This is an optimization exercise on Yosys and OpenROAD, whose aim is small area and a short achievable clock period, not a production implementation. Not every run is shown, and edits may drop behaviour that the tests do not exercise. No functional check of the RTL was part of any run shown here. The clock cells of runs 1, 2 and 11 come from the design's own scripts or RTL, not from TritonCTS. The clock input has no modelled driver; a real chip could not lean on it and would need a root buffer or a full tree.

==> flow/design.v, too long to show whole: its modules and the start of the top module <==
// module mult_top: 22 lines
// module full_adder: 7 lines
// module half_adder: 7 lines
// module inverter: 6 lines
// module signed_array_mplier: 4799 lines
module mult_top (
    input             clk,
    input      [31:0] mplier,
    input      [31:0] mcand,
    output     [63:0] product
);
  // ...
==> flow/flow/run.sh <==
#!/bin/bash
# Own layout flow: the standard flow (standard.sh) with the standard
# synthesis unchanged, then the layout steps with
#  - plain buffers (buf_2) on the ports,
#  - a two-level balanced clock tree (flow/cts_own.tcl) in place of ORFS's CTS,
#  - repair_timing aiming at a slack margin below the fixed clock period, so
#    that it sizes and buffers the multiplier's critical paths.
# The output of each make run is in make_*.log here; each step's log is in
# orfs/logs/.
set -euo pipefail
export OWN_FLOW_DIR=$(pwd)/flow
bash standard.sh synth > make_synth.log 2>&1
bash standard.sh \
  SETUP_SLACK_MARGIN=21.45 \
  "BUFFER_PORTS_ARGS=-buffer_cell sky130_fd_sc_hd__buf_2" \
  PRE_CTS_TCL=$OWN_FLOW_DIR/cts_own.tcl \
  finish > make_finish.log 2>&1
==> flow/flow/cts_own.tcl <==
set own_l1 sky130_fd_sc_hd__clkbuf_8
set own_l2 sky130_fd_sc_hd__clkbuf_16
set db [ord::get_db]
set block [ord::get_db_block]
set clk_net [$block findNet clk]
set sinks {}
foreach it [$clk_net getITerms] {
  set inst [$it getInst]
  set bb [$inst getBBox]
  set x [expr {([$bb xMin] + [$bb xMax]) / 2}]
  set y [expr {([$bb yMin] + [$bb yMax]) / 2}]
  lappend sinks [list $it $x $y]
}
puts "own cts: [llength $sinks] clock sinks"

# split items (lists whose elements 1, 2 are x, y) into two halves of equal
# size along the longer side of their bounding box
proc own_halves {items} {
  set xs {}; set ys {}
  foreach s $items { lappend xs [lindex $s 1]; lappend ys [lindex $s 2] }
  set xs [lsort -integer $xs]; set ys [lsort -integer $ys]
  set idx [expr {([lindex $xs end] - [lindex $xs 0]) >= ([lindex $ys end] - [lindex $ys 0]) ? 1 : 2}]
  set sorted [lsort -integer -index $idx $items]
  set h [expr {[llength $sorted] / 2}]
  return [list [lrange $sorted 0 [expr {$h - 1}]] [lrange $sorted $h end]]
}
proc own_centroid {items} {
  set sx 0; set sy 0
  foreach s $items { incr sx [lindex $s 1]; incr sy [lindex $s 2] }
  return [list [expr {$sx / [llength $items]}] [expr {$sy / [llength $items]}]]
}
proc own_buffer {name master in_net cx cy} {
  set block [ord::get_db_block]
  set inst [odb::dbInst_create $block $master $name]
  set net [odb::dbNet_create $block "${name}_net"]
  $net setSigType CLOCK
  [$inst findITerm A] connect $in_net
  [$inst findITerm X] connect $net
  set m [$inst getMaster]
  $inst setLocation [expr {$cx - [$m getWidth] / 2}] [expr {$cy - [$m getHeight] / 2}]
  $inst setPlacementStatus PLACED
  return $net
}

set m1 [$db findMaster $own_l1]
set m2 [$db findMaster $own_l2]
set quarters {}
foreach h [own_halves $sinks] { foreach q [own_halves $h] { lappend quarters $q } }
set qi 0
foreach q $quarters {
  set eighths [own_halves $q]
  set leaves {}
  foreach e $eighths { lappend leaves [concat [own_centroid $e]] }
  # first-level buffer midway between its two second-level buffers
  set c1 [own_centroid [list [concat x [lindex $leaves 0]] [concat x [lindex $leaves 1]]]]
  set n1 [own_buffer "clkbuf_own_l1_$qi" $m1 $clk_net [lindex $c1 0] [lindex $c1 1]]
  set ei 0
  foreach e $eighths {
    set c2 [own_centroid $e]
    set n2 [own_buffer "clkbuf_own_l2_${qi}_$ei" $m2 $n1 [lindex $c2 0] [lindex $c2 1]]
    foreach s $e {
      set it [lindex $s 0]
      $it disconnect
      $it connect $n2
    }
    puts "own cts: clkbuf_own_l2_${qi}_$ei drives [llength $e] registers"
    incr ei
  }
  incr qi
}
set_propagated_clock [all_clocks]
rename clock_tree_synthesis own_unused_clock_tree_synthesis
proc clock_tree_synthesis {args} {
  puts "own cts: ORFS clock_tree_synthesis skipped, two-level tree built by flow/cts_own.tcl"
}
==> flow/standard.sh <==
#!/bin/bash
# synth_recipe.tcl (not shown) runs the flow's synth.tcl, then flattens the netlist and writes it again
# the make line also repeats each setting of config.mk as NAME=value (left out here)
make -C /OpenROAD-flow-scripts/flow DESIGN_CONFIG=/design/flow/config.mk WORK_HOME=/design/flow/orfs CLKGATE_MAP_FILE= SYNTH_SCRIPT=/design/flow/synth_recipe.tcl "${@:-finish}"
==> flow/config.mk <==
export PLATFORM = sky130hd
export DESIGN_NAME = mult_top
export DESIGN_NICKNAME = mult_top
export VERILOG_FILES = /design/flow/design.v
export SDC_FILE = /design/flow/constraint.sdc
export NUM_CORES = 4
export LEC_CHECK = 0
export ABC_AREA = 1
export CAP_MARGIN = 20
export CORE_MARGIN = 2
export CORE_UTILIZATION = 40
export SLEW_MARGIN = 20
export SYNTH_HIERARCHICAL = 1
export SYNTH_MINIMUM_KEEP_SIZE = 0
==> flow/constraint.sdc <==
create_clock -name core_clock -period 28.0 [get_ports {clk}]
set_input_delay 5.6000 -clock core_clock [delete_from_list [all_inputs] [get_ports {clk}]]
set_output_delay 5.6000 -clock core_clock [all_outputs]
set_load 0.01 [all_outputs]
### M1 wires, run 1

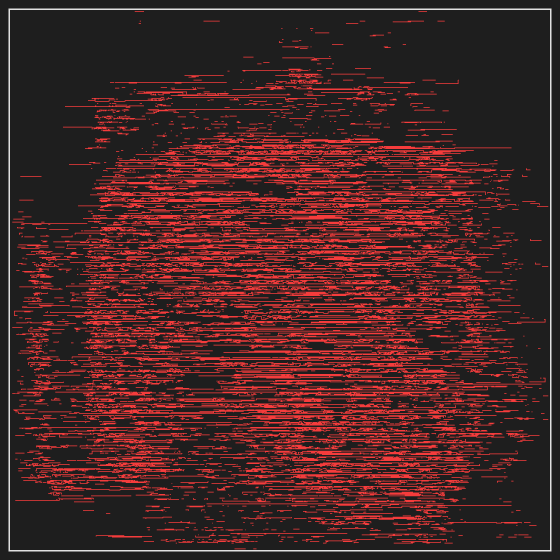
wire length on this layer: 35.0 mm
nets with wire on the layer: 3083
longest straight run: 110 um
main direction: horizontal
met1 Use GR: 37.76%
via count: 24210
Post-Route WL: 97.88 mm

### M3 wires, run 1

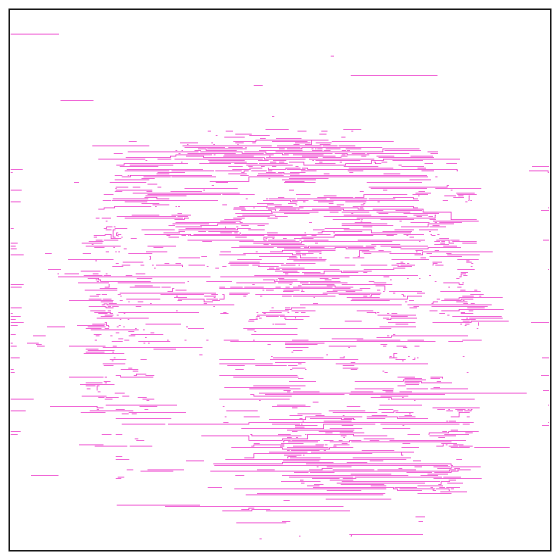
share of all routed wire: 13%
longest straight run: 123 um
met3 Usage GRT: 7.489%

### The metal 4 layer, run 1

Cells faint in the background.
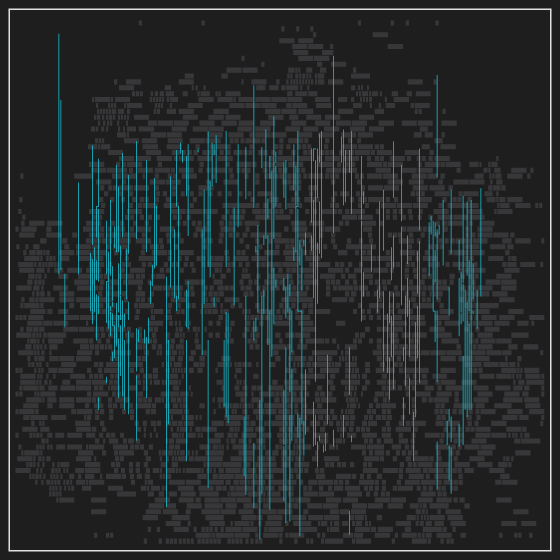
nets with wire on the layer: 181
share of all routed wire: 6.6%
longest straight run: 111 um
main direction: vertical

==> run notes, run 1 <==
outcome=timing/DRC/antenna clean; DRT Pass-1 Iters=8; ANT cells=0; Port Buf Inserts=128; Mapped Cells=2738; ANT nets after route=0; Die Area=62230 um^2; fmax=156.0 MHz; share of cells above drive strength 1=19.13%; Tcrit/Tclk final=22.89%; final net count=3313; number of cell rows=89; vias per cell=7.018; Slew Limit Fails=0; yosys synthesis warning count=7; Worst-path clk slew=0.08 ns; area taken by multi-input logic gates=19430 um^2; critical path class=flop to flop; critical path data arrival time=6.61 ns; slowest cell on the critical path=o32ai_1; Largest stage delay, worst path=0.69 ns; initial antenna violation count=1; ys async rst share=0%; all-layer global routing usage=29.97%; Die Ht=249.5 um; pin count of the biggest net entering global routing=39; Hold WC Path Type=flop to flop; worst path cell trace=buf_4, inv_1, nor2_1, o32ai_1, fa_1, fa_1, fa_1, fa_1, fa_1, fa_1, ha_1, nand2_2, inv_1, a21oi_2, nand2_4, nand2_8, nand2_8, nand2_4, nand2_8, fa_2, xor2_1; Hold Fails Final Rpt=0; R2R depth=21; cts hold-fix bufs=0; Starting DRT DRC Count=3306; fill count=5708; core area=59240 um^2; Yosys cell types=39; Synth Flop Type=dfxtp_1; area grow syn2layout=11.88%; first-pass GRT wire length=146.6 mm; dpl hpwl=69.14 mm; worst slack at placement=20.04 ns; min setup slack post-route=21.59 ns; Post-route DRC=0; Max Cap Viol=0; Setup crit start kind=flop; # setup viols final=0; post-synthesis cell area=24100 um^2; GRT Max-Usage Layer=met2; EDFF count, synth=0; FF-to-FF setup slack=21.59 ns; Register Area=2609 um^2; TNS Setup=0 ns; Synth Area per Inst=8.802 um^2; most frequent cells in the layout=914 x o22ai_1, 437 x fa_1, 161 x nor2_1; critical path peak fanout=17; Hold Path Depth=3; Die Wd=249.5 um; Clock Skew=0.07246 ns; Slew @ Worst Pin=0.8193 ns; Worst setup EP type=flop; most common cell after layout, fill and taps aside=o22ai_1; RSZ-0062 raised after global routing=no; CP most frequent cell=fa_1; I/O Pins=129; clock latency (worst-skew pair)=0.35 ns; wire per inst=28.37 um; FF+latch count, synth=128; Starting Density=40.68%; Critical Path RT=28.20 ns; max reg flops=64; GR Overflow Total=0; sequential fraction of the synthesis area=10.63%; met2 usage=48.30%; clock period minus worst slack=6.410 ns; vias in the first global route=24850; Slew headroom=45.21%; final RePlAce weighted congestion=0.9981
[run 1: cell usage after synthesis (30+ instances only)]
cell | n | area share (%)
o22ai_1 | 946 | 25
fa_1 | 444 | 37
clkbuf_1 | 284 | 4.4
inv_1 | 189 | 2.9
nor2_1 | 164 | 2.6
nand2_1 | 134 | 2.1
dfxtp_1 | 128 | 11
ha_1 | 125 | 6.5
buf_4 | 64 | 2.0
buf_2 | 56 | 1.2
o32ai_1 | 30 | 1.1
xor2_1 | 30 | 1.1
[run 1: what timing repair did]
item / in CTS / in global routing
buffers inserted: 63 / 45
endpoints found under the setup margin: 40 / 13
pin swaps: 2 / 21
gates cloned: 7 / 10
resized for setup: 113 / 124
[run 1: metal layers]
metal | wire length, um | part of all wire [%]
met1 | 34950 | 36
met2 | 43690 | 45
met3 | 12710 | 13
met4 | 6481 | 6.6
met5 | 46 | 0.047
[run 1: stage by stage]
stage	instance area (um^2)	instances	utilization (%)	hold WS, ns
global route	26960	3450	45.51	0.8846
CTS	25810	3394	43.56	0.7819
floorplan	24100	2738	-	0.5941
global placement	24490	3312	41.34	0.8969
detailed placement	24490	3312	41.34	0.8958
finish	26960	3450	45.51	0.8844
[run 1: kinds of logic after synthesis]
family / share of synthesized area [%]
AOI/OAI and AO/OA: 27.49
xor gates and xnor gates: 1.744
adders and majority gates: 43.37
buffers and inverters: 10.79
DFF: 10.63
and+or+nand+nor: 5.965
[run 1: worst max-delay path, delay by kind of cell, from the launching register on]
kind                       cells  cell delay, ns
adders and majority gates      8            3.40
AOI/OAI and AO/OA              2            0.88
buffers and inverters          3            0.79
and+or+nand+nor                7            0.74
DFF                            1            0.30
xor gates and xnor gates       1            0.16
[run 1: final cells by class]
cell class	instances	area share, %
multi-input combinational	2005	72.08
buffer	12	0.9466
timing repair inverter	6	0.1578
tap	773	3.587
sequential	128	9.675
inverter	189	3.123
timing repair buffer	337	10.43
### The metal 2 layer, run 1

Bar = 50 um.
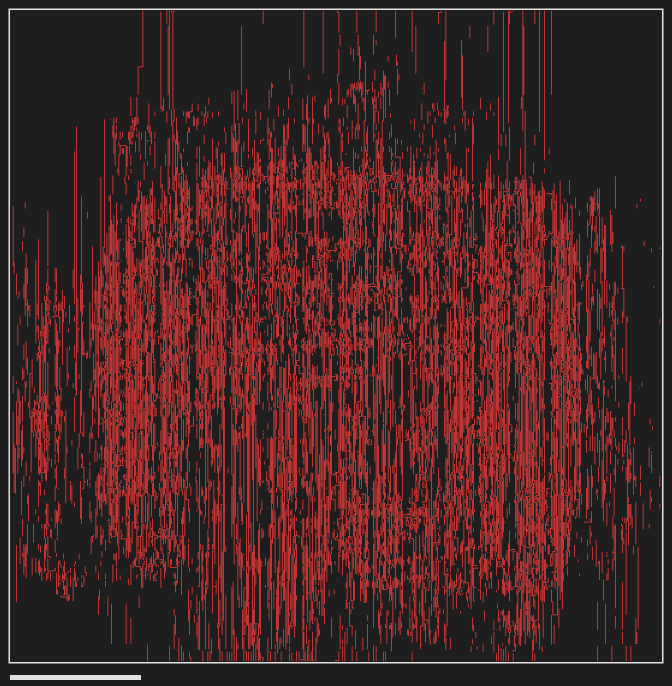

==> run 2: too many edits to list; what changed since run 1 <==
flow/design.v: 4842 -> 5038 lines; modules unchanged: 4
  signed_array_mplier: edited, 4799 -> 4995 lines
### The metal 2 layer, run 2

Bar = 100 um.
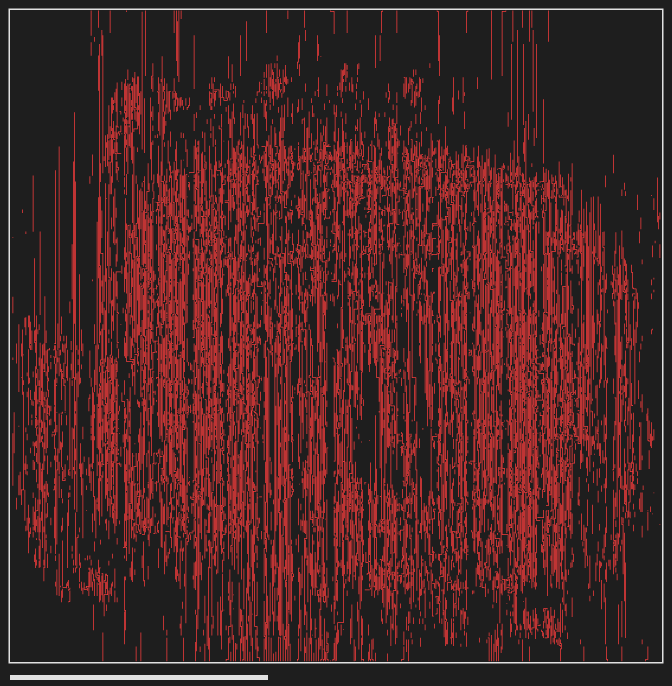
longest straight run: 86.9 um
main direction: vertical
wire length on this layer: 46.0 mm
nets with wire on the layer: 3064
Post-Route WL: 102.2 mm
via count: 25270
met2 usage: 51.02%

### M3 wires, run 2

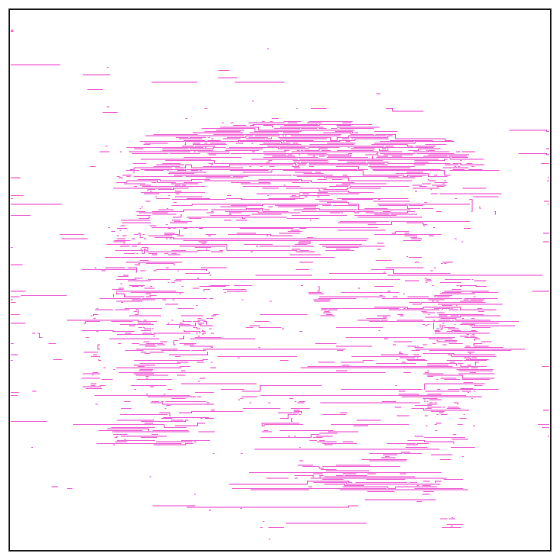
main direction: horizontal
nets with wire on the layer: 488
share of all routed wire: 13%
wire length on this layer: 13000 um
met3 Usage GRT: 9.992%

### The metal 4 layer, run 2

Cells faint in the background.
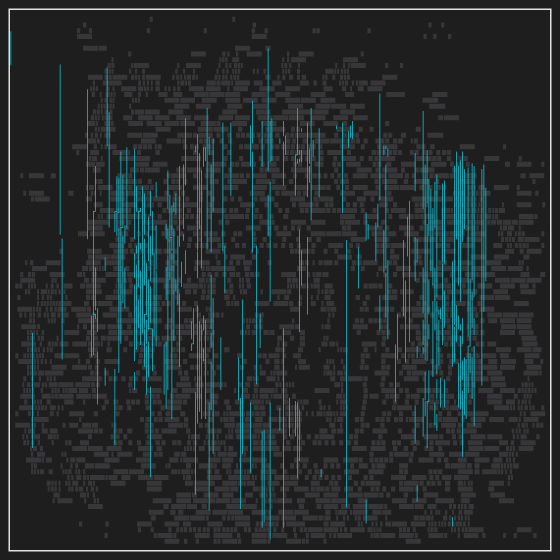
nets with wire on the layer: 173
wire length on this layer: 7040 um
longest straight run: 125 um
share of all routed wire: 6.9%

==> run 2 against run 1 <==
Still clean. Critical path depth shrank 20. Maximum frequency is essentially flat. Global-route usage grew 1.5 points. Core utilization shrank 2.8 points. Critical endpoint is now product[63]. Highest routed layer unchanged.
==> run notes, run 2 <==
critical path data arrival time=0.80 ns; worst path cell trace=buf_2; ANT nets after route=0; all-layer global routing usage=31.49%; Die Wd=253.2 um; final RePlAce weighted congestion=0.9989; count leader, synth=o22ai_1; GR Overflow Total=0; TNS Setup=0 ns; Worst setup EP type=output pin; top cell type's share of synthesized area=34.82%; Max Cap Viol=0; ys async rst share=0%; most common cell after layout, fill and taps aside=o22ai_1; WHS=0.9956 ns; FF+latch count, synth=128; initial antenna violation count=1; critical path peak fanout=1; final net count=3475; Die Ht=253.2 um; Largest stage delay, worst path=0.35 ns; Synth top cells by count=948 x o22ai_1, 432 x fa_1, 335 x clkbuf_1; clock latency (worst-skew pair)=0.34 ns; Area contributors post-synth=fa_1 35%, o22ai_1 24%, dfxtp_1 10%, ha_1 6.3%, clkbuf_1 5.1%; wire per inst=27.73 um; post-synthesis cell area=24830 um^2; Slew headroom=29.06%; # setup viols final=0; Slew @ Worst Pin=1.063 ns; Yosys cell types=38; clock period minus worst slack=6.405 ns; Mapped Cells=2990; area grow syn2layout=6.021%; I/O Pins=129; Buf/Inv on CP=1; outcome=timing/DRC/antenna clean; core area=61600 um^2; fmax=156.1 MHz; Setup crit start kind=flop; first-pass GRT wire length=155.2 mm; Top delay family on crit path=flip-flops; Hold Fails Final Rpt=0; sequential fraction of the synthesis area=10.32%; ANT cells=0; yosys synthesis warning count=7; cts hold-fix bufs=0; EDFF count, synth=0; slowest cell on the critical path=dfxtp_1; number of cell rows=91; Worst-path clk slew=0.08 ns; share of cells above drive strength 1=13.23%; critical path class=flop to output pin; max reg flops=64; RSZ-0062 raised after global routing=yes; Starting DRT DRC Count=3114; pin count of the biggest net entering global routing=38; most frequent cells in the layout=945 x o22ai_1, 432 x fa_1, 263 x nand2_1; Hold Path Depth=5; dpl hpwl=74.48 mm; Synth Flop Type=dfxtp_1; vias in the first global route=26090; Clock Skew=0.06276 ns; R2R depth=19; Slew Limit Fails=0; Tcrit/Tclk final=22.87%; Hold WC Path Type=flop to flop; Critical Path RT=22.40 ns; WP depth=1; vias per cell=6.853; post-synth top area cell=fa_1; Die Area=64090 um^2; Post-route DRC=0; DRT Pass-1 Iters=12; FF-to-FF setup slack=21.61 ns; Synth Area per Inst=8.306 um^2; Starting Density=40.32%; Port Buf Inserts=128
[run 2: cell types whose count changed after synthesis, sizes merged, moves of 14 or more]
cell    previous run  this run
a21oi             31        61
nand2            147       283
inv              189       243
xor2              30        16
buf              133        87
nor2             166       194
nand3             25        52
clkbuf           284       335
[run 2: cell type report]
class,instances,area (um^2)
inverter,243,998.5
buffer,12,255.2
timing repair buffer,266,1833
sequential,128,2574
tap,837,1047
multi-input combinational,2198,19600
fill,6104,35270
timing repair inverter,3,17.52
[run 2: timing repair]
| action | CTS | global route |
|---|---|---|
| resized for setup | 33 | 56 |
| pin swaps | 1 | 0 |
| setup endpoints to repair | 32 | 32 |
| gates cloned | 2 | 2 |
| setup buffers | 10 | 32 |
[run 2: per-stage QoR]
step / instances / util (%) / area [um^2] / worst slack [ns]
after floorplan: 2990 / - / 24830 / 22.07
after global placement: 3629 / 41.20 / 25380 / 20.49
after detailed placement: 3629 / 41.20 / 25380 / 20.33
after CTS: 3653 / 41.94 / 25830 / 21.48
after global routing: 3687 / 42.74 / 26330 / 21.44
final: 3687 / 42.74 / 26330 / 21.60
[run 2: per-layer routing]
layer	routed length [um]	vias to the layer above	global-route usage, %
met1	36180	12290	37.56
met3	12990	578	9.992
li1	-	10370	-
met2	45970	2024	51.02
met4	7044	2	16.03
met5	46	-	0
[run 2: kinds of logic after synthesis]
| logic type | after synthesis | synth area share [%] |
|---|---|---|
| buf+inv | 665 | 11.19 |
| xor+xnor | 33 | 1.164 |
| fa+ha+maj | 558 | 41.17 |
| simple gates | 538 | 8.988 |
| compound gates | 1068 | 27.17 |
| flops | 128 | 10.32 |
### M1 wires, run 2

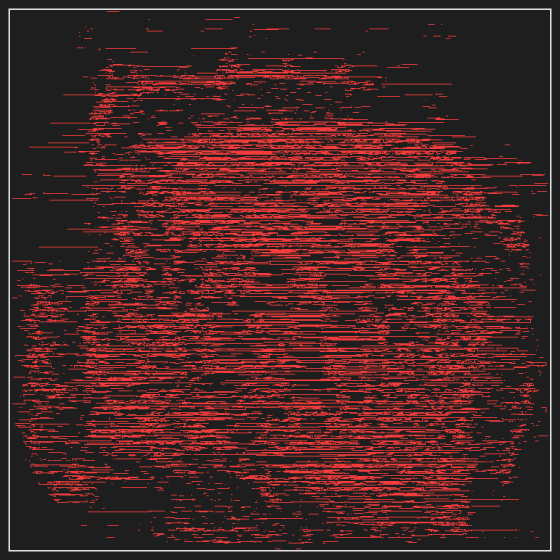

## Run 3: files that changed since run 2, shown whole
removed: flow/flow/run.sh
removed: flow/flow/cts_own.tcl
removed: flow/standard.sh
==> flow/design.v <==
module mult_top (
    input             clk,
    input      [31:0] mplier,
    input      [31:0] mcand,
    output     [63:0] product
);
    reg  [31:0] mplier_q;
    reg  [31:0] mcand_q;
    reg  [63:0] product_q;
    wire [63:0] product_d;
    signed_array_mplier #(.N(32)) u_mult (
        .mplier (mplier_q),
        .mcand  (mcand_q),
        .product(product_d)
    );
    always @(posedge clk) begin
        mplier_q  <= mplier;
        mcand_q   <= mcand;
        product_q <= product_d;
    end
    assign product = product_q;
endmodule

module full_adder (
    input  a, b, c,
    output sum, cout
);
    assign sum = a ^ b ^ c;
    assign cout = (a & b) | (b & c) | (c & a);
endmodule
module signed_array_mplier #(
    parameter N = 32
) (
    input  [N-1:0]   mplier,
    input  [N-1:0]   mcand,
    output [2*N-1:0] product
);
    wire [N-1:0] pp [0:N-1];
    genvar i, j;
    generate
        for (i=0; i<N; i=i+1) begin : pp_gen
            for (j=0; j<N; j=j+1) begin : and_gen
                if(j == N-1 ^ i == N-1)                          
                    assign pp[i][j] = !(mcand[i] & mplier[j]);
                else
                    assign pp[i][j] = mcand[i] & mplier[j];
            end
        end
    endgenerate
    wire [N-1:0] sum [0:N-1];
    wire [N-1:0] carry [0:N-1];
    generate
        for (i = 0; i < N; i = i + 1) begin : rows_gen
            for (j = 0; j < N; j = j + 1) begin : cols_gen
                if (i == 0) begin                                
                    full_adder fa (
                        .a(pp[i][j]),
                        .b(1'b0),                                
                        .c(1'b0),                              
                        .sum(sum[i][j]),
                        .cout(carry[i][j])
                    );
                end
                else if (i > 0 && j == N-1) begin                
                    full_adder fa (
                        .a(pp[i][j]),
                        .b(carry[i-1][j]),
                        .c(1'b0),
                        .sum(sum[i][j]),
                        .cout(carry[i][j])
                    );
                end
                else begin                                       
                    full_adder fa (
                        .a(pp[i][j]),
                        .b(sum[i-1][j+1]),
                        .c(carry[i-1][j]),
                        .sum(sum[i][j]),
                        .cout(carry[i][j])
                    );
                end
            end
        end
    endgenerate
    wire [N-1:0] cin;
    assign cin[0] = 1'b1;
    assign product[0] = sum[0][0];
    generate
        for (j = 0; j < N ; j = j + 1) begin : Connect_lower_bits_of_product
            assign product[j] = sum[j][0];
        end
        for (i = 0; i < N-1; i = i + 1) begin : Connect_upper_bits_of_product
             full_adder fa (
                        .a(sum[N-1][i+1]),
                        .b(carry[N-1][i]),
                        .c(cin[i]),
            			.sum(product[N+i]),              
            			.cout(cin[i+1])
                     );
        end
    endgenerate
    assign product[2*N-1] = cin[N-1] + 1;
endmodule
==> flow/run.sh <==
#!/bin/bash
# synth_recipe.tcl (not shown) runs the flow's synth.tcl, then flattens the netlist and writes it again
# the make line also repeats each setting of config.mk as NAME=value (left out here)
make -C /OpenROAD-flow-scripts/flow DESIGN_CONFIG=/design/flow/config.mk WORK_HOME=/design/flow/orfs CLKGATE_MAP_FILE= SYNTH_SCRIPT=/design/flow/synth_recipe.tcl finish
==> flow/config.mk <==
export PLATFORM = sky130hd
export DESIGN_NAME = mult_top
export DESIGN_NICKNAME = mult_top
export VERILOG_FILES = /design/flow/design.v
export SDC_FILE = /design/flow/constraint.sdc
export NUM_CORES = 4
export LEC_CHECK = 0
export CAP_MARGIN = 20
export CORE_MARGIN = 2
export CORE_UTILIZATION = 40
export SLEW_MARGIN = 20
### M1 wires, run 3

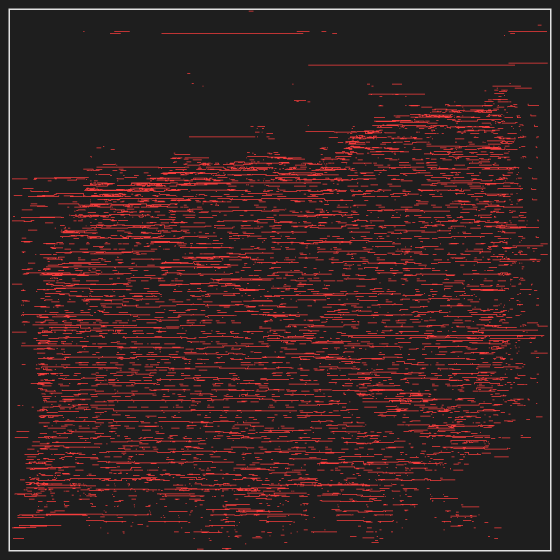
longest straight run: 107 um
nets with wire on the layer: 3023
met1 Use GR: 16.99%
via count: 16800
Post-Route WL: 48.06 mm

### M3 wires, run 3

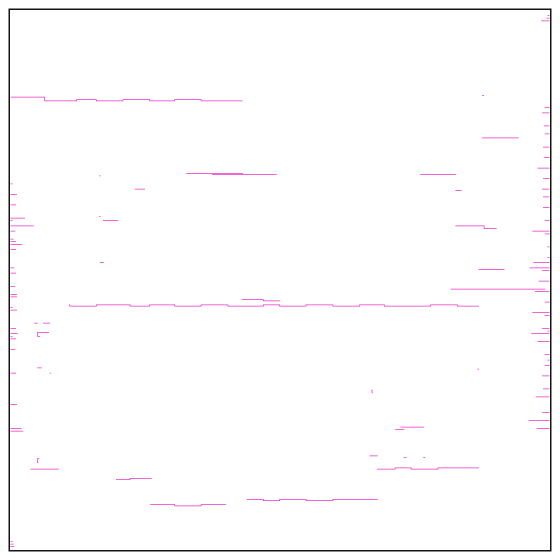
met3 Usage GRT: 2.385%

### The clock tree on the layout, run 3

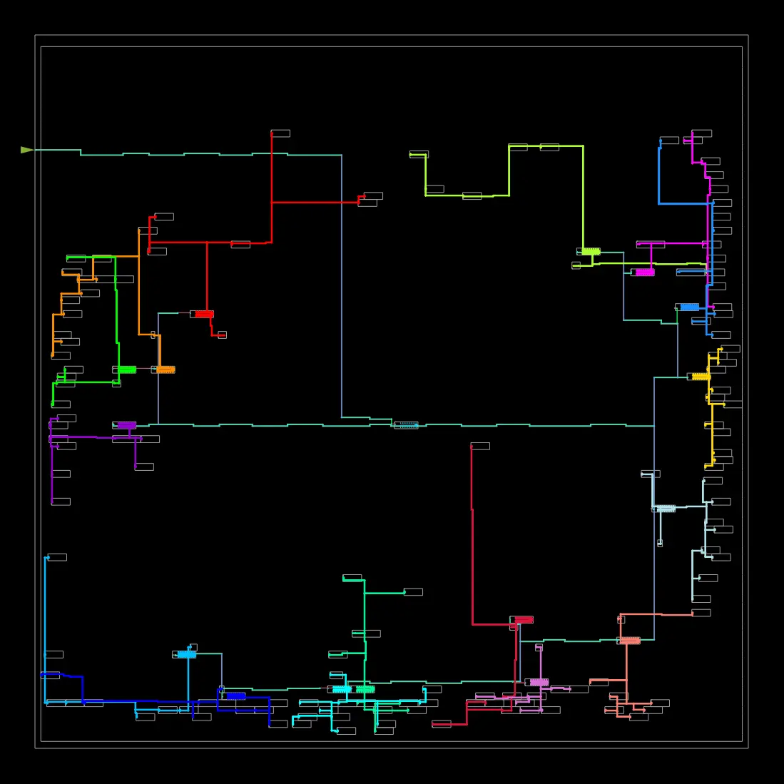
CTS Sinks: 128
clk root buf: clkbuf_16

==> run 3 against run 2 <==
Still clean. Die area is 22% higher. Via count is 34% lower. Area after synthesis rose by 22%. Sequential cell count unchanged. Core utilization is 1.3 points higher. Worst setup slack worse by 21 ns. Global-route usage is 18 points lower. Synthesized cell count down 13%. Wire length decreased by 53%. Critical endpoint is now product_q[62]. Highest routed layer is now met4.
==> run notes, run 3 <==
Starting Density=40.58%; wire per inst=13.46 um; Yosys cell types=10; Hold WC Path Type=flop to flop; Slew Limit Fails=0; Max Cap Viol=0; TNS Setup=0 ns; clock period minus worst slack=27.35 ns; met3 routed WL=1.059 mm; slowest cell on the critical path=fa_2; ANT nets after route=0; vias per cell=4.704; R2R depth=68; Die Area=77990 um^2; fin util=44.07%; Mapped Cells=2595; top cell type's share of synthesized area=63.41%; worst slack at placement=-0.3931 ns; area taken by multi-input logic gates=25910 um^2; Slew @ Worst Pin=1.012 ns; DRT Pass-1 Iters=4; share of cells above drive strength 1=4.650%; Tcrit/Tclk final=97.69%; core area=74700 um^2; yosys synthesis warning count=2; final RePlAce weighted congestion=0.7432; Placement Cell Area=32170 um^2; number of cell rows=100; Die Ht=279.3 um; Port Buf Inserts=128; Setup crit start kind=flop; pin count of the biggest net entering global routing=33; most common cell after layout, fill and taps aside=and2_1; Synth Flop Type=dfxtp_1; critical path class=flop to flop; outcome=timing/DRC/antenna clean; FF+latch count, synth=128; FF-to-FF setup slack=0.65 ns; Largest stage delay, worst path=0.58 ns; clock latency (worst-skew pair)=0.49 ns; routed wl met2=26.25 mm; critical path peak fanout=14; all-layer global routing usage=13.58%; sequential fraction of the synthesis area=8.454%; Synth Area per Inst=11.68 um^2; cts hold-fix bufs=0; # setup viols final=0; first-pass GRT wire length=89.15 mm; post-synthesis cell area=30310 um^2; min setup slack post-route=0.6457 ns; dpl hpwl=43.22 mm; post-synth top area cell=fa_1; initial antenna violation count=0; Slew headroom=32.45%; Buf/Inv on CP=5; Worst setup EP type=flop; setup bufs post-CTS=0; ANT cells=0; critical path data arrival time=27.74 ns; vias in the first global route=19530; area grow syn2layout=8.607%; final net count=3646; count leader, synth=fa_1; Register Area=2565 um^2; GR Overflow Total=0; max reg flops=64
[run 3: changes by cell type after synthesis, moves of 116 or more]
cell / delta
nand2_1: -176
clkbuf_2: +116
o22ai_1: -948
fa_1: +528
clkbuf_1: -335
nor2_1: -180
and2_1: +927
[run 3: what timing repair did]
action	4_1_cts	5_1_grt
resized for setup	18	26
cloned	0	0
pin swaps	46	29
setup endpoints to repair	3	3
[run 3: worst min-delay path: stages, from the launching register on]
cell     delay [ns]
dfxtp_1        0.35
buf_12         0.17
and2_1         0.14
[run 3: metal layers]
metal / global-route usage (%) / vias up
met5: 0 / -
met4: 2.440 / 0
met3: 2.385 / 31
met2: 24.73 / 118
met1: 16.99 / 9251
li1: - / 7399
[run 3: area by class of cell]
cell class / instances / share of cell area (%)
clock buffer: 19 / 1.345
clock inverter: 13 / 0.5701
inverter: 259 / 2.953
multi-input combinational: 2016 / 78.72
sequential: 128 / 7.792
tap: 969 / 3.683
timing repair buffer: 167 / 4.933
[run 3: per-stage QoR]
step	std cells	hold slack, ns
final	3571	0.7406
after global routing	3571	0.7813
after CTS	3571	0.7428
after detailed placement	3539	0.7737
after global placement	3539	0.7576
after floorplan	2595	0.6074
[run 3: logic make-up after synthesis]
group / Yosys count / share of synthesized area, %
AND/OR/NAND/NOR: 1024 / 20.43
adder cells (fa/ha/maj): 992 / 64.73
buffers and inverters: 451 / 6.386
flip-flops: 128 / 8.454
### The metal 4 layer, run 3

Cells faint in the background.
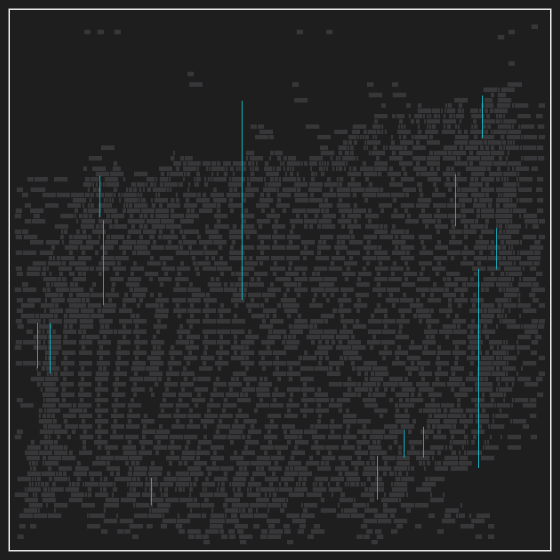

## Run 4: large edit since run 3, in outline
flow/design.v: 103 -> 3910 lines; modules unchanged: 2
  signed_array_mplier: edited, 73 -> 3880 lines
--- a/flow/config.mk
+++ b/flow/config.mk
@@ -6,4 +6,5 @@
 export NUM_CORES = 4
 export LEC_CHECK = 0
+export ABC_AREA = 1
 export CAP_MARGIN = 20
 export CORE_MARGIN = 2
### The metal 4 layer, run 4

Cells faint in the background.
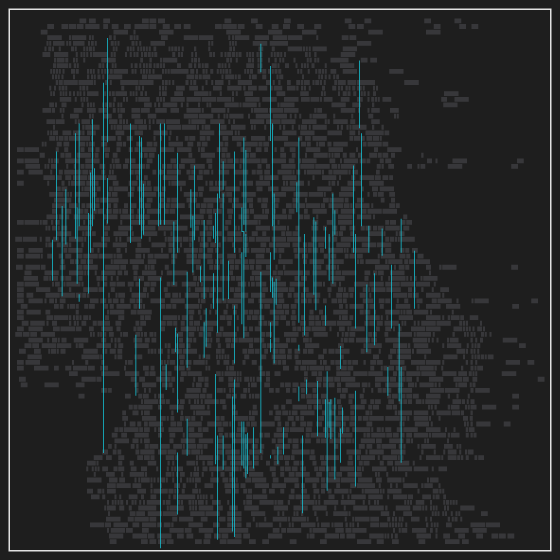
share of all routed wire: 4.2%
wire length on this layer: 3810 um
nets with wire on the layer: 87
longest straight run: 180 um
main direction: vertical
Post-Route WL: 90.13 mm
via count: 22760

### M1 wires, run 4

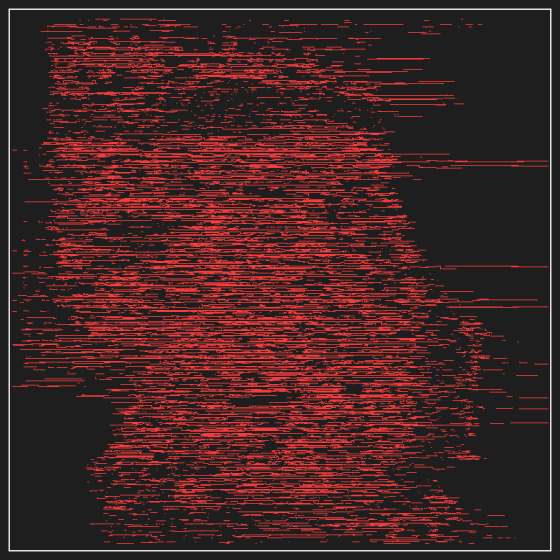
main direction: horizontal
wire length on this layer: 35.5 mm
share of all routed wire: 39%
met1 Use GR: 33.85%

==> run 4 against run 3 <==
Worst setup slack gained 20 ns. Register-to-register slack gained 20 ns. Critical endpoint is now product_q[33]. First-iteration DRC count grew to 7.3 times the previous value. Largest cell class unchanged. Global-route usage grew 13 points. Sequential cell count is the same.
==> run notes, run 4 <==
ANT cells=0; Max Cap Viol=0; TNS Setup=0 ns; ANT nets after route=0; FF-to-FF setup slack=20.26 ns; share of cells above drive strength 1=6.046%; Post-route DRC=0; simple-gate portion of the synthesized area=7.785%; Synth top cells by count=608 x inv_1, 526 x xor2_1, 495 x o22ai_1; Starting DRT DRC Count=2382; vias per cell=5.611; Worst setup EP type=flop; fin util=44.37%; final net count=3792; critical path data arrival time=8.13 ns; sequential fraction of the synthesis area=9.599%; CTS Sinks=128; # setup viols final=0; Synth Area per Inst=8.347 um^2; EDFF count, synth=0; outcome=timing/DRC/antenna clean; count leader, synth=inv_1; top cell type's share of synthesized area=32.02%; RSZ-0062 raised after global routing=no; fmax=129.1 MHz; vias in the first global route=23370; number of cell rows=94; Hold Fails Final Rpt=0; Setup crit start kind=flop; clock period minus worst slack=7.743 ns; Hold WC Path Type=flop to flop; Yosys cell types=39; Critical Path RT=28.39 ns; critical path peak fanout=31; TritonCTS clock tree=yes; Die Area=68820 um^2; Mapped Cells=3198; Hold Path Depth=3; Synth Flop Type=dfxtp_1; max reg flops=64; dpl hpwl=60.81 mm; Post-Synth Adder-Cell Area=37.69%; Slew @ Worst Pin=0.9697 ns; final RePlAce weighted congestion=0.9256; first-pass GRT wire length=139.3 mm; FF+latch count, synth=128; PostCTS Resize Cnt=0; min setup slack post-route=20.26 ns; Slew Limit Fails=0; R2R depth=26; Tcrit/Tclk final=27.65%; most frequent cells in the layout=600 x inv_1, 526 x xor2_1, 495 x o22ai_1; initial antenna violation count=1; Area contributors post-synth=fa_1 32%, xor2_1 17%, o22ai_1 12%, dfxtp_1 9.6%, inv_1 8.5%; Design Area, Final=29220 um^2; Starting Density=40.53%; Slew headroom=35.26%; ys async rst share=0%; largest family of logic cells by synthesized area=adder cells; WHS=0.6189 ns; CTS Buffer Depth=2; GR Overflow Total=0; yosys synthesis warning count=1; critical path class=flop to flop; all-layer global routing usage=26.32%; Die Ht=262.3 um; clk root buf=clkbuf_16; Synth Area in XOR/XNOR=17.45%; Worst-path clk slew=0.08 ns; Placement Cell Area=28690 um^2; pin count of the biggest net entering global routing=39; setup bufs post-CTS=0; post-synthesis cell area=26690 um^2; clock latency (worst-skew pair)=0.51 ns; Clock Skew=0.02043 ns; core area=65860 um^2; Port Buf Inserts=128; worst slack at placement=20.28 ns; most common cell after layout, fill and taps aside=inv_1; cts hold-fix bufs=0; mux cell area share after synthesis=0%; area grow syn2layout=9.477%; I/O Pins=129; compound-gate portion of the synthesized area=14.31%; DRT Pass-1 Iters=7; post-synth top area cell=fa_1; Die Wd=262.3 um; wire per inst=22.22 um
### The clock tree on the layout, run 4

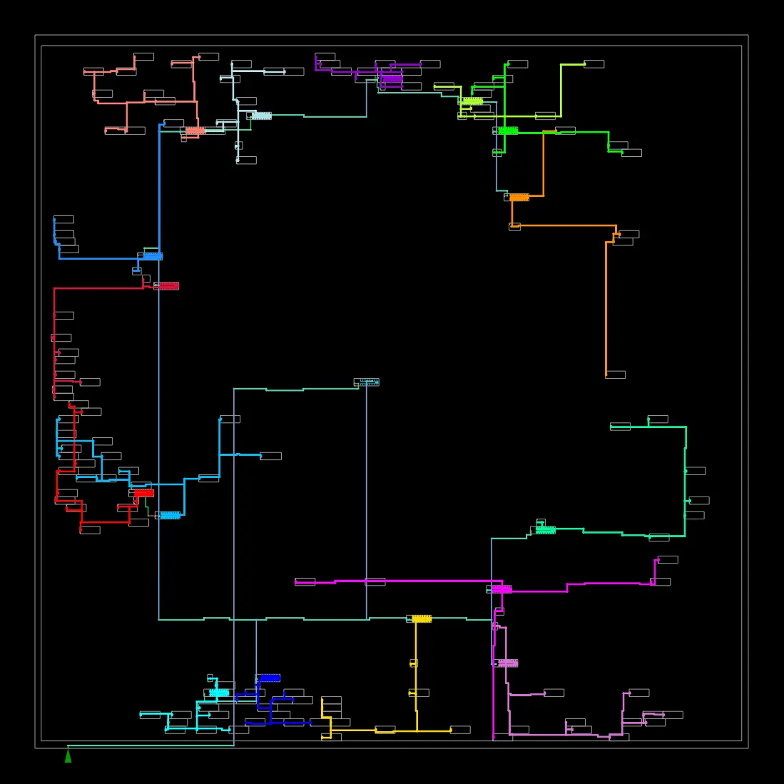
CTS Buf Count: 17
H-tree depth: 4

-- run 4: layout make-up --
cell class,count,area [um^2]
Clock buffer,17,425.4
Clock inverter,15,107.6
Fill cell,6529,36640
Inverter,619,2325
Multi-Input combinational cell,2190,20730
Sequential cell,128,2564
Tap cell,864,1081
Timing Repair Buffer,223,1994
-- run 4: cell families after synthesis --
| family | Yosys count |
|---|---|
| buf+inv | 880 |
| compound gates | 608 |
| fa+ha+maj | 548 |
| xor+xnor | 532 |
| simple gates | 502 |
| flops | 128 |
-- run 4: layer usage --
layer	vias to the layer above	global-route usage, %	routed length [um]	part of all wire [%]
met5	-	0	14	0.016
met1	11060	33.85	35530	39
met4	2	11.89	3810	4.2
met2	1382	41.07	40690	45
met3	257	7.440	10080	11
li1	10060	-	-	-
-- run 4: critical path, stage by stage (launching register included) --
cell and delay, ns:
dfxtp_1 0.96, inv_1 0.17, o21ai_2 0.72, buf_4 0.36, o22ai_1 0.11, xor2_1 0.19, fa_1 0.43, inv_1 0.11
fa_1 0.45, fa_1 0.43, fa_1 0.38, inv_1 0.08, fa_1 0.42, fa_1 0.49, inv_1 0.04, ha_1 0.27
ha_1 0.32, nand2_1 0.08, nand2_1 0.04, inv_1 0.06, nor2_1 0.04, nor2_1 0.08, nand2_1 0.06, a21oi_1 0.14
nand2_2 0.42, fa_1 0.58, xor2_1 0.14
-- run 4: metrics by stage --
step	std cells
detailed placement	4024
global placement	4024
floorplan	3198
CTS	4056
finish	4056
global route	4056
### M3 wires, run 4

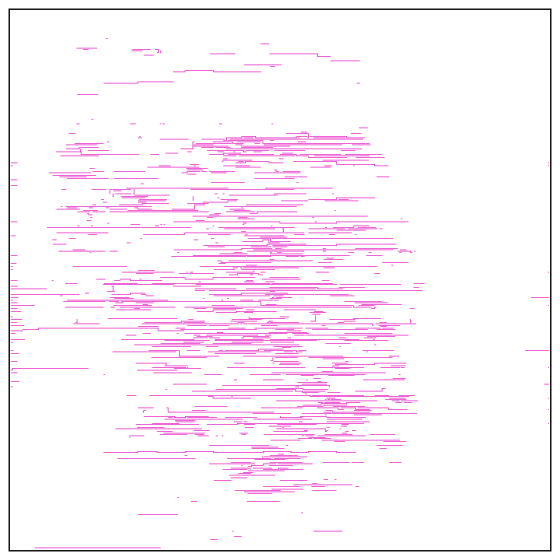

--- run 5 (diff from run 4) ---
--- a/flow/design.v
+++ b/flow/design.v
@@ -30,2 +30,9 @@
 endmodule
+module half_adder (
+    input  a, b,
+    output sum, cout
+);
+    assign sum  = a ^ b;
+    assign cout = a & b;
+endmodule
 module signed_array_mplier #(
@@ -2736,20 +2743,14 @@
     assign ns15 = ~pp15_32;
-    assign s1 = neg1 ^ pp0_2;
-    assign c2 = neg1 & pp0_2;
-    assign s3 = pp0_3 ^ pp1_1;
-    assign c4 = pp0_3 & pp1_1;
+    half_adder ha1 (.a(neg1), .b(pp0_2), .sum(s1), .cout(c2));
+    half_adder ha2 (.a(pp0_3), .b(pp1_1), .sum(s3), .cout(c4));
     full_adder fa1 (.a(neg2), .b(pp0_4), .c(pp1_2), .sum(s5), .cout(c6));
-    assign s7 = pp2_0 ^ c4;
-    assign c8 = pp2_0 & c4;
+    half_adder ha3 (.a(pp2_0), .b(c4), .sum(s7), .cout(c8));
     full_adder fa2 (.a(pp0_5), .b(pp1_3), .c(pp2_1), .sum(s9), .cout(c10));
-    assign s11 = c6 ^ c8;
-    assign c12 = c6 & c8;
+    half_adder ha4 (.a(c6), .b(c8), .sum(s11), .cout(c12));
     full_adder fa3 (.a(neg3), .b(pp0_6), .c(pp1_4), .sum(s13), .cout(c14));
     full_adder fa4 (.a(pp2_2), .b(pp3_0), .c(c10), .sum(s15), .cout(c16));
-    assign s17 = s13 ^ c12;
-    assign c18 = s13 & c12;
+    half_adder ha5 (.a(s13), .b(c12), .sum(s17), .cout(c18));
     full_adder fa5 (.a(pp0_7), .b(pp1_5), .c(pp2_3), .sum(s19), .cout(c20));
     full_adder fa6 (.a(pp3_1), .b(c14), .c(s19), .sum(s21), .cout(c22));
-    assign s23 = c16 ^ c18;
-    assign c24 = c16 & c18;
+    half_adder ha6 (.a(c16), .b(c18), .sum(s23), .cout(c24));
     full_adder fa7 (.a(neg4), .b(pp0_8), .c(pp1_6), .sum(s25), .cout(c26));
@@ -2757,4 +2758,3 @@
     full_adder fa9 (.a(c20), .b(s25), .c(s27), .sum(s29), .cout(c30));
-    assign s31 = c22 ^ s29;
-    assign c32 = c22 & s29;
+    half_adder ha7 (.a(c22), .b(s29), .sum(s31), .cout(c32));
     full_adder fa10 (.a(pp0_9), .b(pp1_7), .c(pp2_5), .sum(s33), .cout(c34));
@@ -2762,4 +2762,3 @@
     full_adder fa12 (.a(c28), .b(s33), .c(s35), .sum(s37), .cout(c38));
-    assign s39 = c30 ^ c32;
-    assign c40 = c30 & c32;
+    half_adder ha8 (.a(c30), .b(c32), .sum(s39), .cout(c40));
     full_adder fa13 (.a(neg5), .b(pp0_10), .c(pp1_8), .sum(s41), .cout(c42));
@@ -2768,4 +2767,3 @@
     full_adder fa16 (.a(s43), .b(c36), .c(s45), .sum(s47), .cout(c48));
-    assign s49 = c38 ^ c40;
-    assign c50 = c38 & c40;
+    half_adder ha9 (.a(c38), .b(c40), .sum(s49), .cout(c50));
     full_adder fa17 (.a(pp0_11), .b(pp1_9), .c(pp2_7), .sum(s51), .cout(c52));
@@ -2774,4 +2772,3 @@
     full_adder fa20 (.a(s53), .b(c46), .c(s55), .sum(s57), .cout(c58));
-    assign s59 = c48 ^ s57;
-    assign c60 = c48 & s57;
+    half_adder ha10 (.a(c48), .b(s57), .sum(s59), .cout(c60));
     full_adder fa21 (.a(neg6), .b(pp0_12), .c(pp1_10), .sum(s61), .cout(c62));
@@ -2781,4 +2778,3 @@
     full_adder fa25 (.a(s65), .b(c56), .c(s67), .sum(s69), .cout(c70));
-    assign s71 = c58 ^ s69;
-    assign c72 = c58 & s69;
+    half_adder ha11 (.a(c58), .b(s69), .sum(s71), .cout(c72));
     full_adder fa26 (.a(pp0_13), .b(pp1_11), .c(pp2_9), .sum(s73), .cout(c74));
@@ -2788,4 +2784,3 @@
     full_adder fa30 (.a(s77), .b(c68), .c(s79), .sum(s81), .cout(c82));
-    assign s83 = c70 ^ c72;
-    assign c84 = c70 & c72;
+    half_adder ha12 (.a(c70), .b(c72), .sum(s83), .cout(c84));
     full_adder fa31 (.a(neg7), .b(pp0_14), .c(pp1_12), .sum(s85), .cout(c86));
@@ -2796,4 +2791,3 @@
     full_adder fa36 (.a(s91), .b(c80), .c(s93), .sum(s95), .cout(c96));
-    assign s97 = c82 ^ s95;
-    assign c98 = c82 & s95;
+    half_adder ha13 (.a(c82), .b(s95), .sum(s97), .cout(c98));
     full_adder fa37 (.a(pp0_15), .b(pp1_13), .c(pp2_11), .sum(s99), .cout(c100));
@@ -2804,4 +2798,3 @@
     full_adder fa42 (.a(s105), .b(c94), .c(s107), .sum(s109), .cout(c110));
-    assign s111 = c96 ^ s109;
-    assign c112 = c96 & s109;
+    half_adder ha14 (.a(c96), .b(s109), .sum(s111), .cout(c112));
     full_adder fa43 (.a(neg8), .b(pp0_16), .c(pp1_14), .sum(s113), .cout(c114));
@@ -2813,4 +2806,3 @@
     full_adder fa49 (.a(s121), .b(c108), .c(s123), .sum(s125), .cout(c126));
-    assign s127 = c110 ^ s125;
-    assign c128 = c110 & s125;
+    half_adder ha15 (.a(c110), .b(s125), .sum(s127), .cout(c128));
     full_adder fa50 (.a(pp0_17), .b(pp1_15), .c(pp2_13), .sum(s129), .cout(c130));
@@ -2822,4 +2814,3 @@
     full_adder fa56 (.a(s137), .b(c124), .c(s139), .sum(s141), .cout(c142));
-    assign s143 = c126 ^ s141;
-    assign c144 = c126 & s141;
+    half_adder ha16 (.a(c126), .b(s141), .sum(s143), .cout(c144));
     full_adder fa57 (.a(neg9), .b(pp0_18), .c(pp1_16), .sum(s145), .cout(c146));
@@ -2832,4 +2823,3 @@
     full_adder fa64 (.a(c140), .b(s155), .c(s157), .sum(s159), .cout(c160));
-    assign s161 = c142 ^ s159;
-    assign c162 = c142 & s159;
+    half_adder ha17 (.a(c142), .b(s159), .sum(s161), .cout(c162));
     full_adder fa65 (.a(pp0_19), .b(pp1_17), .c(pp2_15), .sum(s163), .cout(c164));
@@ -2842,4 +2832,3 @@
     full_adder fa72 (.a(c158), .b(s173), .c(s175), .sum(s177), .cout(c178));
-    assign s179 = c160 ^ c162;
-    assign c180 = c160 & c162;
+    half_adder ha18 (.a(c160), .b(c162), .sum(s179), .cout(c180));
     full_adder fa73 (.a(neg10), .b(pp0_20), .c(pp1_18), .sum(s181), .cout(c182));
@@ -2853,4 +2842,3 @@
     full_adder fa81 (.a(s193), .b(c176), .c(s195), .sum(s197), .cout(c198));
-    assign s199 = c178 ^ s197;
-    assign c200 = c178 & s197;
+    half_adder ha19 (.a(c178), .b(s197), .sum(s199), .cout(c200));
     full_adder fa82 (.a(pp0_21), .b(pp1_19), .c(pp2_17), .sum(s201), .cout(c202));
@@ -2864,4 +2852,3 @@
     full_adder fa90 (.a(s213), .b(c196), .c(s215), .sum(s217), .cout(c218));
-    assign s219 = c198 ^ s217;
-    assign c220 = c198 & s217;
+    half_adder ha20 (.a(c198), .b(s217), .sum(s219), .cout(c220));
     full_adder fa91 (.a(neg11), .b(pp0_22), .c(pp1_20), .sum(s221), .cout(c222));
@@ -2876,4 +2863,3 @@
     full_adder fa100 (.a(s235), .b(c216), .c(s237), .sum(s239), .cout(c240));
-    assign s241 = c218 ^ s239;
-    assign c242 = c218 & s239;
+    half_adder ha21 (.a(c218), .b(s239), .sum(s241), .cout(c242));
     full_adder fa101 (.a(pp0_23), .b(pp1_21), .c(pp2_19), .sum(s243), .cout(c244));
@@ -2888,4 +2874,3 @@
     full_adder fa110 (.a(s257), .b(c238), .c(s259), .sum(s261), .cout(c262));
-    assign s263 = c240 ^ s261;
-    assign c264 = c240 & s261;
+    half_adder ha22 (.a(c240), .b(s261), .sum(s263), .cout(c264));
     full_adder fa111 (.a(neg12), .b(pp0_24), .c(pp1_22), .sum(s265), .cout(c266));
@@ -2901,4 +2886,3 @@
     full_adder fa121 (.a(s281), .b(c260), .c(s283), .sum(s285), .cout(c286));
-    assign s287 = c262 ^ s285;
-    assign c288 = c262 & s285;
+    half_adder ha23 (.a(c262), .b(s285), .sum(s287), .cout(c288));
     full_adder fa122 (.a(pp0_25), .b(pp1_23), .c(pp2_21), .sum(s289), .cout(c290));
@@ -2914,4 +2898,3 @@
     full_adder fa132 (.a(s305), .b(c284), .c(s307), .sum(s309), .cout(c310));
-    assign s311 = c286 ^ s309;
-    assign c312 = c286 & s309;
+    half_adder ha24 (.a(c286), .b(s309), .sum(s311), .cout(c312));
     full_adder fa133 (.a(neg13), .b(pp0_26), .c(pp1_24), .sum(s313), .cout(c314));
@@ -2928,4 +2911,3 @@
     full_adder fa144 (.a(s331), .b(c308), .c(s333), .sum(s335), .cout(c336));
-    assign s337 = c310 ^ s335;
-    assign c338 = c310 & s335;
+    half_adder ha25 (.a(c310), .b(s335), .sum(s337), .cout(c338));
     full_adder fa145 (.a(pp0_27), .b(pp1_25), .c(pp2_23), .sum(s339), .cout(c340));
@@ -2942,4 +2924,3 @@
     full_adder fa156 (.a(c334), .b(s357), .c(s359), .sum(s361), .cout(c362));
-    assign s363 = c336 ^ s361;
-    assign c364 = c336 & s361;
+    half_adder ha26 (.a(c336), .b(s361), .sum(s363), .cout(c364));
     full_adder fa157 (.a(neg14), .b(pp0_28), .c(pp1_26), .sum(s365), .cout(c366));
@@ -2957,4 +2938,3 @@
     full_adder fa169 (.a(c360), .b(s385), .c(s387), .sum(s389), .cout(c390));
-    assign s391 = c362 ^ c364;
-    assign c392 = c362 & c364;
+    half_adder ha27 (.a(c362), .b(c364), .sum(s391), .cout(c392));
     full_adder fa170 (.a(pp0_29), .b(pp1_27), .c(pp2_25), .sum(s393), .cout(c394));
@@ -2972,4 +2952,3 @@
     full_adder fa182 (.a(s413), .b(c388), .c(s415), .sum(s417), .cout(c418));
-    assign s419 = c390 ^ s417;
-    assign c420 = c390 & s417;
+    half_adder ha28 (.a(c390), .b(s417), .sum(s419), .cout(c420));
     full_adder fa183 (.a(neg15), .b(pp0_30), .c(pp1_28), .sum(s421), .cout(c422));
@@ -2988,4 +2967,3 @@
     full_adder fa196 (.a(s443), .b(c416), .c(s445), .sum(s447), .cout(c448));
-    assign s449 = c418 ^ s447;
-    assign c450 = c418 & s447;
+    half_adder ha29 (.a(c418), .b(s447), .sum(s449), .cout(c450));
     full_adder fa197 (.a(pp0_31), .b(pp1_29), .c(pp2_27), .sum(s451), .cout(c452));
@@ -3004,4 +2982,3 @@
     full_adder fa210 (.a(s473), .b(c446), .c(s475), .sum(s477), .cout(c478));
-    assign s479 = c448 ^ s477;
-    assign c480 = c448 & s477;
+    half_adder ha30 (.a(c448), .b(s477), .sum(s479), .cout(c480));
     full_adder fa211 (.a(pp0_32), .b(pp1_30), .c(pp2_28), .sum(s481), .cout(c482));
@@ -3020,4 +2997,3 @@
     full_adder fa224 (.a(s503), .b(c476), .c(s505), .sum(s507), .cout(c508));
-    assign s509 = c478 ^ s507;
-    assign c510 = c478 & s507;
+    half_adder ha31 (.a(c478), .b(s507), .sum(s509), .cout(c510));
     full_adder fa225 (.a(pp0_32), .b(pp1_31), .c(pp2_29), .sum(s511), .cout(c512));
@@ -3036,4 +3012,3 @@
     full_adder fa238 (.a(s533), .b(c506), .c(s535), .sum(s537), .cout(c538));
-    assign s539 = c508 ^ s537;
-    assign c540 = c508 & s537;
+    half_adder ha32 (.a(c508), .b(s537), .sum(s539), .cout(c540));
     full_adder fa239 (.a(ns0), .b(ns1), .c(pp2_30), .sum(s541), .cout(c542));
@@ -3052,4 +3027,3 @@
     full_adder fa252 (.a(s563), .b(c536), .c(s565), .sum(s567), .cout(c568));
-    assign s569 = c538 ^ s567;
-    assign c570 = c538 & s567;
+    half_adder ha33 (.a(c538), .b(s567), .sum(s569), .cout(c570));
     assign s571 = ~(pp2_31 ^ pp3_29);
@@ -3095,4 +3069,3 @@
     full_adder fa289 (.a(s643), .b(c620), .c(s645), .sum(s647), .cout(c648));
-    assign s649 = c622 ^ s647;
-    assign c650 = c622 & s647;
+    half_adder ha34 (.a(c622), .b(s647), .sum(s649), .cout(c650));
     full_adder fa290 (.a(ns3), .b(pp4_30), .c(pp5_28), .sum(s651), .cout(c652));
@@ -3121,4 +3094,3 @@
     full_adder fa311 (.a(s691), .b(c670), .c(s693), .sum(s695), .cout(c696));
-    assign s697 = c672 ^ s695;
-    assign c698 = c672 & s695;
+    half_adder ha35 (.a(c672), .b(s695), .sum(s697), .cout(c698));
     full_adder fa312 (.a(ns4), .b(pp5_30), .c(pp6_28), .sum(s699), .cout(c700));
@@ -3145,4 +3117,3 @@
     full_adder fa331 (.a(s735), .b(c716), .c(s737), .sum(s739), .cout(c740));
-    assign s741 = c718 ^ s739;
-    assign c742 = c718 & s739;
+    half_adder ha36 (.a(c718), .b(s739), .sum(s741), .cout(c742));
     full_adder fa332 (.a(ns5), .b(pp6_30), .c(pp7_28), .sum(s743), .cout(c744));
@@ -3167,4 +3138,3 @@
     full_adder fa349 (.a(s775), .b(c758), .c(s777), .sum(s779), .cout(c780));
-    assign s781 = c760 ^ s779;
-    assign c782 = c760 & s779;
+    half_adder ha37 (.a(c760), .b(s779), .sum(s781), .cout(c782));
     full_adder fa350 (.a(ns6), .b(pp7_30), .c(pp8_28), .sum(s783), .cout(c784));
@@ -3187,4 +3157,3 @@
     full_adder fa365 (.a(s811), .b(c796), .c(s813), .sum(s815), .cout(c816));
-    assign s817 = c798 ^ s815;
-    assign c818 = c798 & s815;
+    half_adder ha38 (.a(c798), .b(s815), .sum(s817), .cout(c818));
     full_adder fa366 (.a(ns7), .b(pp8_30), .c(pp9_28), .sum(s819), .cout(c820));
@@ -3205,4 +3174,3 @@
     full_adder fa379 (.a(s843), .b(c830), .c(s845), .sum(s847), .cout(c848));
-    assign s849 = c832 ^ s847;
-    assign c850 = c832 & s847;
+    half_adder ha39 (.a(c832), .b(s847), .sum(s849), .cout(c850));
     full_adder fa380 (.a(ns8), .b(pp9_30), .c(pp10_28), .sum(s851), .cout(c852));
@@ -3221,4 +3189,3 @@
     full_adder fa391 (.a(s871), .b(c860), .c(s873), .sum(s875), .cout(c876));
-    assign s877 = c862 ^ s875;
-    assign c878 = c862 & s875;
+    half_adder ha40 (.a(c862), .b(s875), .sum(s877), .cout(c878));
     full_adder fa392 (.a(ns9), .b(pp10_30), .c(pp11_28), .sum(s879), .cout(c880));
@@ -3235,4 +3202,3 @@
     full_adder fa401 (.a(s895), .b(c886), .c(s897), .sum(s899), .cout(c900));
-    assign s901 = c888 ^ s899;
-    assign c902 = c888 & s899;
+    half_adder ha41 (.a(c888), .b(s899), .sum(s901), .cout(c902));
     full_adder fa402 (.a(ns10), .b(pp11_30), .c(pp12_28), .sum(s903), .cout(c904));
@@ -3247,4 +3213,3 @@
     full_adder fa409 (.a(s915), .b(s917), .c(c908), .sum(s919), .cout(c920));
-    assign s921 = c910 ^ s919;
-    assign c922 = c910 & s919;
+    half_adder ha42 (.a(c910), .b(s919), .sum(s921), .cout(c922));
     full_adder fa410 (.a(ns11), .b(pp12_30), .c(pp13_28), .sum(s923), .cout(c924));
@@ -3257,4 +3222,3 @@
     full_adder fa415 (.a(c924), .b(c926), .c(s933), .sum(s935), .cout(c936));
-    assign s937 = c928 ^ s935;
-    assign c938 = c928 & s935;
+    half_adder ha43 (.a(c928), .b(s935), .sum(s937), .cout(c938));
     full_adder fa416 (.a(ns12), .b(pp13_30), .c(pp14_28), .sum(s939), .cout(c940));
@@ -3265,4 +3229,3 @@
     full_adder fa419 (.a(pp15_27), .b(s945), .c(c940), .sum(s947), .cout(c948));
-    assign s949 = s947 ^ c942;
-    assign c950 = s947 & c942;
+    half_adder ha44 (.a(s947), .b(c942), .sum(s949), .cout(c950));
     full_adder fa420 (.a(ns13), .b(pp14_30), .c(pp15_28), .sum(s951), .cout(c952));
@@ -3271,4 +3234,3 @@
     assign c956 = pp14_31 | pp15_29;
-    assign s957 = s955 ^ c952;
-    assign c958 = s955 & c952;
+    half_adder ha45 (.a(s955), .b(c952), .sum(s957), .cout(c958));
     full_adder fa422 (.a(ns14), .b(pp15_30), .c(c956), .sum(s959), .cout(c960));
--- a/flow/config.mk
+++ b/flow/config.mk
@@ -12 +12,3 @@
 export SLEW_MARGIN = 20
+export SYNTH_HIERARCHICAL = 1
+export SYNTH_MINIMUM_KEEP_SIZE = 0
### M3 wires, run 5

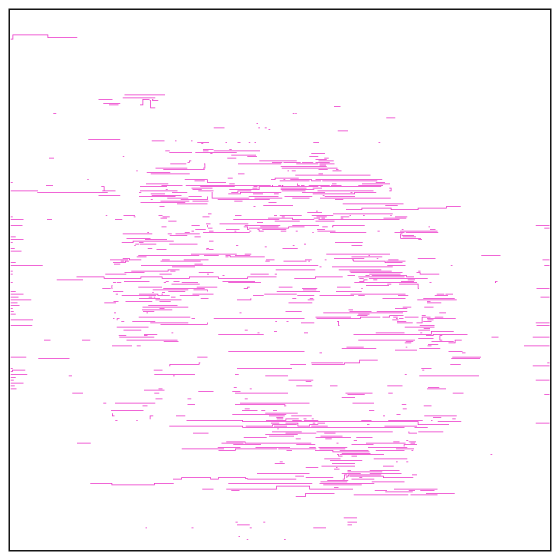
met3 Usage GRT: 4.468%
Post-Route WL: 83.12 mm
via count: 21330

### The clock tree on the layout, run 5

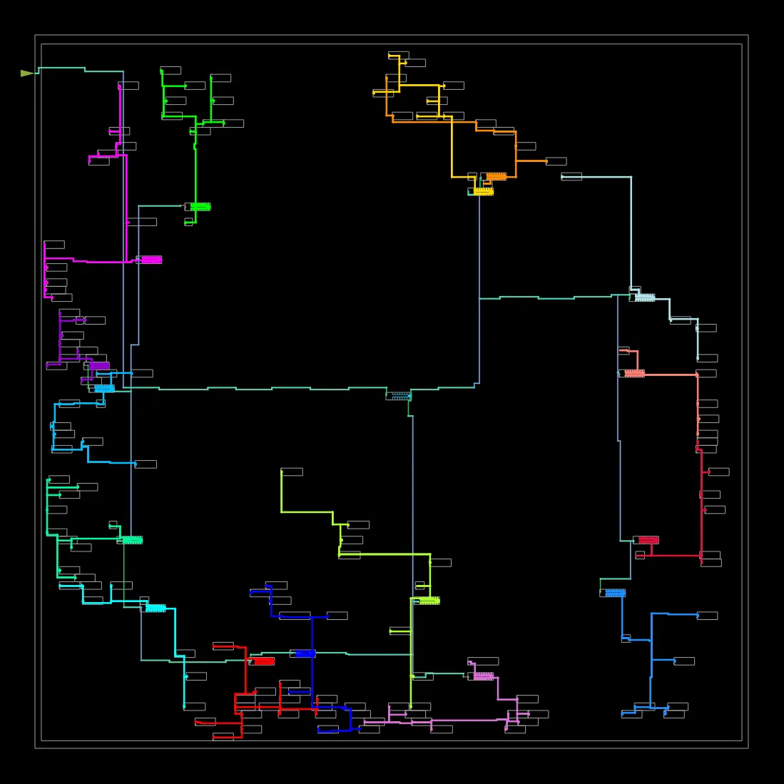
sequential cells: 128

### M1 wires, run 5

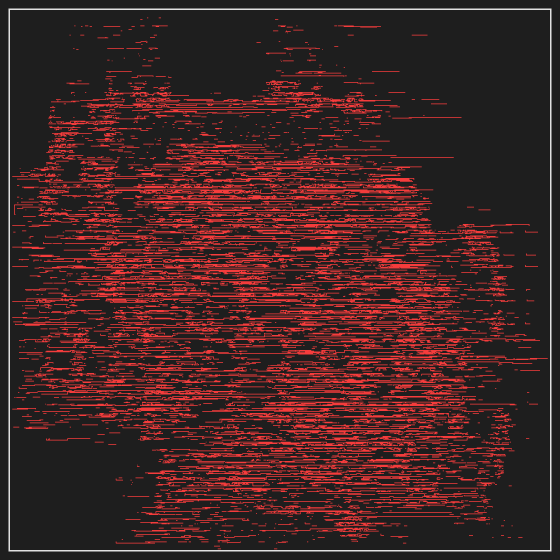
longest straight run: 67.2 um
nets with wire on the layer: 3094
wire length on this layer: 31.0 mm
main direction: horizontal
met1 Use GR: 30.43%

==> run 5 against run 4 <==
Still clean. Non-clock buffer count shrank 17. Register-to-register slack gained 0.33 ns. Sequential cell count is the same. Area after synthesis shrank 4.7%. Critical endpoint is now product_q[32]. Largest cell class unchanged.
==> run notes, run 5 <==
outcome=timing/DRC/antenna clean; Synth Flop Type=dfxtp_1; Register Area=2582 um^2; min setup slack post-route=20.59 ns; final RePlAce weighted congestion=0.8989; Mapped Cells=2833; yosys synthesis warning count=7; CTS Buf Count=17; Tcrit/Tclk final=26.47%; Critical Path RT=28.36 ns; TNS Setup=0 ns; critical path peak fanout=36; Met1 Wirelength=31.04 mm; max layer used=met4; Max Cap Viol=0; setup bufs post-CTS=0; Post-route DRC=0; Starting Density=40.41%; ys async rst share=0%; post-synth top area cell=fa_1; Starting DRT DRC Count=2247; FF-to-FF setup slack=20.59 ns; vias in the first global route=22520; count leader, synth=xor2_1; clock period minus worst slack=7.411 ns; EDFF count, synth=0; FF+latch count, synth=128; ANT cells=0; ANT nets after route=0; Die Wd=256.2 um; GR Overflow Total=0; TritonCTS clock tree=yes; vias per cell=5.941; Worst-path clk slew=0.08 ns; routed wl met2=40.17 mm; Setup crit start kind=flop; final net count=3344; Yosys cell types=36; number of cell rows=92; Synth Area per Inst=8.981 um^2; most common cell after layout, fill and taps aside=xor2_1; clk root buf=clkbuf_16; initial antenna violation count=0; H-tree depth=4; DRT Pass-1 Iters=5; clock latency (worst-skew pair)=0.50 ns; pin count of the biggest net entering global routing=47; most frequent cells in the layout=527 x xor2_1, 495 x o22ai_1, 427 x fa_1; fmax=134.9 MHz; Slew Limit Fails=0; Slew headroom=42.49%; wire per inst=23.15 um; first-pass GRT wire length=130.3 mm; Worst setup EP type=flop; max reg flops=64; critical path class=flop to flop; CTS Buffer Depth=2; Port Buf Inserts=128; Hold Path Depth=3; dpl hpwl=57.60 mm; Die Area=65640 um^2; CTS Sinks=128; # setup viols final=0; top cell type's share of synthesized area=33.60%; Clock Skew=0.02049 ns; met3 routed WL=6.693 mm; area grow syn2layout=7.942%; post-synthesis cell area=25440 um^2; cts hold-fix bufs=0; Hold WC Path Type=flop to flop; worst slack at placement=20.71 ns; core area=62970 um^2; Hold Fails Final Rpt=0; all-layer global routing usage=25.49%; Die Ht=256.2 um; area taken by multi-input logic gates=20550 um^2; sequential fraction of the synthesis area=10.07%; R2R depth=21; critical path data arrival time=7.77 ns; Area contributors post-synth=fa_1 34%, xor2_1 18%, o22ai_1 12%, dfxtp_1 10%, ha_1 6.0%; Slew @ Worst Pin=0.8615 ns; Synth top cells by count=527 x xor2_1, 495 x o22ai_1, 427 x fa_1; I/O Pins=129; PostCTS Resize Cnt=0; share of cells above drive strength 1=6.378%; fill count=6032; RSZ-0062 raised after global routing=no
## run 5: changes by cell type in the layout (fill, tap and decap cells not counted), moves of 6 or more
| cell | before | now |
|---|---|---|
| a21oi_1 | 58 | 64 |
| a21oi_2 | 2 | 11 |
| a21oi_4 | 8 | 0 |
| buf_4 | 95 | 78 |
| clkinv_1 | 7 | 0 |
| clkinv_2 | 7 | 0 |
| dfxtp_1 | 127 | 112 |
| dfxtp_2 | 1 | 16 |
| inv_1 | 600 | 202 |
| nand2_1 | 322 | 311 |
| nand2_2 | 17 | 9 |
| nor3_1 | 5 | 11 |
## run 5: stage by stage
step	hold slack, ns	instances	instance area [um^2]	util (%)
detailed placement	0.7294	3558	26840	42.63
global placement	0.7274	3558	26840	42.63
floorplan	0.6611	2833	25440	-
finish	0.7350	3590	27470	43.62
global route	0.7465	3590	27470	43.62
CTS	0.7400	3590	27470	43.62
## run 5: cell type report
type | instances | share of cell area (%)
clock buffer | 17 | 1.549
clock inverter | 15 | 0.7152
inverter | 208 | 2.843
multi-input combinational | 2170 | 74.84
sequential | 128 | 9.403
tap | 846 | 3.854
timing repair buffer | 206 | 6.797
## run 5: cell families after synthesis
logic type,synth area share (%)
DFF,10.07
buffers and inverters,9.525
adders and majority gates,39.55
AOI/OAI and AO/OA,14.90
and+or+nand+nor,7.642
xor gates and xnor gates,18.31
## run 5: metal layers
layer / up-vias / GRT usage, %
li1: 9159 / -
met1: 10580 / 30.43
met2: 1289 / 42.49
met3: 299 / 4.468
met4: 0 / 16.29
met5: - / 0.07310
## run 5: critical path: stages, from the launching register on
cell and delay [ns]:
dfxtp_2 0.32, buf_4 0.58, inv_1 0.24, o21ai_2 0.38, buf_4 0.39, o22ai_1 0.13, xor2_1 0.19, fa_1 0.49
fa_1 0.47, fa_1 0.42, fa_1 0.39, fa_1 0.51, fa_1 0.43, ha_1 0.29, ha_1 0.37, nand2_1 0.10
nor2_1 0.14, nand2_1 0.08, nor2_1 0.10, nand2_1 0.07, nand2_2 0.58, fa_1 0.53
### The metal 4 layer, run 5

Cells faint in the background.
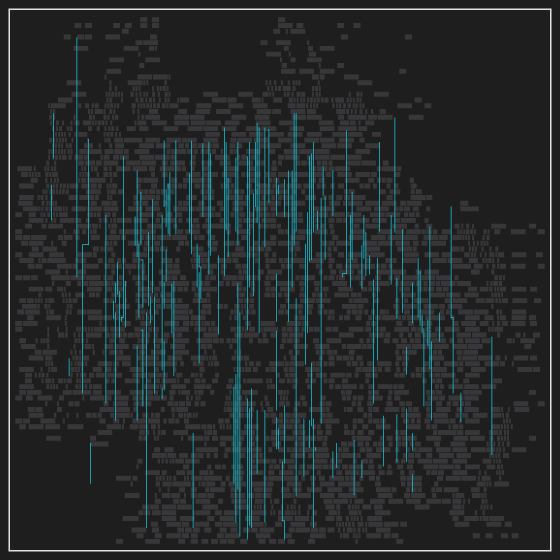

--- run 6 (diff from run 5) ---
==> flow/flow/run.sh (new file) <==
#!/bin/bash
# Own layout flow: the standard flow (standard.sh), with the standard
# synthesis unchanged, then the layout steps with
#  - plain buffers (buf_2) on the ports instead of the resizer's default pick,
#  - repair_timing aiming at a slack margin below the fixed clock period, so
#    that it sizes and buffers the multiplier's critical paths.
# Each step's full output is in this folder (make_*.log) and in orfs/logs/.
set -euo pipefail
MARGIN=${MARGIN:-21}
bash standard.sh synth > make_synth.log 2>&1
bash standard.sh \
  SETUP_SLACK_MARGIN=$MARGIN \
  "BUFFER_PORTS_ARGS=-buffer_cell sky130_fd_sc_hd__buf_2" \
  finish > make_finish.log 2>&1
==> flow/standard.sh (new file) <==
#!/bin/bash
# synth_recipe.tcl (not shown) runs the flow's synth.tcl, then flattens the netlist and writes it again
# the make line also repeats each setting of config.mk as NAME=value (left out here)
make -C /OpenROAD-flow-scripts/flow DESIGN_CONFIG=/design/flow/config.mk WORK_HOME=/design/flow/orfs CLKGATE_MAP_FILE= SYNTH_SCRIPT=/design/flow/synth_recipe.tcl "${@:-finish}"
removed: flow/run.sh
### The metal 4 layer, run 6

Cells faint in the background.
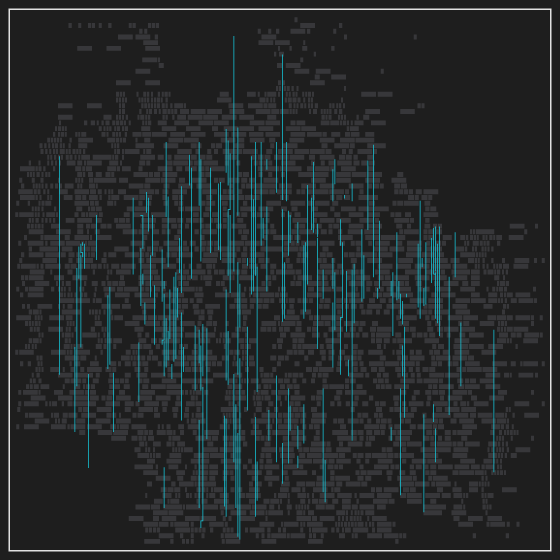
share of all routed wire: 5.6%
longest straight run: 112 um
main direction: vertical
Post-Route WL: 85.16 mm
via count: 21730

### The clock tree on the layout, run 6

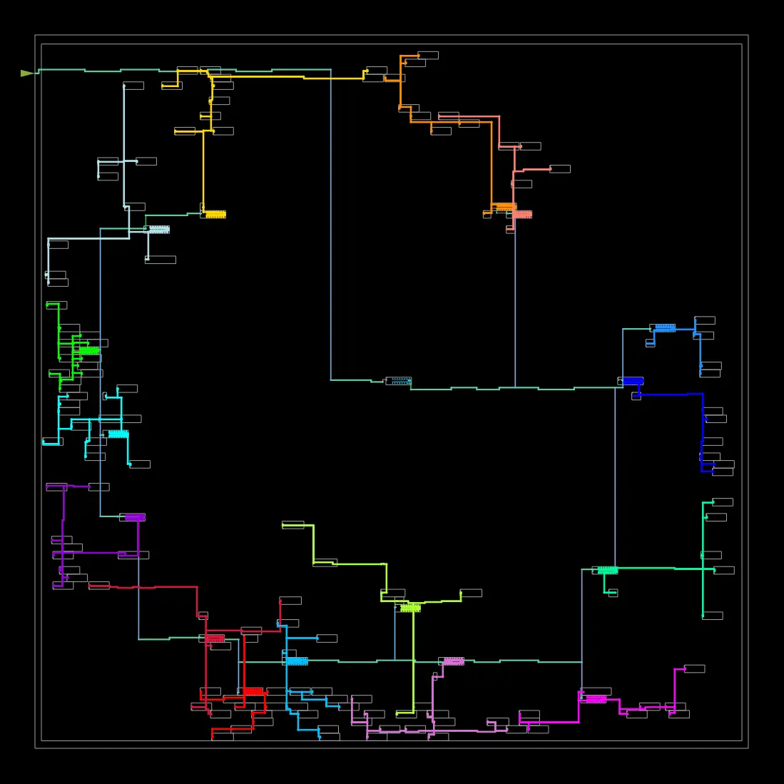

### The metal 2 layer, run 6

Bar = 100 um.
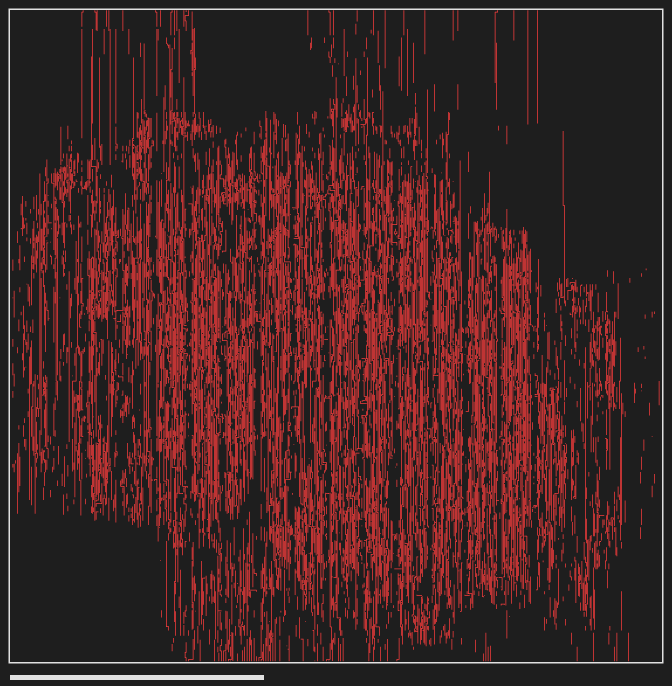
share of all routed wire: 48%
longest straight run: 92.5 um
met2 usage: 42.70%

==> run 6 against run 5 <==
Clock skew grew 0.0032 ns. Die area unchanged. Synthesized cell count unchanged. Clock-buffer cell count increased by 5. Sequential cell count unchanged. Critical path depth increased by 3. Via count rose by 1.9%. Critical endpoint is now product_q[58]. Largest cell class unchanged.
==> run notes, run 6 <==
most frequent cells in the layout=527 x xor2_1, 495 x o22ai_1, 427 x fa_1; outcome=timing/DRC/antenna clean; Synth Flop Type=dfxtp_1; clk root buf=clkbuf_16; CTS Sinks=128; vias in the first global route=22990; min setup slack post-route=21.29 ns; Max Cap Viol=0; Largest stage delay, worst path=0.51 ns; Tcrit/Tclk final=23.97%; I/O Pins=129; number of cell rows=92; filler-free cell count of the finished design=3599; Hold WC Path Type=flop to flop; clock latency (worst-skew pair)=0.50 ns; ANT cells=0; placed cells=3558; Hold Path Depth=3; final RePlAce weighted congestion=0.8813; Post-route DRC=0; TNS Setup=0 ns; Area contributors post-synth=fa_1 34%, xor2_1 18%, o22ai_1 12%, dfxtp_1 10%, ha_1 6.0%; worst slack at placement=20.59 ns; final net count=3353; GRT Max-Usage Layer=met2; EDFF count, synth=0; CP most frequent cell=fa_1; Post-Synth Adder-Cell Area=39.55%; Die Ht=256.2 um; Yosys cell types=36; sequential fraction of the synthesis area=10.07%; all-layer global routing usage=25.90%; DRT Pass-1 Iters=6; Slew @ Worst Pin=0.8880 ns; R2R depth=24; Setup crit start kind=flop; Starting DRT DRC Count=1906; top cell type's share of synthesized area=33.60%; largest family of logic cells by synthesized area=adder cells; cts hold-fix bufs=0; initial antenna violation count=0; FF-to-FF setup slack=21.29 ns; Hold Fails Final Rpt=0; H-tree depth=4; most common cell after layout, fill and taps aside=xor2_1; share of cells above drive strength 1=11.44%; wire per inst=23.66 um; Synth top cells by count=527 x xor2_1, 495 x o22ai_1, 427 x fa_1; ys async rst share=0%; Synth Area in XOR/XNOR=18.31%; # setup viols final=0; slowest cell on the critical path=fa_1; pin count of the biggest net entering global routing=47; first-pass GRT wire length=132.3 mm; Clock Skew=0.02364 ns; yosys synthesis warning count=7; GR Overflow Total=0; mux cell area share after synthesis=0%; critical path peak fanout=36; compound-gate portion of the synthesized area=14.90%; Critical Path RT=28.39 ns; fmax=149.0 MHz; Die Wd=256.2 um; CTS Buffer Depth=2; met3 Usage GRT=5.279%; met1 Use GR=31.56%; WP depth=24; Worst setup EP type=flop; Starting Density=40.41%; Mapped Cells=2833; post-synthesis cell area=25440 um^2; post-synth top area cell=fa_1; Synth Area per Inst=8.981 um^2; Buf/Inv on CP=3
run 6: tightest hold or removal path: stages (launching register included):
cell     delay [ns]
dfxtp_1        0.38
nand2_1        0.11
ha_1           0.14
xnor2_1        0.06
run 6: layer usage:
layer / vias up / routed length (um) / part of all wire (%)
met5: - / 0 / 0
met4: 0 / 4786 / 5.6
met3: 343 / 7928 / 9.3
met2: 1394 / 40450 / 48
met1: 10820 / 31990 / 38
li1: 9174 / - / -
run 6: cells by family (layout without fill, tap and decap cells):
kind of cell,count (synthesis),after routing
compound gates,613,613
xor+xnor,532,532
fa+ha+maj,548,548
buf+inv,535,455
flops,128,128
simple gates,477,477
run 6: stage by stage:
stage	instance area (um^2)	hold WS, ns	util (%)
5_1_grt	27150	0.7840	43.11
3_5_place_dp	26200	0.7298	41.61
2_1_floorplan	25440	0.6611	-
6_report	27150	0.7301	43.11
3_3_place_gp	26200	0.7255	41.61
4_1_cts	26860	0.7393	42.65
run 6: repair_timing:
action / 4_1_cts / 5_1_grt
resized for setup: 10 / 65
pin swaps: 0 / 1
setup endpoints to repair: 32 / 32
hold endpoints to repair: 0 / 0
setup buffers: 0 / 9
run 6: final cells by class:
class / count / area (um^2)
repair buffers: 215 / 1496
flip-flops and latches: 128 / 2587
fillers: 6076 / 35820
clock buffers: 22 / 464.2
multi-input cells: 2170 / 20610
well taps: 846 / 1059
clock inverters: 10 / 150.1
inverters: 208 / 780.7
### M1 wires, run 6

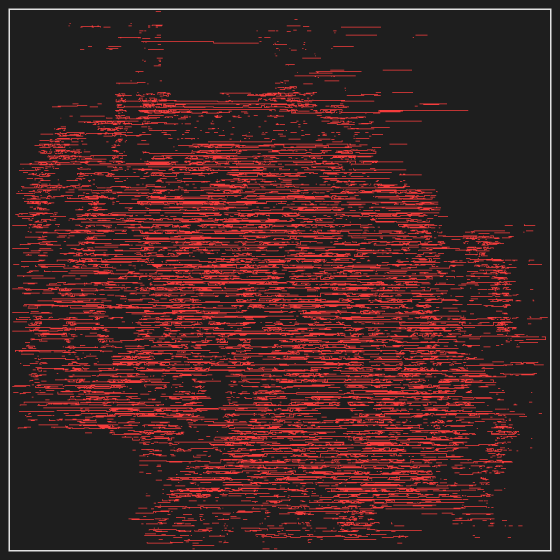

--- run 7: outline of the changes from run 6 ---
flow/design.v: 3872 -> 3616 lines; modules unchanged: 3
  signed_array_mplier: edited, 3835 -> 3579 lines
--- a/flow/flow/run.sh
+++ b/flow/flow/run.sh
@@ -7,5 +7,5 @@
 # Each step's full output is in this folder (make_*.log) and in orfs/logs/.
 set -euo pipefail
-MARGIN=${MARGIN:-21}
+MARGIN=${MARGIN:-21.45}
 bash standard.sh synth > make_synth.log 2>&1
 bash standard.sh \
### M1 wires, run 7

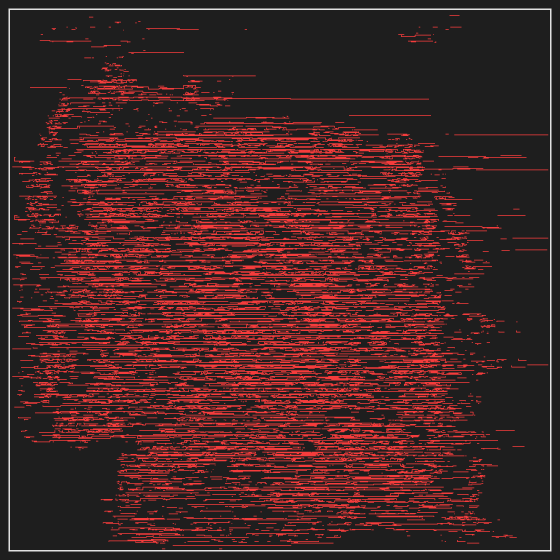
longest straight run: 77.7 um
share of all routed wire: 36%
nets with wire on the layer: 3042
wire length on this layer: 34.1 mm
met1 Use GR: 34.33%
via count: 22160
Post-Route WL: 95.68 mm

### The metal 4 layer, run 7

Cells faint in the background.
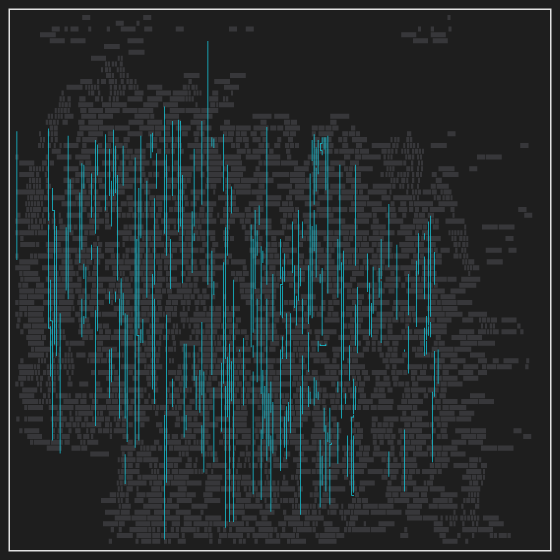
nets with wire on the layer: 165
main direction: vertical
share of all routed wire: 6.6%

### M3 wires, run 7

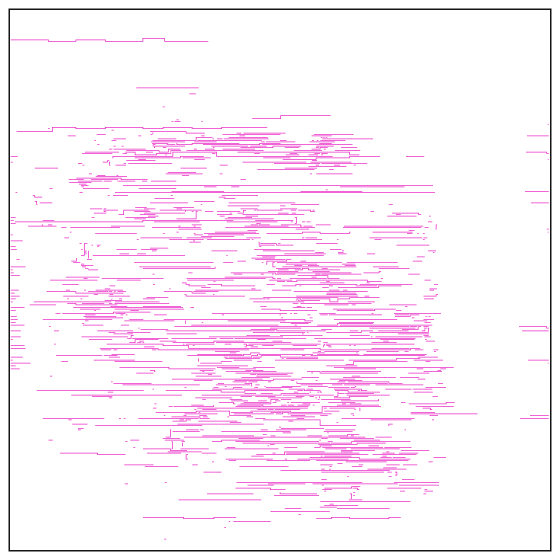
wire length on this layer: 12200 um
nets with wire on the layer: 496
main direction: horizontal
met3 Usage GRT: 9.320%

==> run 7 against run 6 <==
Still clean on timing, DRC and antenna. Sequential cell count is the same. Sequential share of layout area is 0.35 points lower. Worst setup slack better by 0.13 ns. Non-clock buffer count is 103 higher. Die area decreased by 3.0%. Final area is 6.4% higher. Wire length increased by 12%. Maximum frequency increased by 1.9%.
==> run notes, run 7 <==
Placement Cell Area=25340 um^2; # setup viols final=0; most frequent cells in the layout=484 x xor2_1, 454 x o22ai_1, 412 x fa_1; Hold WC Path Type=flop to flop; WHS=0.7105 ns; FF-to-FF setup slack=21.56 ns; Synth top cells by count=489 x xor2_1, 466 x o22ai_1, 454 x fa_1; wire per inst=27.09 um; final net count=3317; Top delay family on crit path=flip-flops; Area contributors post-synth=fa_1 37%, xor2_1 17%, o22ai_1 12%, dfxtp_1 10%, nand2_1 4.0%; fill count=5534; yosys synthesis warning count=7; Worst-path clk slew=0.07 ns; Die Wd=252.3 um; clk root buf=clkbuf_16; DRT Pass-1 Iters=6; Die Ht=252.3 um; Slew headroom=48.40%; Critical Path RT=22.40 ns; Worst setup EP type=output pin; core area=61370 um^2; share of cells above drive strength 1=21.29%; number of cell rows=91; largest family of logic cells by synthesized area=adder cells; ys async rst share=0%; compound-gate portion of the synthesized area=15.15%; CTS Buffer Depth=2; Clock Skew=0.03287 ns; EDFF count, synth=0; dpl hpwl=58.11 mm; clock period minus worst slack=6.585 ns; critical path peak fanout=1; met2 usage=45.19%; FF+latch count, synth=128; Port Buf Inserts=128; Synth Flop Type=dfxtp_1; Max Cap Viol=0; first-pass GRT wire length=137.4 mm; worst path cell trace=buf_6; WP depth=1; Starting DRT DRC Count=2754; Hold Path Depth=3; Mapped Cells=2706; TritonCTS clock tree=yes; min setup slack post-route=21.42 ns; Hold Fails Final Rpt=0; CTS Buf Count=17; pin count of the biggest net entering global routing=64; area grow syn2layout=17.10%; Die Area=63670 um^2; outcome=timing/DRC/antenna clean; post-synth top area cell=fa_1; GRT Max-Usage Layer=met2; final RePlAce weighted congestion=0.9252; top cell type's share of synthesized area=36.84%; Synth Area per Inst=9.116 um^2; critical path data arrival time=0.98 ns; all-layer global routing usage=28.74%; fmax=151.9 MHz; max reg flops=64; count leader, synth=xor2_1; vias in the first global route=22710; GR Overflow Total=0; CTS Sinks=128; Design Area, Final=28890 um^2; slowest cell on the critical path=dfxtp_4; most common cell after layout, fill and taps aside=xor2_1; placed cells=3366; H-tree depth=4; cts hold-fix bufs=0; clock latency (worst-skew pair)=0.51 ns; initial antenna violation count=3
[run 7: final cells by class]
type	instances	area, um^2	share of cell area, %
multi-input combinational	2080	20720	71.73
timing repair buffer	318	3151	10.91
sequential	128	2653	9.182
tap	790	988.4	3.422
inverter	179	752.0	2.603
clock buffer	18	439.2	1.520
clock inverter	14	160.2	0.5544
timing repair inverter	2	15.01	0.05198
antenna	3	7.507	0.02599
[run 7: logic make-up after synthesis]
kind of cell / after synthesis
compound gates: 615
fa+ha+maj: 526
buf+inv: 504
xor+xnor: 493
simple gates: 440
flops: 128
[run 7: per-layer routing]
metal	up-vias	share of wire (%)	wire (um)
li1	8979	-	-
met1	10940	36	34050
met2	1788	45	42980
met3	453	13	12230
met4	2	6.6	6327
met5	-	0.080	77
[run 7: timing repair]
item | 4_1_cts | 5_1_grt
buffers inserted | 44 | 60
cloned | 14 | 13
pin swaps | 11 | 60
resized for setup | 142 | 199
endpoints found under the setup margin | 107 | 92
[run 7: stage by stage]
step                      util (%)
after global routing         47.06
after floorplan                  -
after global placement       41.25
after CTS                    44.38
after detailed placement     41.30
final                        47.07
### The metal 2 layer, run 7

Bar = 100 um.
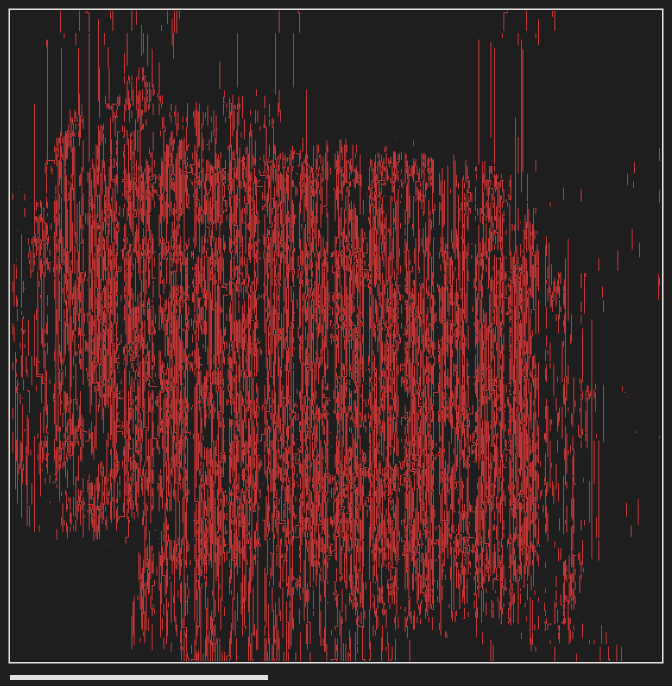

--- run 8: outline of the changes from run 7 ---
flow/design.v: 3616 -> 3404 lines; modules unchanged: 3
  signed_array_mplier: edited, 3579 -> 3367 lines
### The metal 2 layer, run 8

Bar = 50 um.
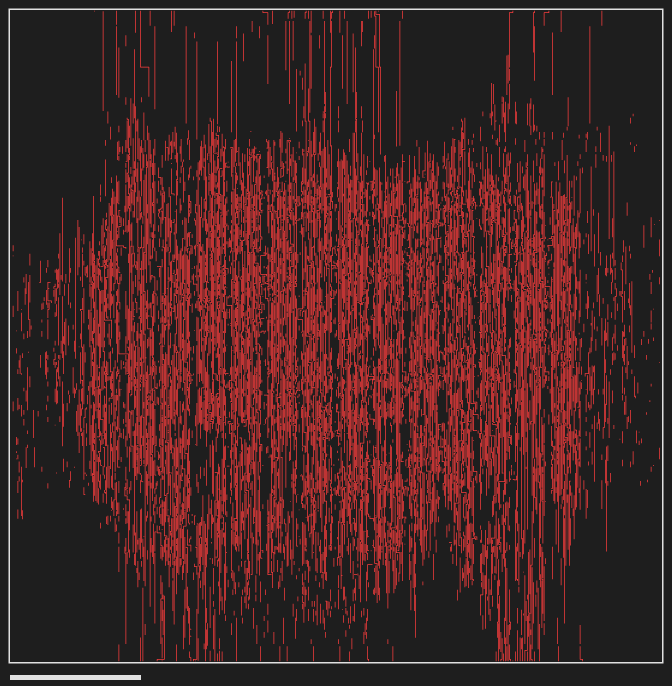
share of all routed wire: 44%
wire length on this layer: 41.0 mm
met2 usage: 44.37%
via count: 21360

### M3 wires, run 8

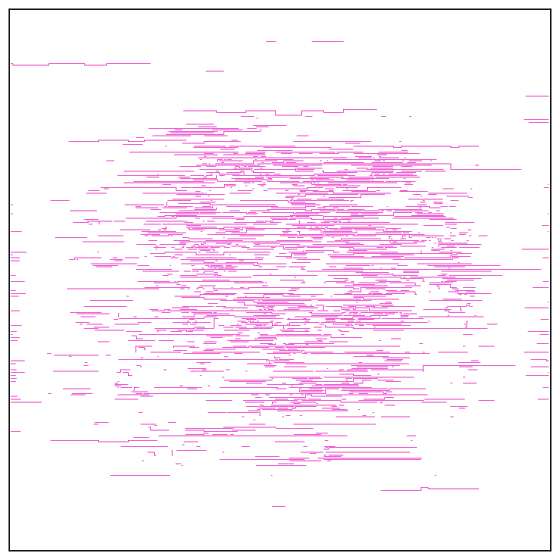
share of all routed wire: 14%
longest straight run: 101 um
Post-Route WL: 92.57 mm
met3 Usage GRT: 9.116%

### The clock tree on the layout, run 8

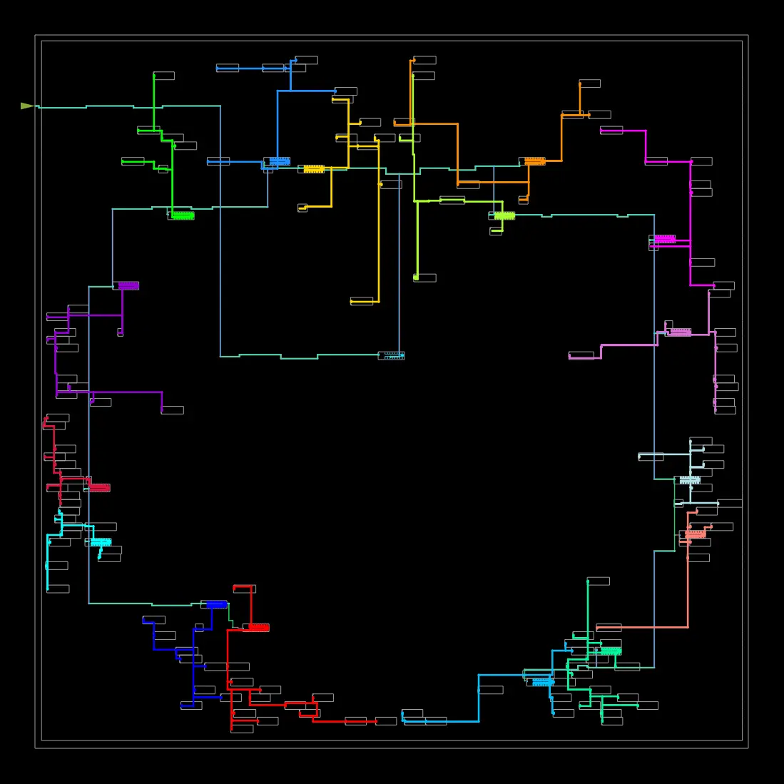

==> run 8 against run 7 <==
Still clean. Clock-buffer cell count is 1 lower. Clock skew fell by 0.019 ns. Register-to-register slack worse by 0.11 ns.
==> run notes, run 8 <==
outcome=timing/DRC/antenna clean; critical path peak fanout=6; Critical Path RT=28.36 ns; Mapped Cells=2420; WP depth=30; ys async rst share=0%; vias per cell=6.465; Post-route DRC=0; WHS=0.8956 ns; H-tree depth=4; most common cell after layout, fill and taps aside=xor2_1; EDFF count, synth=0; CTS Sinks=128; initial antenna violation count=2; Synth Area per Inst=9.968 um^2; Max Cap Viol=0; Starting DRT DRC Count=3112; Area contributors post-synth=fa_1 39%, xor2_1 19%, o22ai_1 13%, dfxtp_1 11%, ha_1 3.9%; worst slack at placement=20.13 ns; post-synthesis cell area=24120 um^2; max reg flops=64; Die Area=62290 um^2; Largest stage delay, worst path=0.58 ns; Starting Density=40.19%; Die Ht=249.6 um; count leader, synth=xor2_1; CTS Buf Count=17; cts hold-fix bufs=0; min setup slack post-route=21.45 ns; Hold Path Depth=2; area grow syn2layout=24.47%; CTS Buffer Depth=2; final net count=3121; FF+latch count, synth=128; Buf/Inv on CP=5; final RePlAce weighted congestion=0.9421; yosys synthesis warning count=7; Tcrit/Tclk final=23.40%; critical path class=flop to flop; RSZ-0062 raised after global routing=yes; Setup crit start kind=flop; TritonCTS clock tree=yes; Synth Flop Type=dfxtp_1; DRT Pass-1 Iters=9; Hold Fails Final Rpt=0; wire per inst=28.02 um; I/O Pins=129; # setup viols final=0; fmax=152.6 MHz; Slew headroom=55.52%; Top delay family on crit path=adder cells; dpl hpwl=52.73 mm; pin count of the biggest net entering global routing=33; Port Buf Inserts=128; Slew @ Worst Pin=0.6672 ns; Hold WC Path Type=flop to flop; Yosys cell types=36; ANT nets after route=0; sequential fraction of the synthesis area=10.62%; Slew Limit Fails=0; first-pass GRT wire length=135.1 mm; number of cell rows=90; clock latency (worst-skew pair)=0.49 ns; critical path data arrival time=6.91 ns; Worst setup EP type=flop; R2R depth=30; GR Overflow Total=0; fill count=5256; most frequent cells in the layout=522 x xor2_1, 461 x o22ai_1, 334 x fa_1; all-layer global routing usage=28.91%; vias in the first global route=22340; core area=60020 um^2; FF-to-FF setup slack=21.45 ns; Worst-path clk slew=0.07 ns; share of cells above drive strength 1=32.25%; Clock Skew=0.01428 ns; TNS Setup=0 ns; clk root buf=clkbuf_16; slowest cell on the critical path=fa_1; Die Wd=249.6 um; Synth top cells by count=531 x xor2_1, 495 x o22ai_1, 472 x fa_1; top cell type's share of synthesized area=39.17%; post-synth top area cell=fa_1; clock period minus worst slack=6.551 ns
==> run 8: cell count changes after synthesis, sizes merged, moves of 25 or more <==
| cell | change |
|---|---|
| nor2 | -69 |
| nand2 | -154 |
| o21ai | -27 |
| clkbuf | -25 |
| o22ai | +29 |
| inv | -42 |
| a21oi | -49 |
| xor2 | +42 |
==> run 8: routing by layer <==
metal | vias up | track usage, % | wire length [um]
li1 | 8268 | - | -
met1 | 10490 | 34.51 | 31370
met2 | 2021 | 44.37 | 40980
met3 | 583 | 9.116 | 12680
met4 | 2 | 20.33 | 7522
met5 | - | 0 | 11
==> run 8: area by class of cell <==
| class | count | area (um^2) | area share [%] |
|---|---|---|---|
| antenna | 1 | 2.502 | 0.008335 |
| clock buffer | 17 | 425.4 | 1.417 |
| clock inverter | 14 | 157.7 | 0.5251 |
| inverter | 136 | 551.8 | 1.838 |
| multi-input combinational | 1845 | 21050 | 70.12 |
| sequential | 128 | 2651 | 8.831 |
| tap | 782 | 978.4 | 3.259 |
| timing repair buffer | 380 | 4198 | 13.98 |
| timing repair inverter | 1 | 7.507 | 0.02500 |
==> run 8: cell families (layout without fill, tap and decap cells) <==
group | after synthesis | count (layout) | synth area share, %
buf+inv | 456 | 548 | 8.761
xor+xnor | 537 | 537 | 19.50
fa+ha+maj | 547 | 547 | 43.06
compound gates | 560 | 565 | 14.46
other cells | 0 | 1 | 0
simple gates | 192 | 196 | 3.595
flops | 128 | 128 | 10.62
==> run 8: repair_timing <==
action / 4_1_cts / 5_1_grt
pin swaps: 102 / 112
gates resized for setup: 346 / 206
cloned: 35 / 4
setup endpoints to repair: 115 / 72
buffers inserted: 106 / 47
==> run 8: metrics by stage <==
step / utilization [%] / std cells / instance area, um^2
CTS: 47.79 / 3252 / 28690
floorplan: - / 2420 / 24120
detailed placement: 41.36 / 3080 / 24820
global route: 50.02 / 3304 / 30020
finish: 50.02 / 3304 / 30020
global placement: 41.36 / 3080 / 24820
### The metal 4 layer, run 8

Cells faint in the background.
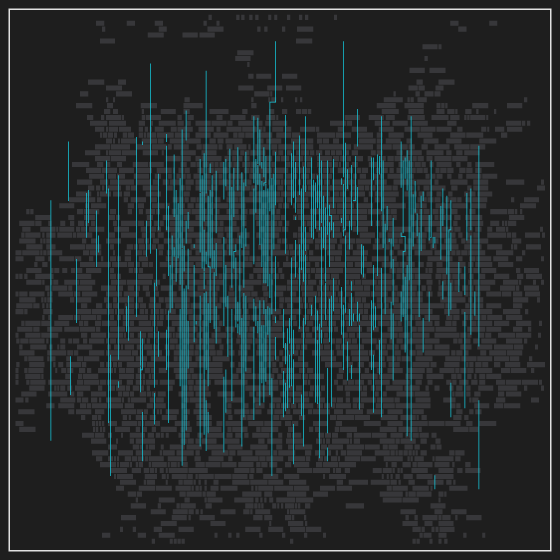

## Run 9: large edit since run 8, in outline
flow/design.v: 3404 -> 3592 lines; modules unchanged: 3
  signed_array_mplier: edited, 3367 -> 3555 lines
==> flow/flow/run.sh (replaced) <==
#!/bin/bash
# Own layout flow: the standard flow (standard.sh) with the standard
# synthesis unchanged, then the layout steps with
#  - the buffers ABC inserted removed at floorplan (the resizer rebuffers),
#  - plain buffers (buf_2) on the ports,
#  - repair_timing aiming at a slack margin below the fixed clock period, so
#    that it sizes and buffers the multiplier's critical paths.
# The output of each make run is in make_*.log here; each step's log is in
# orfs/logs/.
set -euo pipefail
bash standard.sh synth > make_synth.log 2>&1
bash standard.sh \
  SETUP_SLACK_MARGIN=21.2 \
  REMOVE_ABC_BUFFERS=1 \
  "BUFFER_PORTS_ARGS=-buffer_cell sky130_fd_sc_hd__buf_2" \
  finish > make_finish.log 2>&1
### The metal 4 layer, run 9

Cells faint in the background.
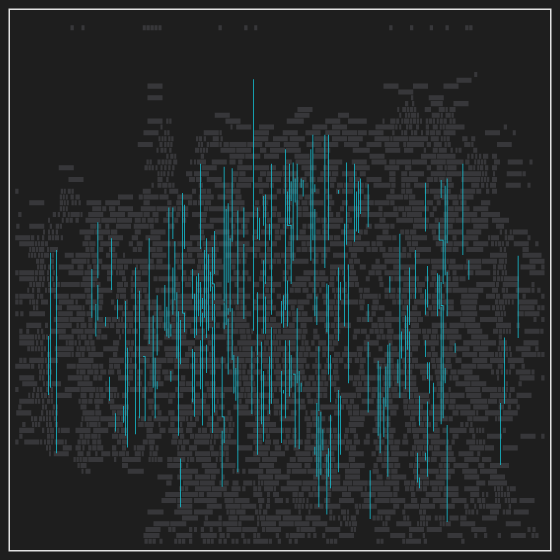
Post-Route WL: 90.60 mm
via count: 21640

### M1 wires, run 9

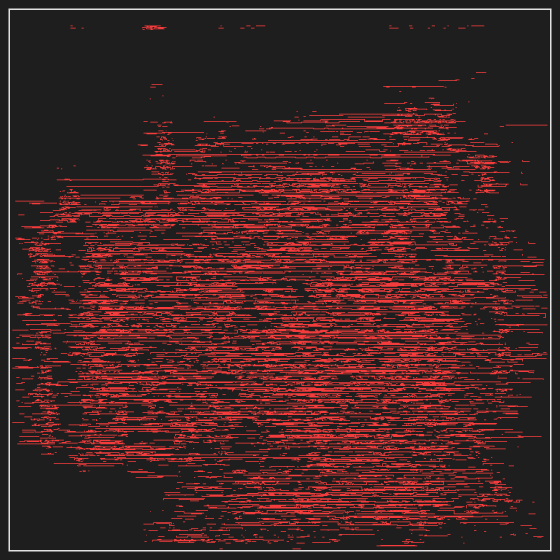
met1 Use GR: 34.44%

### The metal 2 layer, run 9

Bar = 100 um.
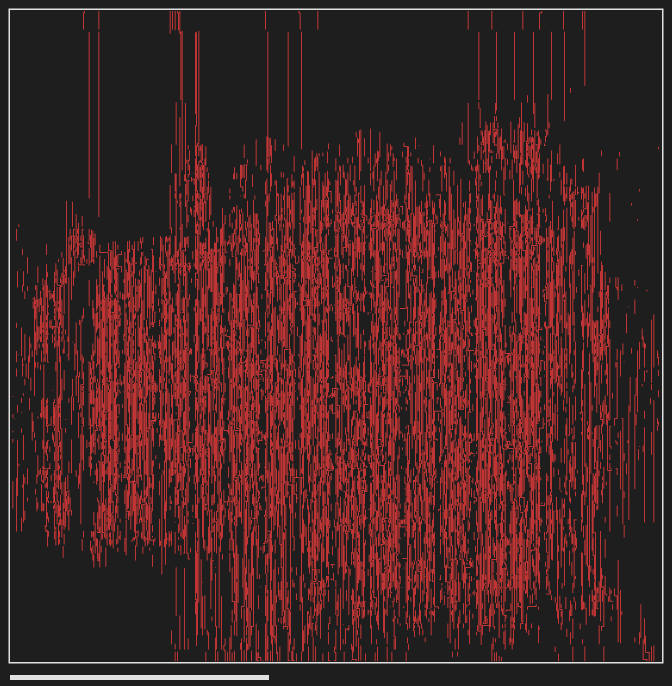
nets with wire on the layer: 2768
wire length on this layer: 41.8 mm
longest straight run: 90.1 um
met2 usage: 45.41%

==> run 9 against run 8 <==
Die area is 1.7% higher. Wire length fell by 2.1%. Highest routed layer is now met4. Sequential share of layout area up 0.56 points. Non-clock buffer count shrank 111. Via count rose by 1.3%. Still clean.
==> run notes, run 9 <==
Buf/Inv on CP=6; top cell type's share of synthesized area=37.51%; Die Wd=251.7 um; I/O Pins=129; critical path class=flop to flop; all-layer global routing usage=28.42%; Setup crit start kind=flop; Critical Path RT=28.39 ns; Die Ht=251.7 um; FF+latch count, synth=128; Area contributors post-synth=fa_1 38%, xor2_1 18%, o22ai_1 12%, dfxtp_1 10%, nand2_1 3.4%; DRT Pass-1 Iters=6; filler-free cell count of the finished design=3433; Synth Flop Type=dfxtp_1; initial antenna violation count=1; clock period minus worst slack=6.682 ns; Die Area=63370 um^2; critical path data arrival time=7.07 ns; slowest cell on the critical path=fa_2; outcome=timing/DRC/antenna clean; dpl hpwl=56.12 mm; Port Buf Inserts=128; fill count=5629; Worst setup EP type=flop; Worst-path clk slew=0.07 ns; sequential fraction of the synthesis area=10.44%; number of cell rows=90; CP most frequent cell=fa_1; final net count=3222; yosys synthesis warning count=7; R2R depth=27; CTS Buf Count=17; Hold WC Path Type=flop to flop; vias in the first global route=22840; Starting DRT DRC Count=2828; TNS Setup=0 ns; WP depth=27; Clock Skew=0.02152 ns; ys async rst share=0%; Synth Area per Inst=9.191 um^2; first-pass GRT wire length=136.0 mm; min setup slack post-route=21.32 ns; Max Cap Viol=0; TritonCTS clock tree=yes; post-synth top area cell=fa_1; Slew @ Worst Pin=0.9534 ns; post-synthesis cell area=24550 um^2; EDFF count, synth=0; worst slack at placement=20.10 ns; FF-to-FF setup slack=21.32 ns; ANT nets after route=0; most frequent cells in the layout=492 x xor2_1, 461 x o22ai_1, 422 x fa_1; # setup viols final=0; share of cells above drive strength 1=17.32%; CTS Sinks=128; critical path peak fanout=10; core area=60470 um^2; placed cells=3330; final RePlAce weighted congestion=0.9220; CTS Buffer Depth=2; count leader, synth=xor2_1; fmax=149.6 MHz; Hold Path Depth=3; Starting Density=40.60%; Synth top cells by count=494 x xor2_1, 466 x o22ai_1, 460 x fa_1; Mapped Cells=2671; H-tree depth=4; area grow syn2layout=12.63%; wire per inst=26.39 um; clk root buf=clkbuf_16; Post-route DRC=0; Tcrit/Tclk final=23.87%; vias per cell=6.303; Largest stage delay, worst path=0.51 ns; cts hold-fix bufs=0; pin count of the biggest net entering global routing=64; Slew headroom=36.37%; Yosys cell types=32; RSZ-0062 raised after global routing=yes; most common cell after layout, fill and taps aside=xor2_1; GR Overflow Total=0; Slew Limit Fails=0; Hold Fails Final Rpt=0; max reg flops=64; Top delay family on crit path=adder cells; clock latency (worst-skew pair)=0.50 ns
## run 9: logic make-up (layout without fill, tap and decap cells)
family	count (synthesis)	in the layout	synth area share (%)
adder cells (fa/ha/maj)	520	520	40.57
flip-flops	128	128	10.44
XOR/XNOR	496	496	17.70
AND/OR/NAND/NOR	408	409	6.713
other	0	1	0
AO/OA/AOI/OAI	628	629	15.50
buffers and inverters	491	468	9.083
## run 9: routing by layer
layer / vias to the layer above / routed length [um] / GRT usage [%]
met3: 425 / 10550 / 7.851
met2: 1690 / 41800 / 45.41
met1: 10750 / 32810 / 34.44
met5: - / 0 / 0
met4: 0 / 5432 / 16.50
li1: 8775 / - / -
## run 9: worst min-delay path, cell delays in order (launching register included)
cell and delay [ns]:
dfxtp_1 0.33, nand2_1 0.07, a21oi_1 0.16, ha_1 0.14
## run 9: what timing repair did
action,4_1_cts,5_1_grt
pin swaps,11,38
setup endpoints to repair,42,28
cloned,15,3
resized for setup,115,103
setup buffers,30,22
## run 9: per-stage QoR
stage	util [%]	cell area, um^2	hold slack [ns]
final	45.72	27650	0.7245
after global routing	45.72	27650	0.7600
after floorplan	-	22940	0.6587
after detailed placement	41.77	25260	0.7038
after global placement	41.77	25260	0.6877
after CTS	44.61	26980	0.7190
## run 9: final cells by class
class                           count  area (um^2)  area share [%]
Antenna cell                        1        2.502        0.009051
Clock buffer                       17        425.4           1.539
Clock inverter                     15        151.4          0.5476
Inverter                          165        645.6           2.335
Multi-Input combinational cell   2054        20380           73.72
Sequential cell                   128         2596           9.390
Tap cell                          782        978.4           3.539
Timing Repair Buffer              269         2452           8.870
Timing Repair inverter              2        15.01         0.05430
### M3 wires, run 9

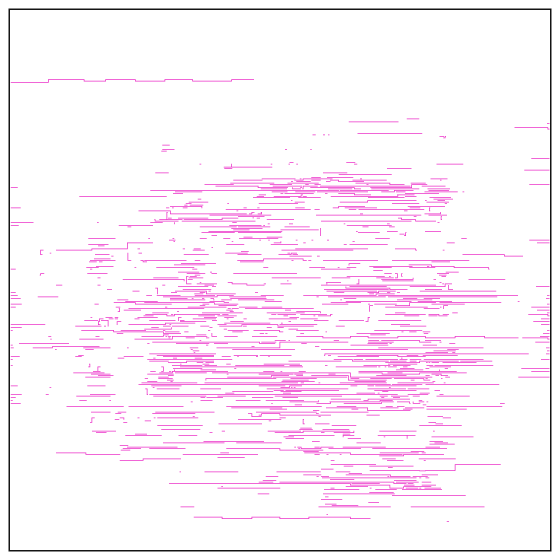

==> run 10: too many edits to list; what changed since run 9 <==
flow/design.v: 3592 -> 3380 lines; modules unchanged: 3
  signed_array_mplier: edited, 3555 -> 3343 lines
### M3 wires, run 10

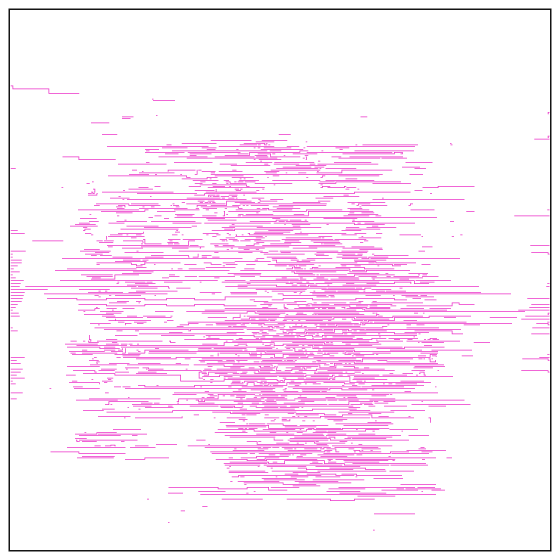
nets with wire on the layer: 608
wire length on this layer: 17100 um
Post-Route WL: 103.3 mm
via count: 22170
met3 Usage GRT: 16.84%

### The metal 4 layer, run 10

Cells faint in the background.
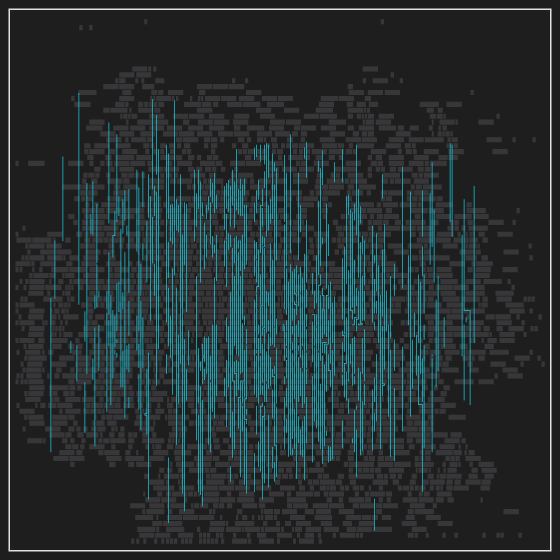
main direction: vertical
wire length on this layer: 10500 um
share of all routed wire: 10%
nets with wire on the layer: 276

### M1 wires, run 10

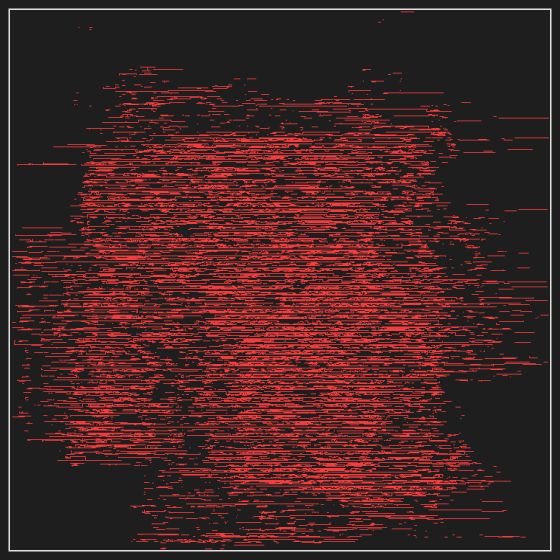
main direction: horizontal
nets with wire on the layer: 2823
share of all routed wire: 32%
wire length on this layer: 33.5 mm
met1 Use GR: 36.25%

==> run 10 against run 9 <==
Critical path depth rose by 2. Area after synthesis decreased by 2.3%. Final cell count decreased by 4.7%. Die area is 2.3% lower. Clock-buffer cell count up 4. Sequential cell count unchanged. Clock skew down 0.0016 ns. Maximum frequency is 2.6% lower. Core utilization up 4.2 points. Still clean. Global-route usage up 3.7 points.
==> run notes, run 10 <==
GR Overflow Total=0; Synth Area per Inst=10.01 um^2; mux cell area share after synthesis=0%; share of cells above drive strength 1=27.75%; Post-Synth Adder-Cell Area=43.19%; clk root buf=clkbuf_16; WP depth=29; critical path peak fanout=8; Slew headroom=54.97%; post-synthesis cell area=23980 um^2; Critical Path RT=28.40 ns; most common cell after layout, fill and taps aside=xor2_1; CTS Buf Count=17; Clock Skew=0.01995 ns; Worst-path clk slew=0.08 ns; cts hold-fix bufs=0; ANT nets after route=0; fmax=145.8 MHz; Tcrit/Tclk final=24.50%; Port Buf Inserts=128; Area contributors post-synth=fa_1 40%, xor2_1 20%, o22ai_1 13%, dfxtp_1 11%, ha_1 3.3%; count leader, synth=xor2_1; Largest stage delay, worst path=0.53 ns; max reg flops=64; yosys synthesis warning count=7; placed cells=3051; area grow syn2layout=23.13%; fill count=5060; Mapped Cells=2395; Buf/Inv on CP=3; critical path class=flop to flop; post-synth top area cell=fa_1; filler-free cell count of the finished design=3271; Synth top cells by count=535 x xor2_1, 495 x o22ai_1, 478 x fa_1; Synth Flop Type=dfxtp_1; ys async rst share=0%; slowest cell on the critical path=fa_1; Max Cap Viol=0; outcome=timing/DRC/antenna clean; pin count of the biggest net entering global routing=46; Hold WC Path Type=flop to flop; largest family of logic cells by synthesized area=adder cells; CTS Buffer Depth=2; Top delay family on crit path=adder cells; H-tree depth=4; WHS=0.7576 ns; RSZ-0062 raised after global routing=yes; wire per inst=31.57 um; initial antenna violation count=4; I/O Pins=129; Setup crit start kind=flop; fin util=49.94%; final RePlAce weighted congestion=0.9557; clock period minus worst slack=6.860 ns; FF-to-FF setup slack=21.14 ns; vias in the first global route=22690; clock latency (worst-skew pair)=0.51 ns; R2R depth=29; first-pass GRT wire length=146.6 mm; FF+latch count, synth=128; area taken by multi-input logic gates=20550 um^2; Die Wd=248.9 um; number of cell rows=89; Hold Fails Final Rpt=0; Die Ht=248.9 um; all-layer global routing usage=32.16%; most frequent cells in the layout=525 x xor2_1, 478 x o22ai_1, 384 x fa_1; Post-route DRC=0; Slew Limit Fails=0; top cell type's share of synthesized area=39.90%; # setup viols final=0; Yosys cell types=29; Starting DRT DRC Count=4057; TNS Setup=0 ns; CTS Sinks=128; Worst setup EP type=flop; dpl hpwl=54.20 mm; sequential fraction of the synthesis area=10.69%; DRT Pass-1 Iters=22; Hold Path Depth=3; Synth Area in XOR/XNOR=19.61%; core area=59130 um^2; EDFF count, synth=0; final net count=3087; TritonCTS clock tree=yes; compound-gate portion of the synthesized area=14.46%; Slew @ Worst Pin=0.6755 ns; vias per cell=6.777; critical path data arrival time=7.26 ns; Register Area=2624 um^2; simple-gate portion of the synthesized area=3.501%; Die Area=61930 um^2; Starting Density=40.56%
## run 10: worst reg2reg max path, delay by kind of cell (launching register included)
family	cells	cell delay (ns)
and+or+nand+nor	11	1.03
adders and majority gates	10	4.12
xor gates and xnor gates	1	0.24
DFF	1	0.52
AOI/OAI and AO/OA	4	0.54
buffers and inverters	3	0.33
## run 10: timing repair
| item | CTS | global route |
|---|---|---|
| pin swaps | 46 | 130 |
| resized for setup | 241 | 195 |
| setup endpoints to repair | 47 | 35 |
| buffers inserted | 71 | 72 |
| gates cloned | 35 | 6 |
## run 10: final cells by class
type | instances | area share [%]
repair buffers | 383 | 14.65
diodes | 4 | 0.03390
flip-flops and latches | 128 | 8.886
clock inverters | 11 | 0.2839
well taps | 773 | 3.275
inverters | 119 | 1.750
multi-input cells | 1832 | 69.59
clock buffers | 21 | 1.525
## run 10: cell families after synthesis
family,Yosys count
DFF,128
xor gates and xnor gates,537
and+or+nand+nor,191
AOI/OAI and AO/OA,559
adders and majority gates,541
buffers and inverters,439
## run 10: metrics by stage
stage,instance area (um^2),setup WS [ns]
3_5_place_dp,24700,19.92
6_report,29530,21.14
3_3_place_gp,24700,19.94
2_1_floorplan,22380,19.78
4_1_cts,27910,21.19
5_1_grt,29520,21.00
## run 10: per-layer routing
metal / share of wire [%] / global-route usage, %
met2: 41 / 45.87
met3: 17 / 16.84
met5: 0.26 / 4.170
met1: 32 / 36.25
met4: 10 / 23.62
### The metal 2 layer, run 10

Bar = 50 um.
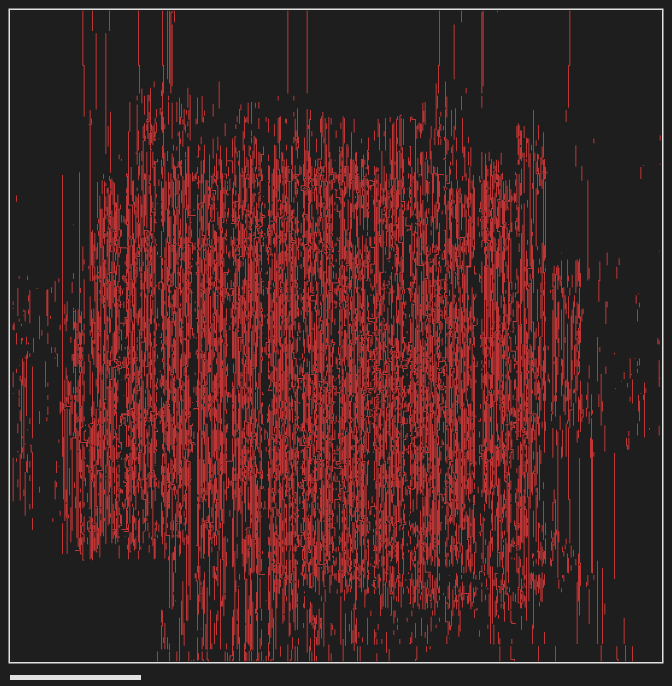

==> run 11: too many edits to list; what changed since run 10 <==
flow/design.v: 3380 -> 4888 lines; modules unchanged: 3
  inverter: new, 6 lines
  signed_array_mplier: edited, 3343 -> 4845 lines
==> module inverter as of run 11 <==
module inverter (
    input  a,
    output y
);
    assign y = ~a;
endmodule
==> flow/flow/run.sh (replaced) <==
#!/bin/bash
# Own layout flow: the standard flow (standard.sh) with the standard
# synthesis unchanged, then the layout steps with
#  - plain buffers (buf_2) on the ports,
#  - a two-level balanced clock tree (flow/cts_own.tcl) in place of ORFS's CTS,
#  - repair_timing aiming at a slack margin below the fixed clock period, so
#    that it sizes and buffers the multiplier's critical paths.
# The output of each make run is in make_*.log here; each step's log is in
# orfs/logs/.
set -euo pipefail
export OWN_FLOW_DIR=$(pwd)/flow
bash standard.sh synth > make_synth.log 2>&1
bash standard.sh \
  SETUP_SLACK_MARGIN=21.55 \
  "BUFFER_PORTS_ARGS=-buffer_cell sky130_fd_sc_hd__buf_2" \
  PRE_CTS_TCL=$OWN_FLOW_DIR/cts_own.tcl \
  finish > make_finish.log 2>&1
==> flow/flow/cts_own.tcl (new file) <==
set own_l1 sky130_fd_sc_hd__clkbuf_8
set own_l2 sky130_fd_sc_hd__clkbuf_16
set db [ord::get_db]
set block [ord::get_db_block]
set clk_net [$block findNet clk]
set sinks {}
foreach it [$clk_net getITerms] {
  set inst [$it getInst]
  set bb [$inst getBBox]
  set x [expr {([$bb xMin] + [$bb xMax]) / 2}]
  set y [expr {([$bb yMin] + [$bb yMax]) / 2}]
  lappend sinks [list $it $x $y]
}
puts "own cts: [llength $sinks] clock sinks"

# split items (lists whose elements 1, 2 are x, y) into two halves of equal
# size along the longer side of their bounding box
proc own_halves {items} {
  set xs {}; set ys {}
  foreach s $items { lappend xs [lindex $s 1]; lappend ys [lindex $s 2] }
  set xs [lsort -integer $xs]; set ys [lsort -integer $ys]
  set idx [expr {([lindex $xs end] - [lindex $xs 0]) >= ([lindex $ys end] - [lindex $ys 0]) ? 1 : 2}]
  set sorted [lsort -integer -index $idx $items]
  set h [expr {[llength $sorted] / 2}]
  return [list [lrange $sorted 0 [expr {$h - 1}]] [lrange $sorted $h end]]
}
proc own_centroid {items} {
  set sx 0; set sy 0
  foreach s $items { incr sx [lindex $s 1]; incr sy [lindex $s 2] }
  return [list [expr {$sx / [llength $items]}] [expr {$sy / [llength $items]}]]
}
proc own_buffer {name master in_net cx cy} {
  set block [ord::get_db_block]
  set inst [odb::dbInst_create $block $master $name]
  set net [odb::dbNet_create $block "${name}_net"]
  $net setSigType CLOCK
  [$inst findITerm A] connect $in_net
  [$inst findITerm X] connect $net
  set m [$inst getMaster]
  $inst setLocation [expr {$cx - [$m getWidth] / 2}] [expr {$cy - [$m getHeight] / 2}]
  $inst setPlacementStatus PLACED
  return $net
}

set m1 [$db findMaster $own_l1]
set m2 [$db findMaster $own_l2]
set quarters {}
foreach h [own_halves $sinks] { foreach q [own_halves $h] { lappend quarters $q } }
set qi 0
foreach q $quarters {
  set eighths [own_halves $q]
  set leaves {}
  foreach e $eighths { lappend leaves [concat [own_centroid $e]] }
  # first-level buffer midway between its two second-level buffers
  set c1 [own_centroid [list [concat x [lindex $leaves 0]] [concat x [lindex $leaves 1]]]]
  set n1 [own_buffer "clkbuf_own_l1_$qi" $m1 $clk_net [lindex $c1 0] [lindex $c1 1]]
  set ei 0
  foreach e $eighths {
    set c2 [own_centroid $e]
    set n2 [own_buffer "clkbuf_own_l2_${qi}_$ei" $m2 $n1 [lindex $c2 0] [lindex $c2 1]]
    foreach s $e {
      set it [lindex $s 0]
      $it disconnect
      $it connect $n2
    }
    puts "own cts: clkbuf_own_l2_${qi}_$ei drives [llength $e] registers"
    incr ei
  }
  incr qi
}
set_propagated_clock [all_clocks]
rename clock_tree_synthesis own_unused_clock_tree_synthesis
proc clock_tree_synthesis {args} {
  puts "own cts: ORFS clock_tree_synthesis skipped, two-level tree built by flow/cts_own.tcl"
}
### The metal 2 layer, run 11

Bar = 100 um.
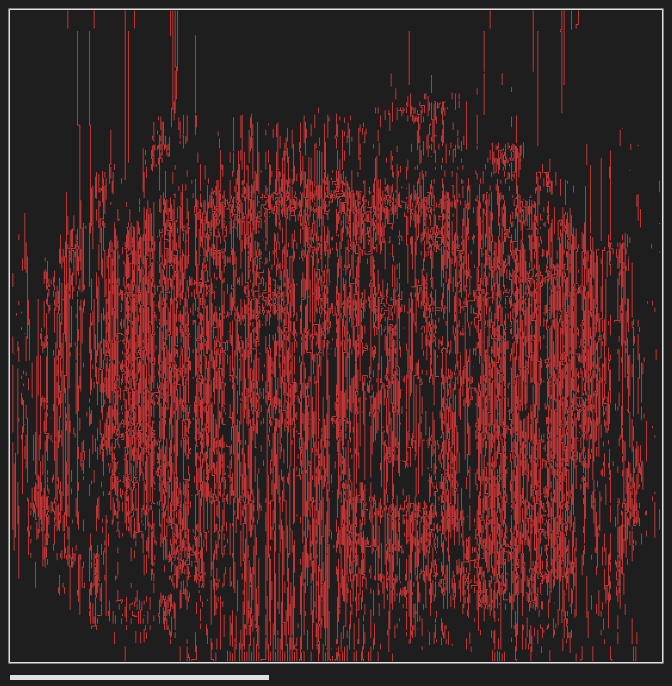
share of all routed wire: 45%
wire length on this layer: 43.1 mm
nets with wire on the layer: 2969
Post-Route WL: 96.63 mm
met2 usage: 47.64%
via count: 24560

### The metal 4 layer, run 11

Cells faint in the background.
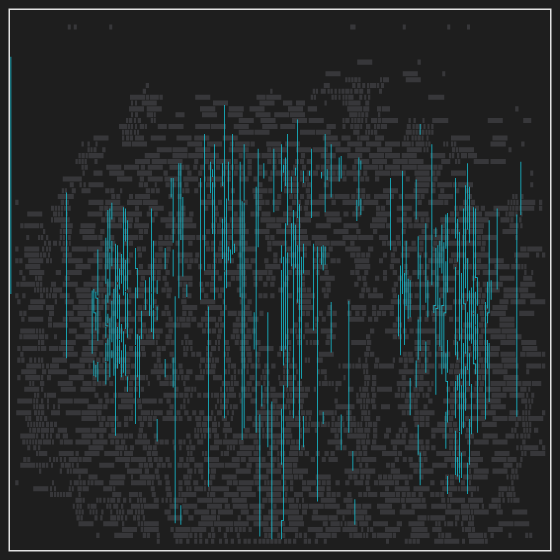
share of all routed wire: 6.7%
wire length on this layer: 6430 um

### M3 wires, run 11

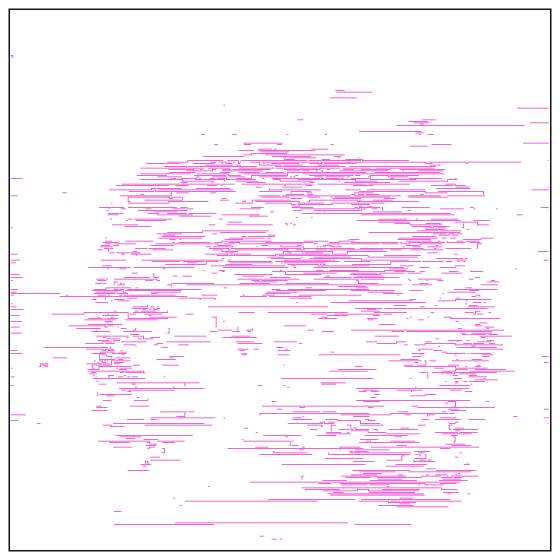
met3 Usage GRT: 8.149%

==> run 11 against run 10 <==
Synthesized cell count increased by 21%. Worst setup slack improved by 0.45 ns. Global-route usage decreased by 2.4 points. Maximum frequency increased by 7.1%. Critical path type is now flop to output pin. Final cell count increased by 8.0%. Core utilization decreased by 7.0 points. Hold slack improved by 0.13 ns. Area after synthesis increased by 2.1%. Sequential share of layout area increased by 1.1 points. Critical endpoint is now product[32]. Wire length decreased by 6.4%.
==> run notes, run 11 <==
dpl hpwl=71.53 mm; Worst setup EP type=output pin; Mapped Cells=2892; ANT nets after route=0; vias per cell=6.951; all-layer global routing usage=29.79%; Port Buf Inserts=128; EDFF count, synth=0; # setup viols final=0; slowest cell on the critical path=dfxtp_2; initial antenna violation count=0; Starting DRT DRC Count=3241; clock latency (worst-skew pair)=0.35 ns; Buf/Inv on CP=1; WP depth=1; area grow syn2layout=5.995%; Register Area=2579 um^2; Max Cap Viol=0; final net count=3379; Tcrit/Tclk final=22.88%; Synth Area per Inst=8.465 um^2; area taken by multi-input logic gates=19390 um^2; Top delay family on crit path=flip-flops; Slew headroom=27.41%; outcome=timing/DRC/antenna clean; FF+latch count, synth=128; Critical Path RT=22.40 ns; count leader, synth=o22ai_1; Largest stage delay, worst path=0.36 ns; yosys synthesis warning count=7; vias in the first global route=25230; fmax=156.1 MHz; RSZ-0062 raised after global routing=yes; number of cell rows=90; Die Area=63200 um^2; post-synth top area cell=fa_1; GR Overflow Total=0; Synth Flop Type=dfxtp_1; core area=60470 um^2; ys async rst share=0%; most frequent cells in the layout=942 x o22ai_1, 427 x fa_1, 211 x nand2_1; wire per inst=27.35 um; Synth top cells by count=945 x o22ai_1, 427 x fa_1, 326 x clkbuf_1; Worst-path clk slew=0.10 ns; Clock Skew=0.07609 ns; top cell type's share of synthesized area=34.92%; TNS Setup=0 ns; fill count=5954; share of cells above drive strength 1=13.85%; Starting Density=40.48%; clock period minus worst slack=6.406 ns; worst path cell trace=buf_6; Yosys cell types=40; max reg flops=64; Area contributors post-synth=fa_1 35%, o22ai_1 24%, dfxtp_1 10%, ha_1 6.9%, clkbuf_1 5.0%; critical path data arrival time=0.81 ns; worst slack at placement=20.78 ns; Hold WC Path Type=flop to flop; post-synthesis cell area=24480 um^2; Slew @ Worst Pin=1.088 ns; critical path peak fanout=1; final RePlAce weighted congestion=1.004; critical path class=flop to output pin; filler-free cell count of the finished design=3533; Setup crit start kind=flop; I/O Pins=129; Hold Fails Final Rpt=0; placed cells=3468; pin count of the biggest net entering global routing=39; R2R depth=20; min setup slack post-route=21.59 ns; most common cell after layout, fill and taps aside=o22ai_1; Slew Limit Fails=0; DRT Pass-1 Iters=9; Hold Path Depth=2; first-pass GRT wire length=147.6 mm; Die Wd=251.4 um; Post-route DRC=0; FF-to-FF setup slack=21.65 ns; Die Ht=251.4 um; sequential fraction of the synthesis area=10.47%; cts hold-fix bufs=0
[run 11: cell type report]
type	instances	share of cell area, %
inverter	217	3.452
multi-input combinational	2129	74.73
antenna	1	0.009644
timing repair buffer	251	6.813
buffer	12	0.9837
sequential	128	9.938
timing repair inverter	13	0.2990
tap	782	3.771
[run 11: per-layer routing]
metal  share of wire [%]  track usage, %
met5                   0          0.6178
met4                 6.7           14.88
met3                  12           8.149
met2                  45           47.64
met1                  37           36.99
[run 11: worst reg2reg max path: cells and delay by family, from the launching register on]
kind	cells	cell delay (ns)
adder cells (fa/ha/maj)	8	3.46
AO/OA/AOI/OAI	4	0.97
buffers and inverters	2	0.80
AND/OR/NAND/NOR	5	0.63
flip-flops	1	0.32
XOR/XNOR	1	0.13
[run 11: kinds of logic (layout without fill, tap and decap cells)]
logic type                 Yosys count  in the layout  synth area share (%)
DFF                                128            128                 10.47
and+or+nand+nor                    468            468                 8.045
xor gates and xnor gates            36             36                 1.288
AOI/OAI and AO/OA                 1063           1063                 27.51
other                                0              1                     0
buffers and inverters              635            493                 10.88
adders and majority gates          562            562                 41.82
[run 11: stage by stage]
stage          hold slack (ns)  area (um^2)  util [%]
6_report                0.8901        25950     42.91
5_1_grt                 0.8654        25950     42.91
4_1_cts                 0.9428        25420     42.03
3_5_place_dp            0.9195        24880     41.15
3_3_place_gp            0.8829        24880     41.15
2_1_floorplan           0.5941        24480         -
[run 11: what timing repair did]
| item | in CTS | in global routing |
|---|---|---|
| pin swaps | 0 | 4 |
| buffers inserted | 11 | 26 |
| endpoints found under the setup margin | 45 | 32 |
| cloned | 8 | 6 |
| gates resized for setup | 38 | 62 |

-- what the ideal ports hide --
Ports are ideal in the flow. The routed layouts listed here were re-timed in OpenROAD. Step 1: set_driving_cell puts a clkbuf_16 on clk and a buf_2 on each other input, an assumption about the parent block. Step 2 also shifts input and output timing later by t, the mid clock arrival at the registers, as if the neighbouring blocks saw the same clock. Three values: ideal, step 1, step 2; two values: the first two.
| run | t, ns | setup slack, ns | latest minus earliest clock arrival (ns) | worst register clock-pin slew, ns |
|---|---|---|---|---|
| run 1 | 0.453 | 21.590 / 21.470 / 21.590 | 0.074 / 0.074 | 0.11 / 0.11 |
| run 2 | 0.435 | 21.595 / 21.467 / 21.606 | 0.065 / 0.065 | 0.11 / 0.11 |
| run 3 | 0.536 | 0.646 / 0.646 / 0.646 | 0.017 / 0.017 | 0.07 / 0.07 |
| run 4 | 0.561 | 20.257 / 20.257 / 20.257 | 0.020 / 0.021 | 0.08 / 0.08 |
| run 5 | 0.556 | 20.589 / 20.589 / 20.589 | 0.021 / 0.021 | 0.08 / 0.08 |
| run 6 | 0.544 | 21.289 / 21.289 / 21.289 | 0.024 / 0.024 | 0.07 / 0.07 |
| run 7 | 0.549 | 21.415 / 21.355 / 21.558 | 0.033 / 0.033 | 0.10 / 0.10 |
| run 8 | 0.542 | 21.449 / 21.409 / 21.449 | 0.014 / 0.015 | 0.07 / 0.07 |
| run 9 | 0.548 | 21.318 / 21.318 / 21.318 | 0.022 / 0.021 | 0.07 / 0.07 |
| run 10 | 0.559 | 21.140 / 21.091 / 21.140 | 0.020 / 0.020 | 0.08 / 0.08 |
| run 11 | 0.440 | 21.594 / 21.471 / 21.646 | 0.076 / 0.076 | 0.10 / 0.10 |
After both steps every run listed still meets setup and hold.
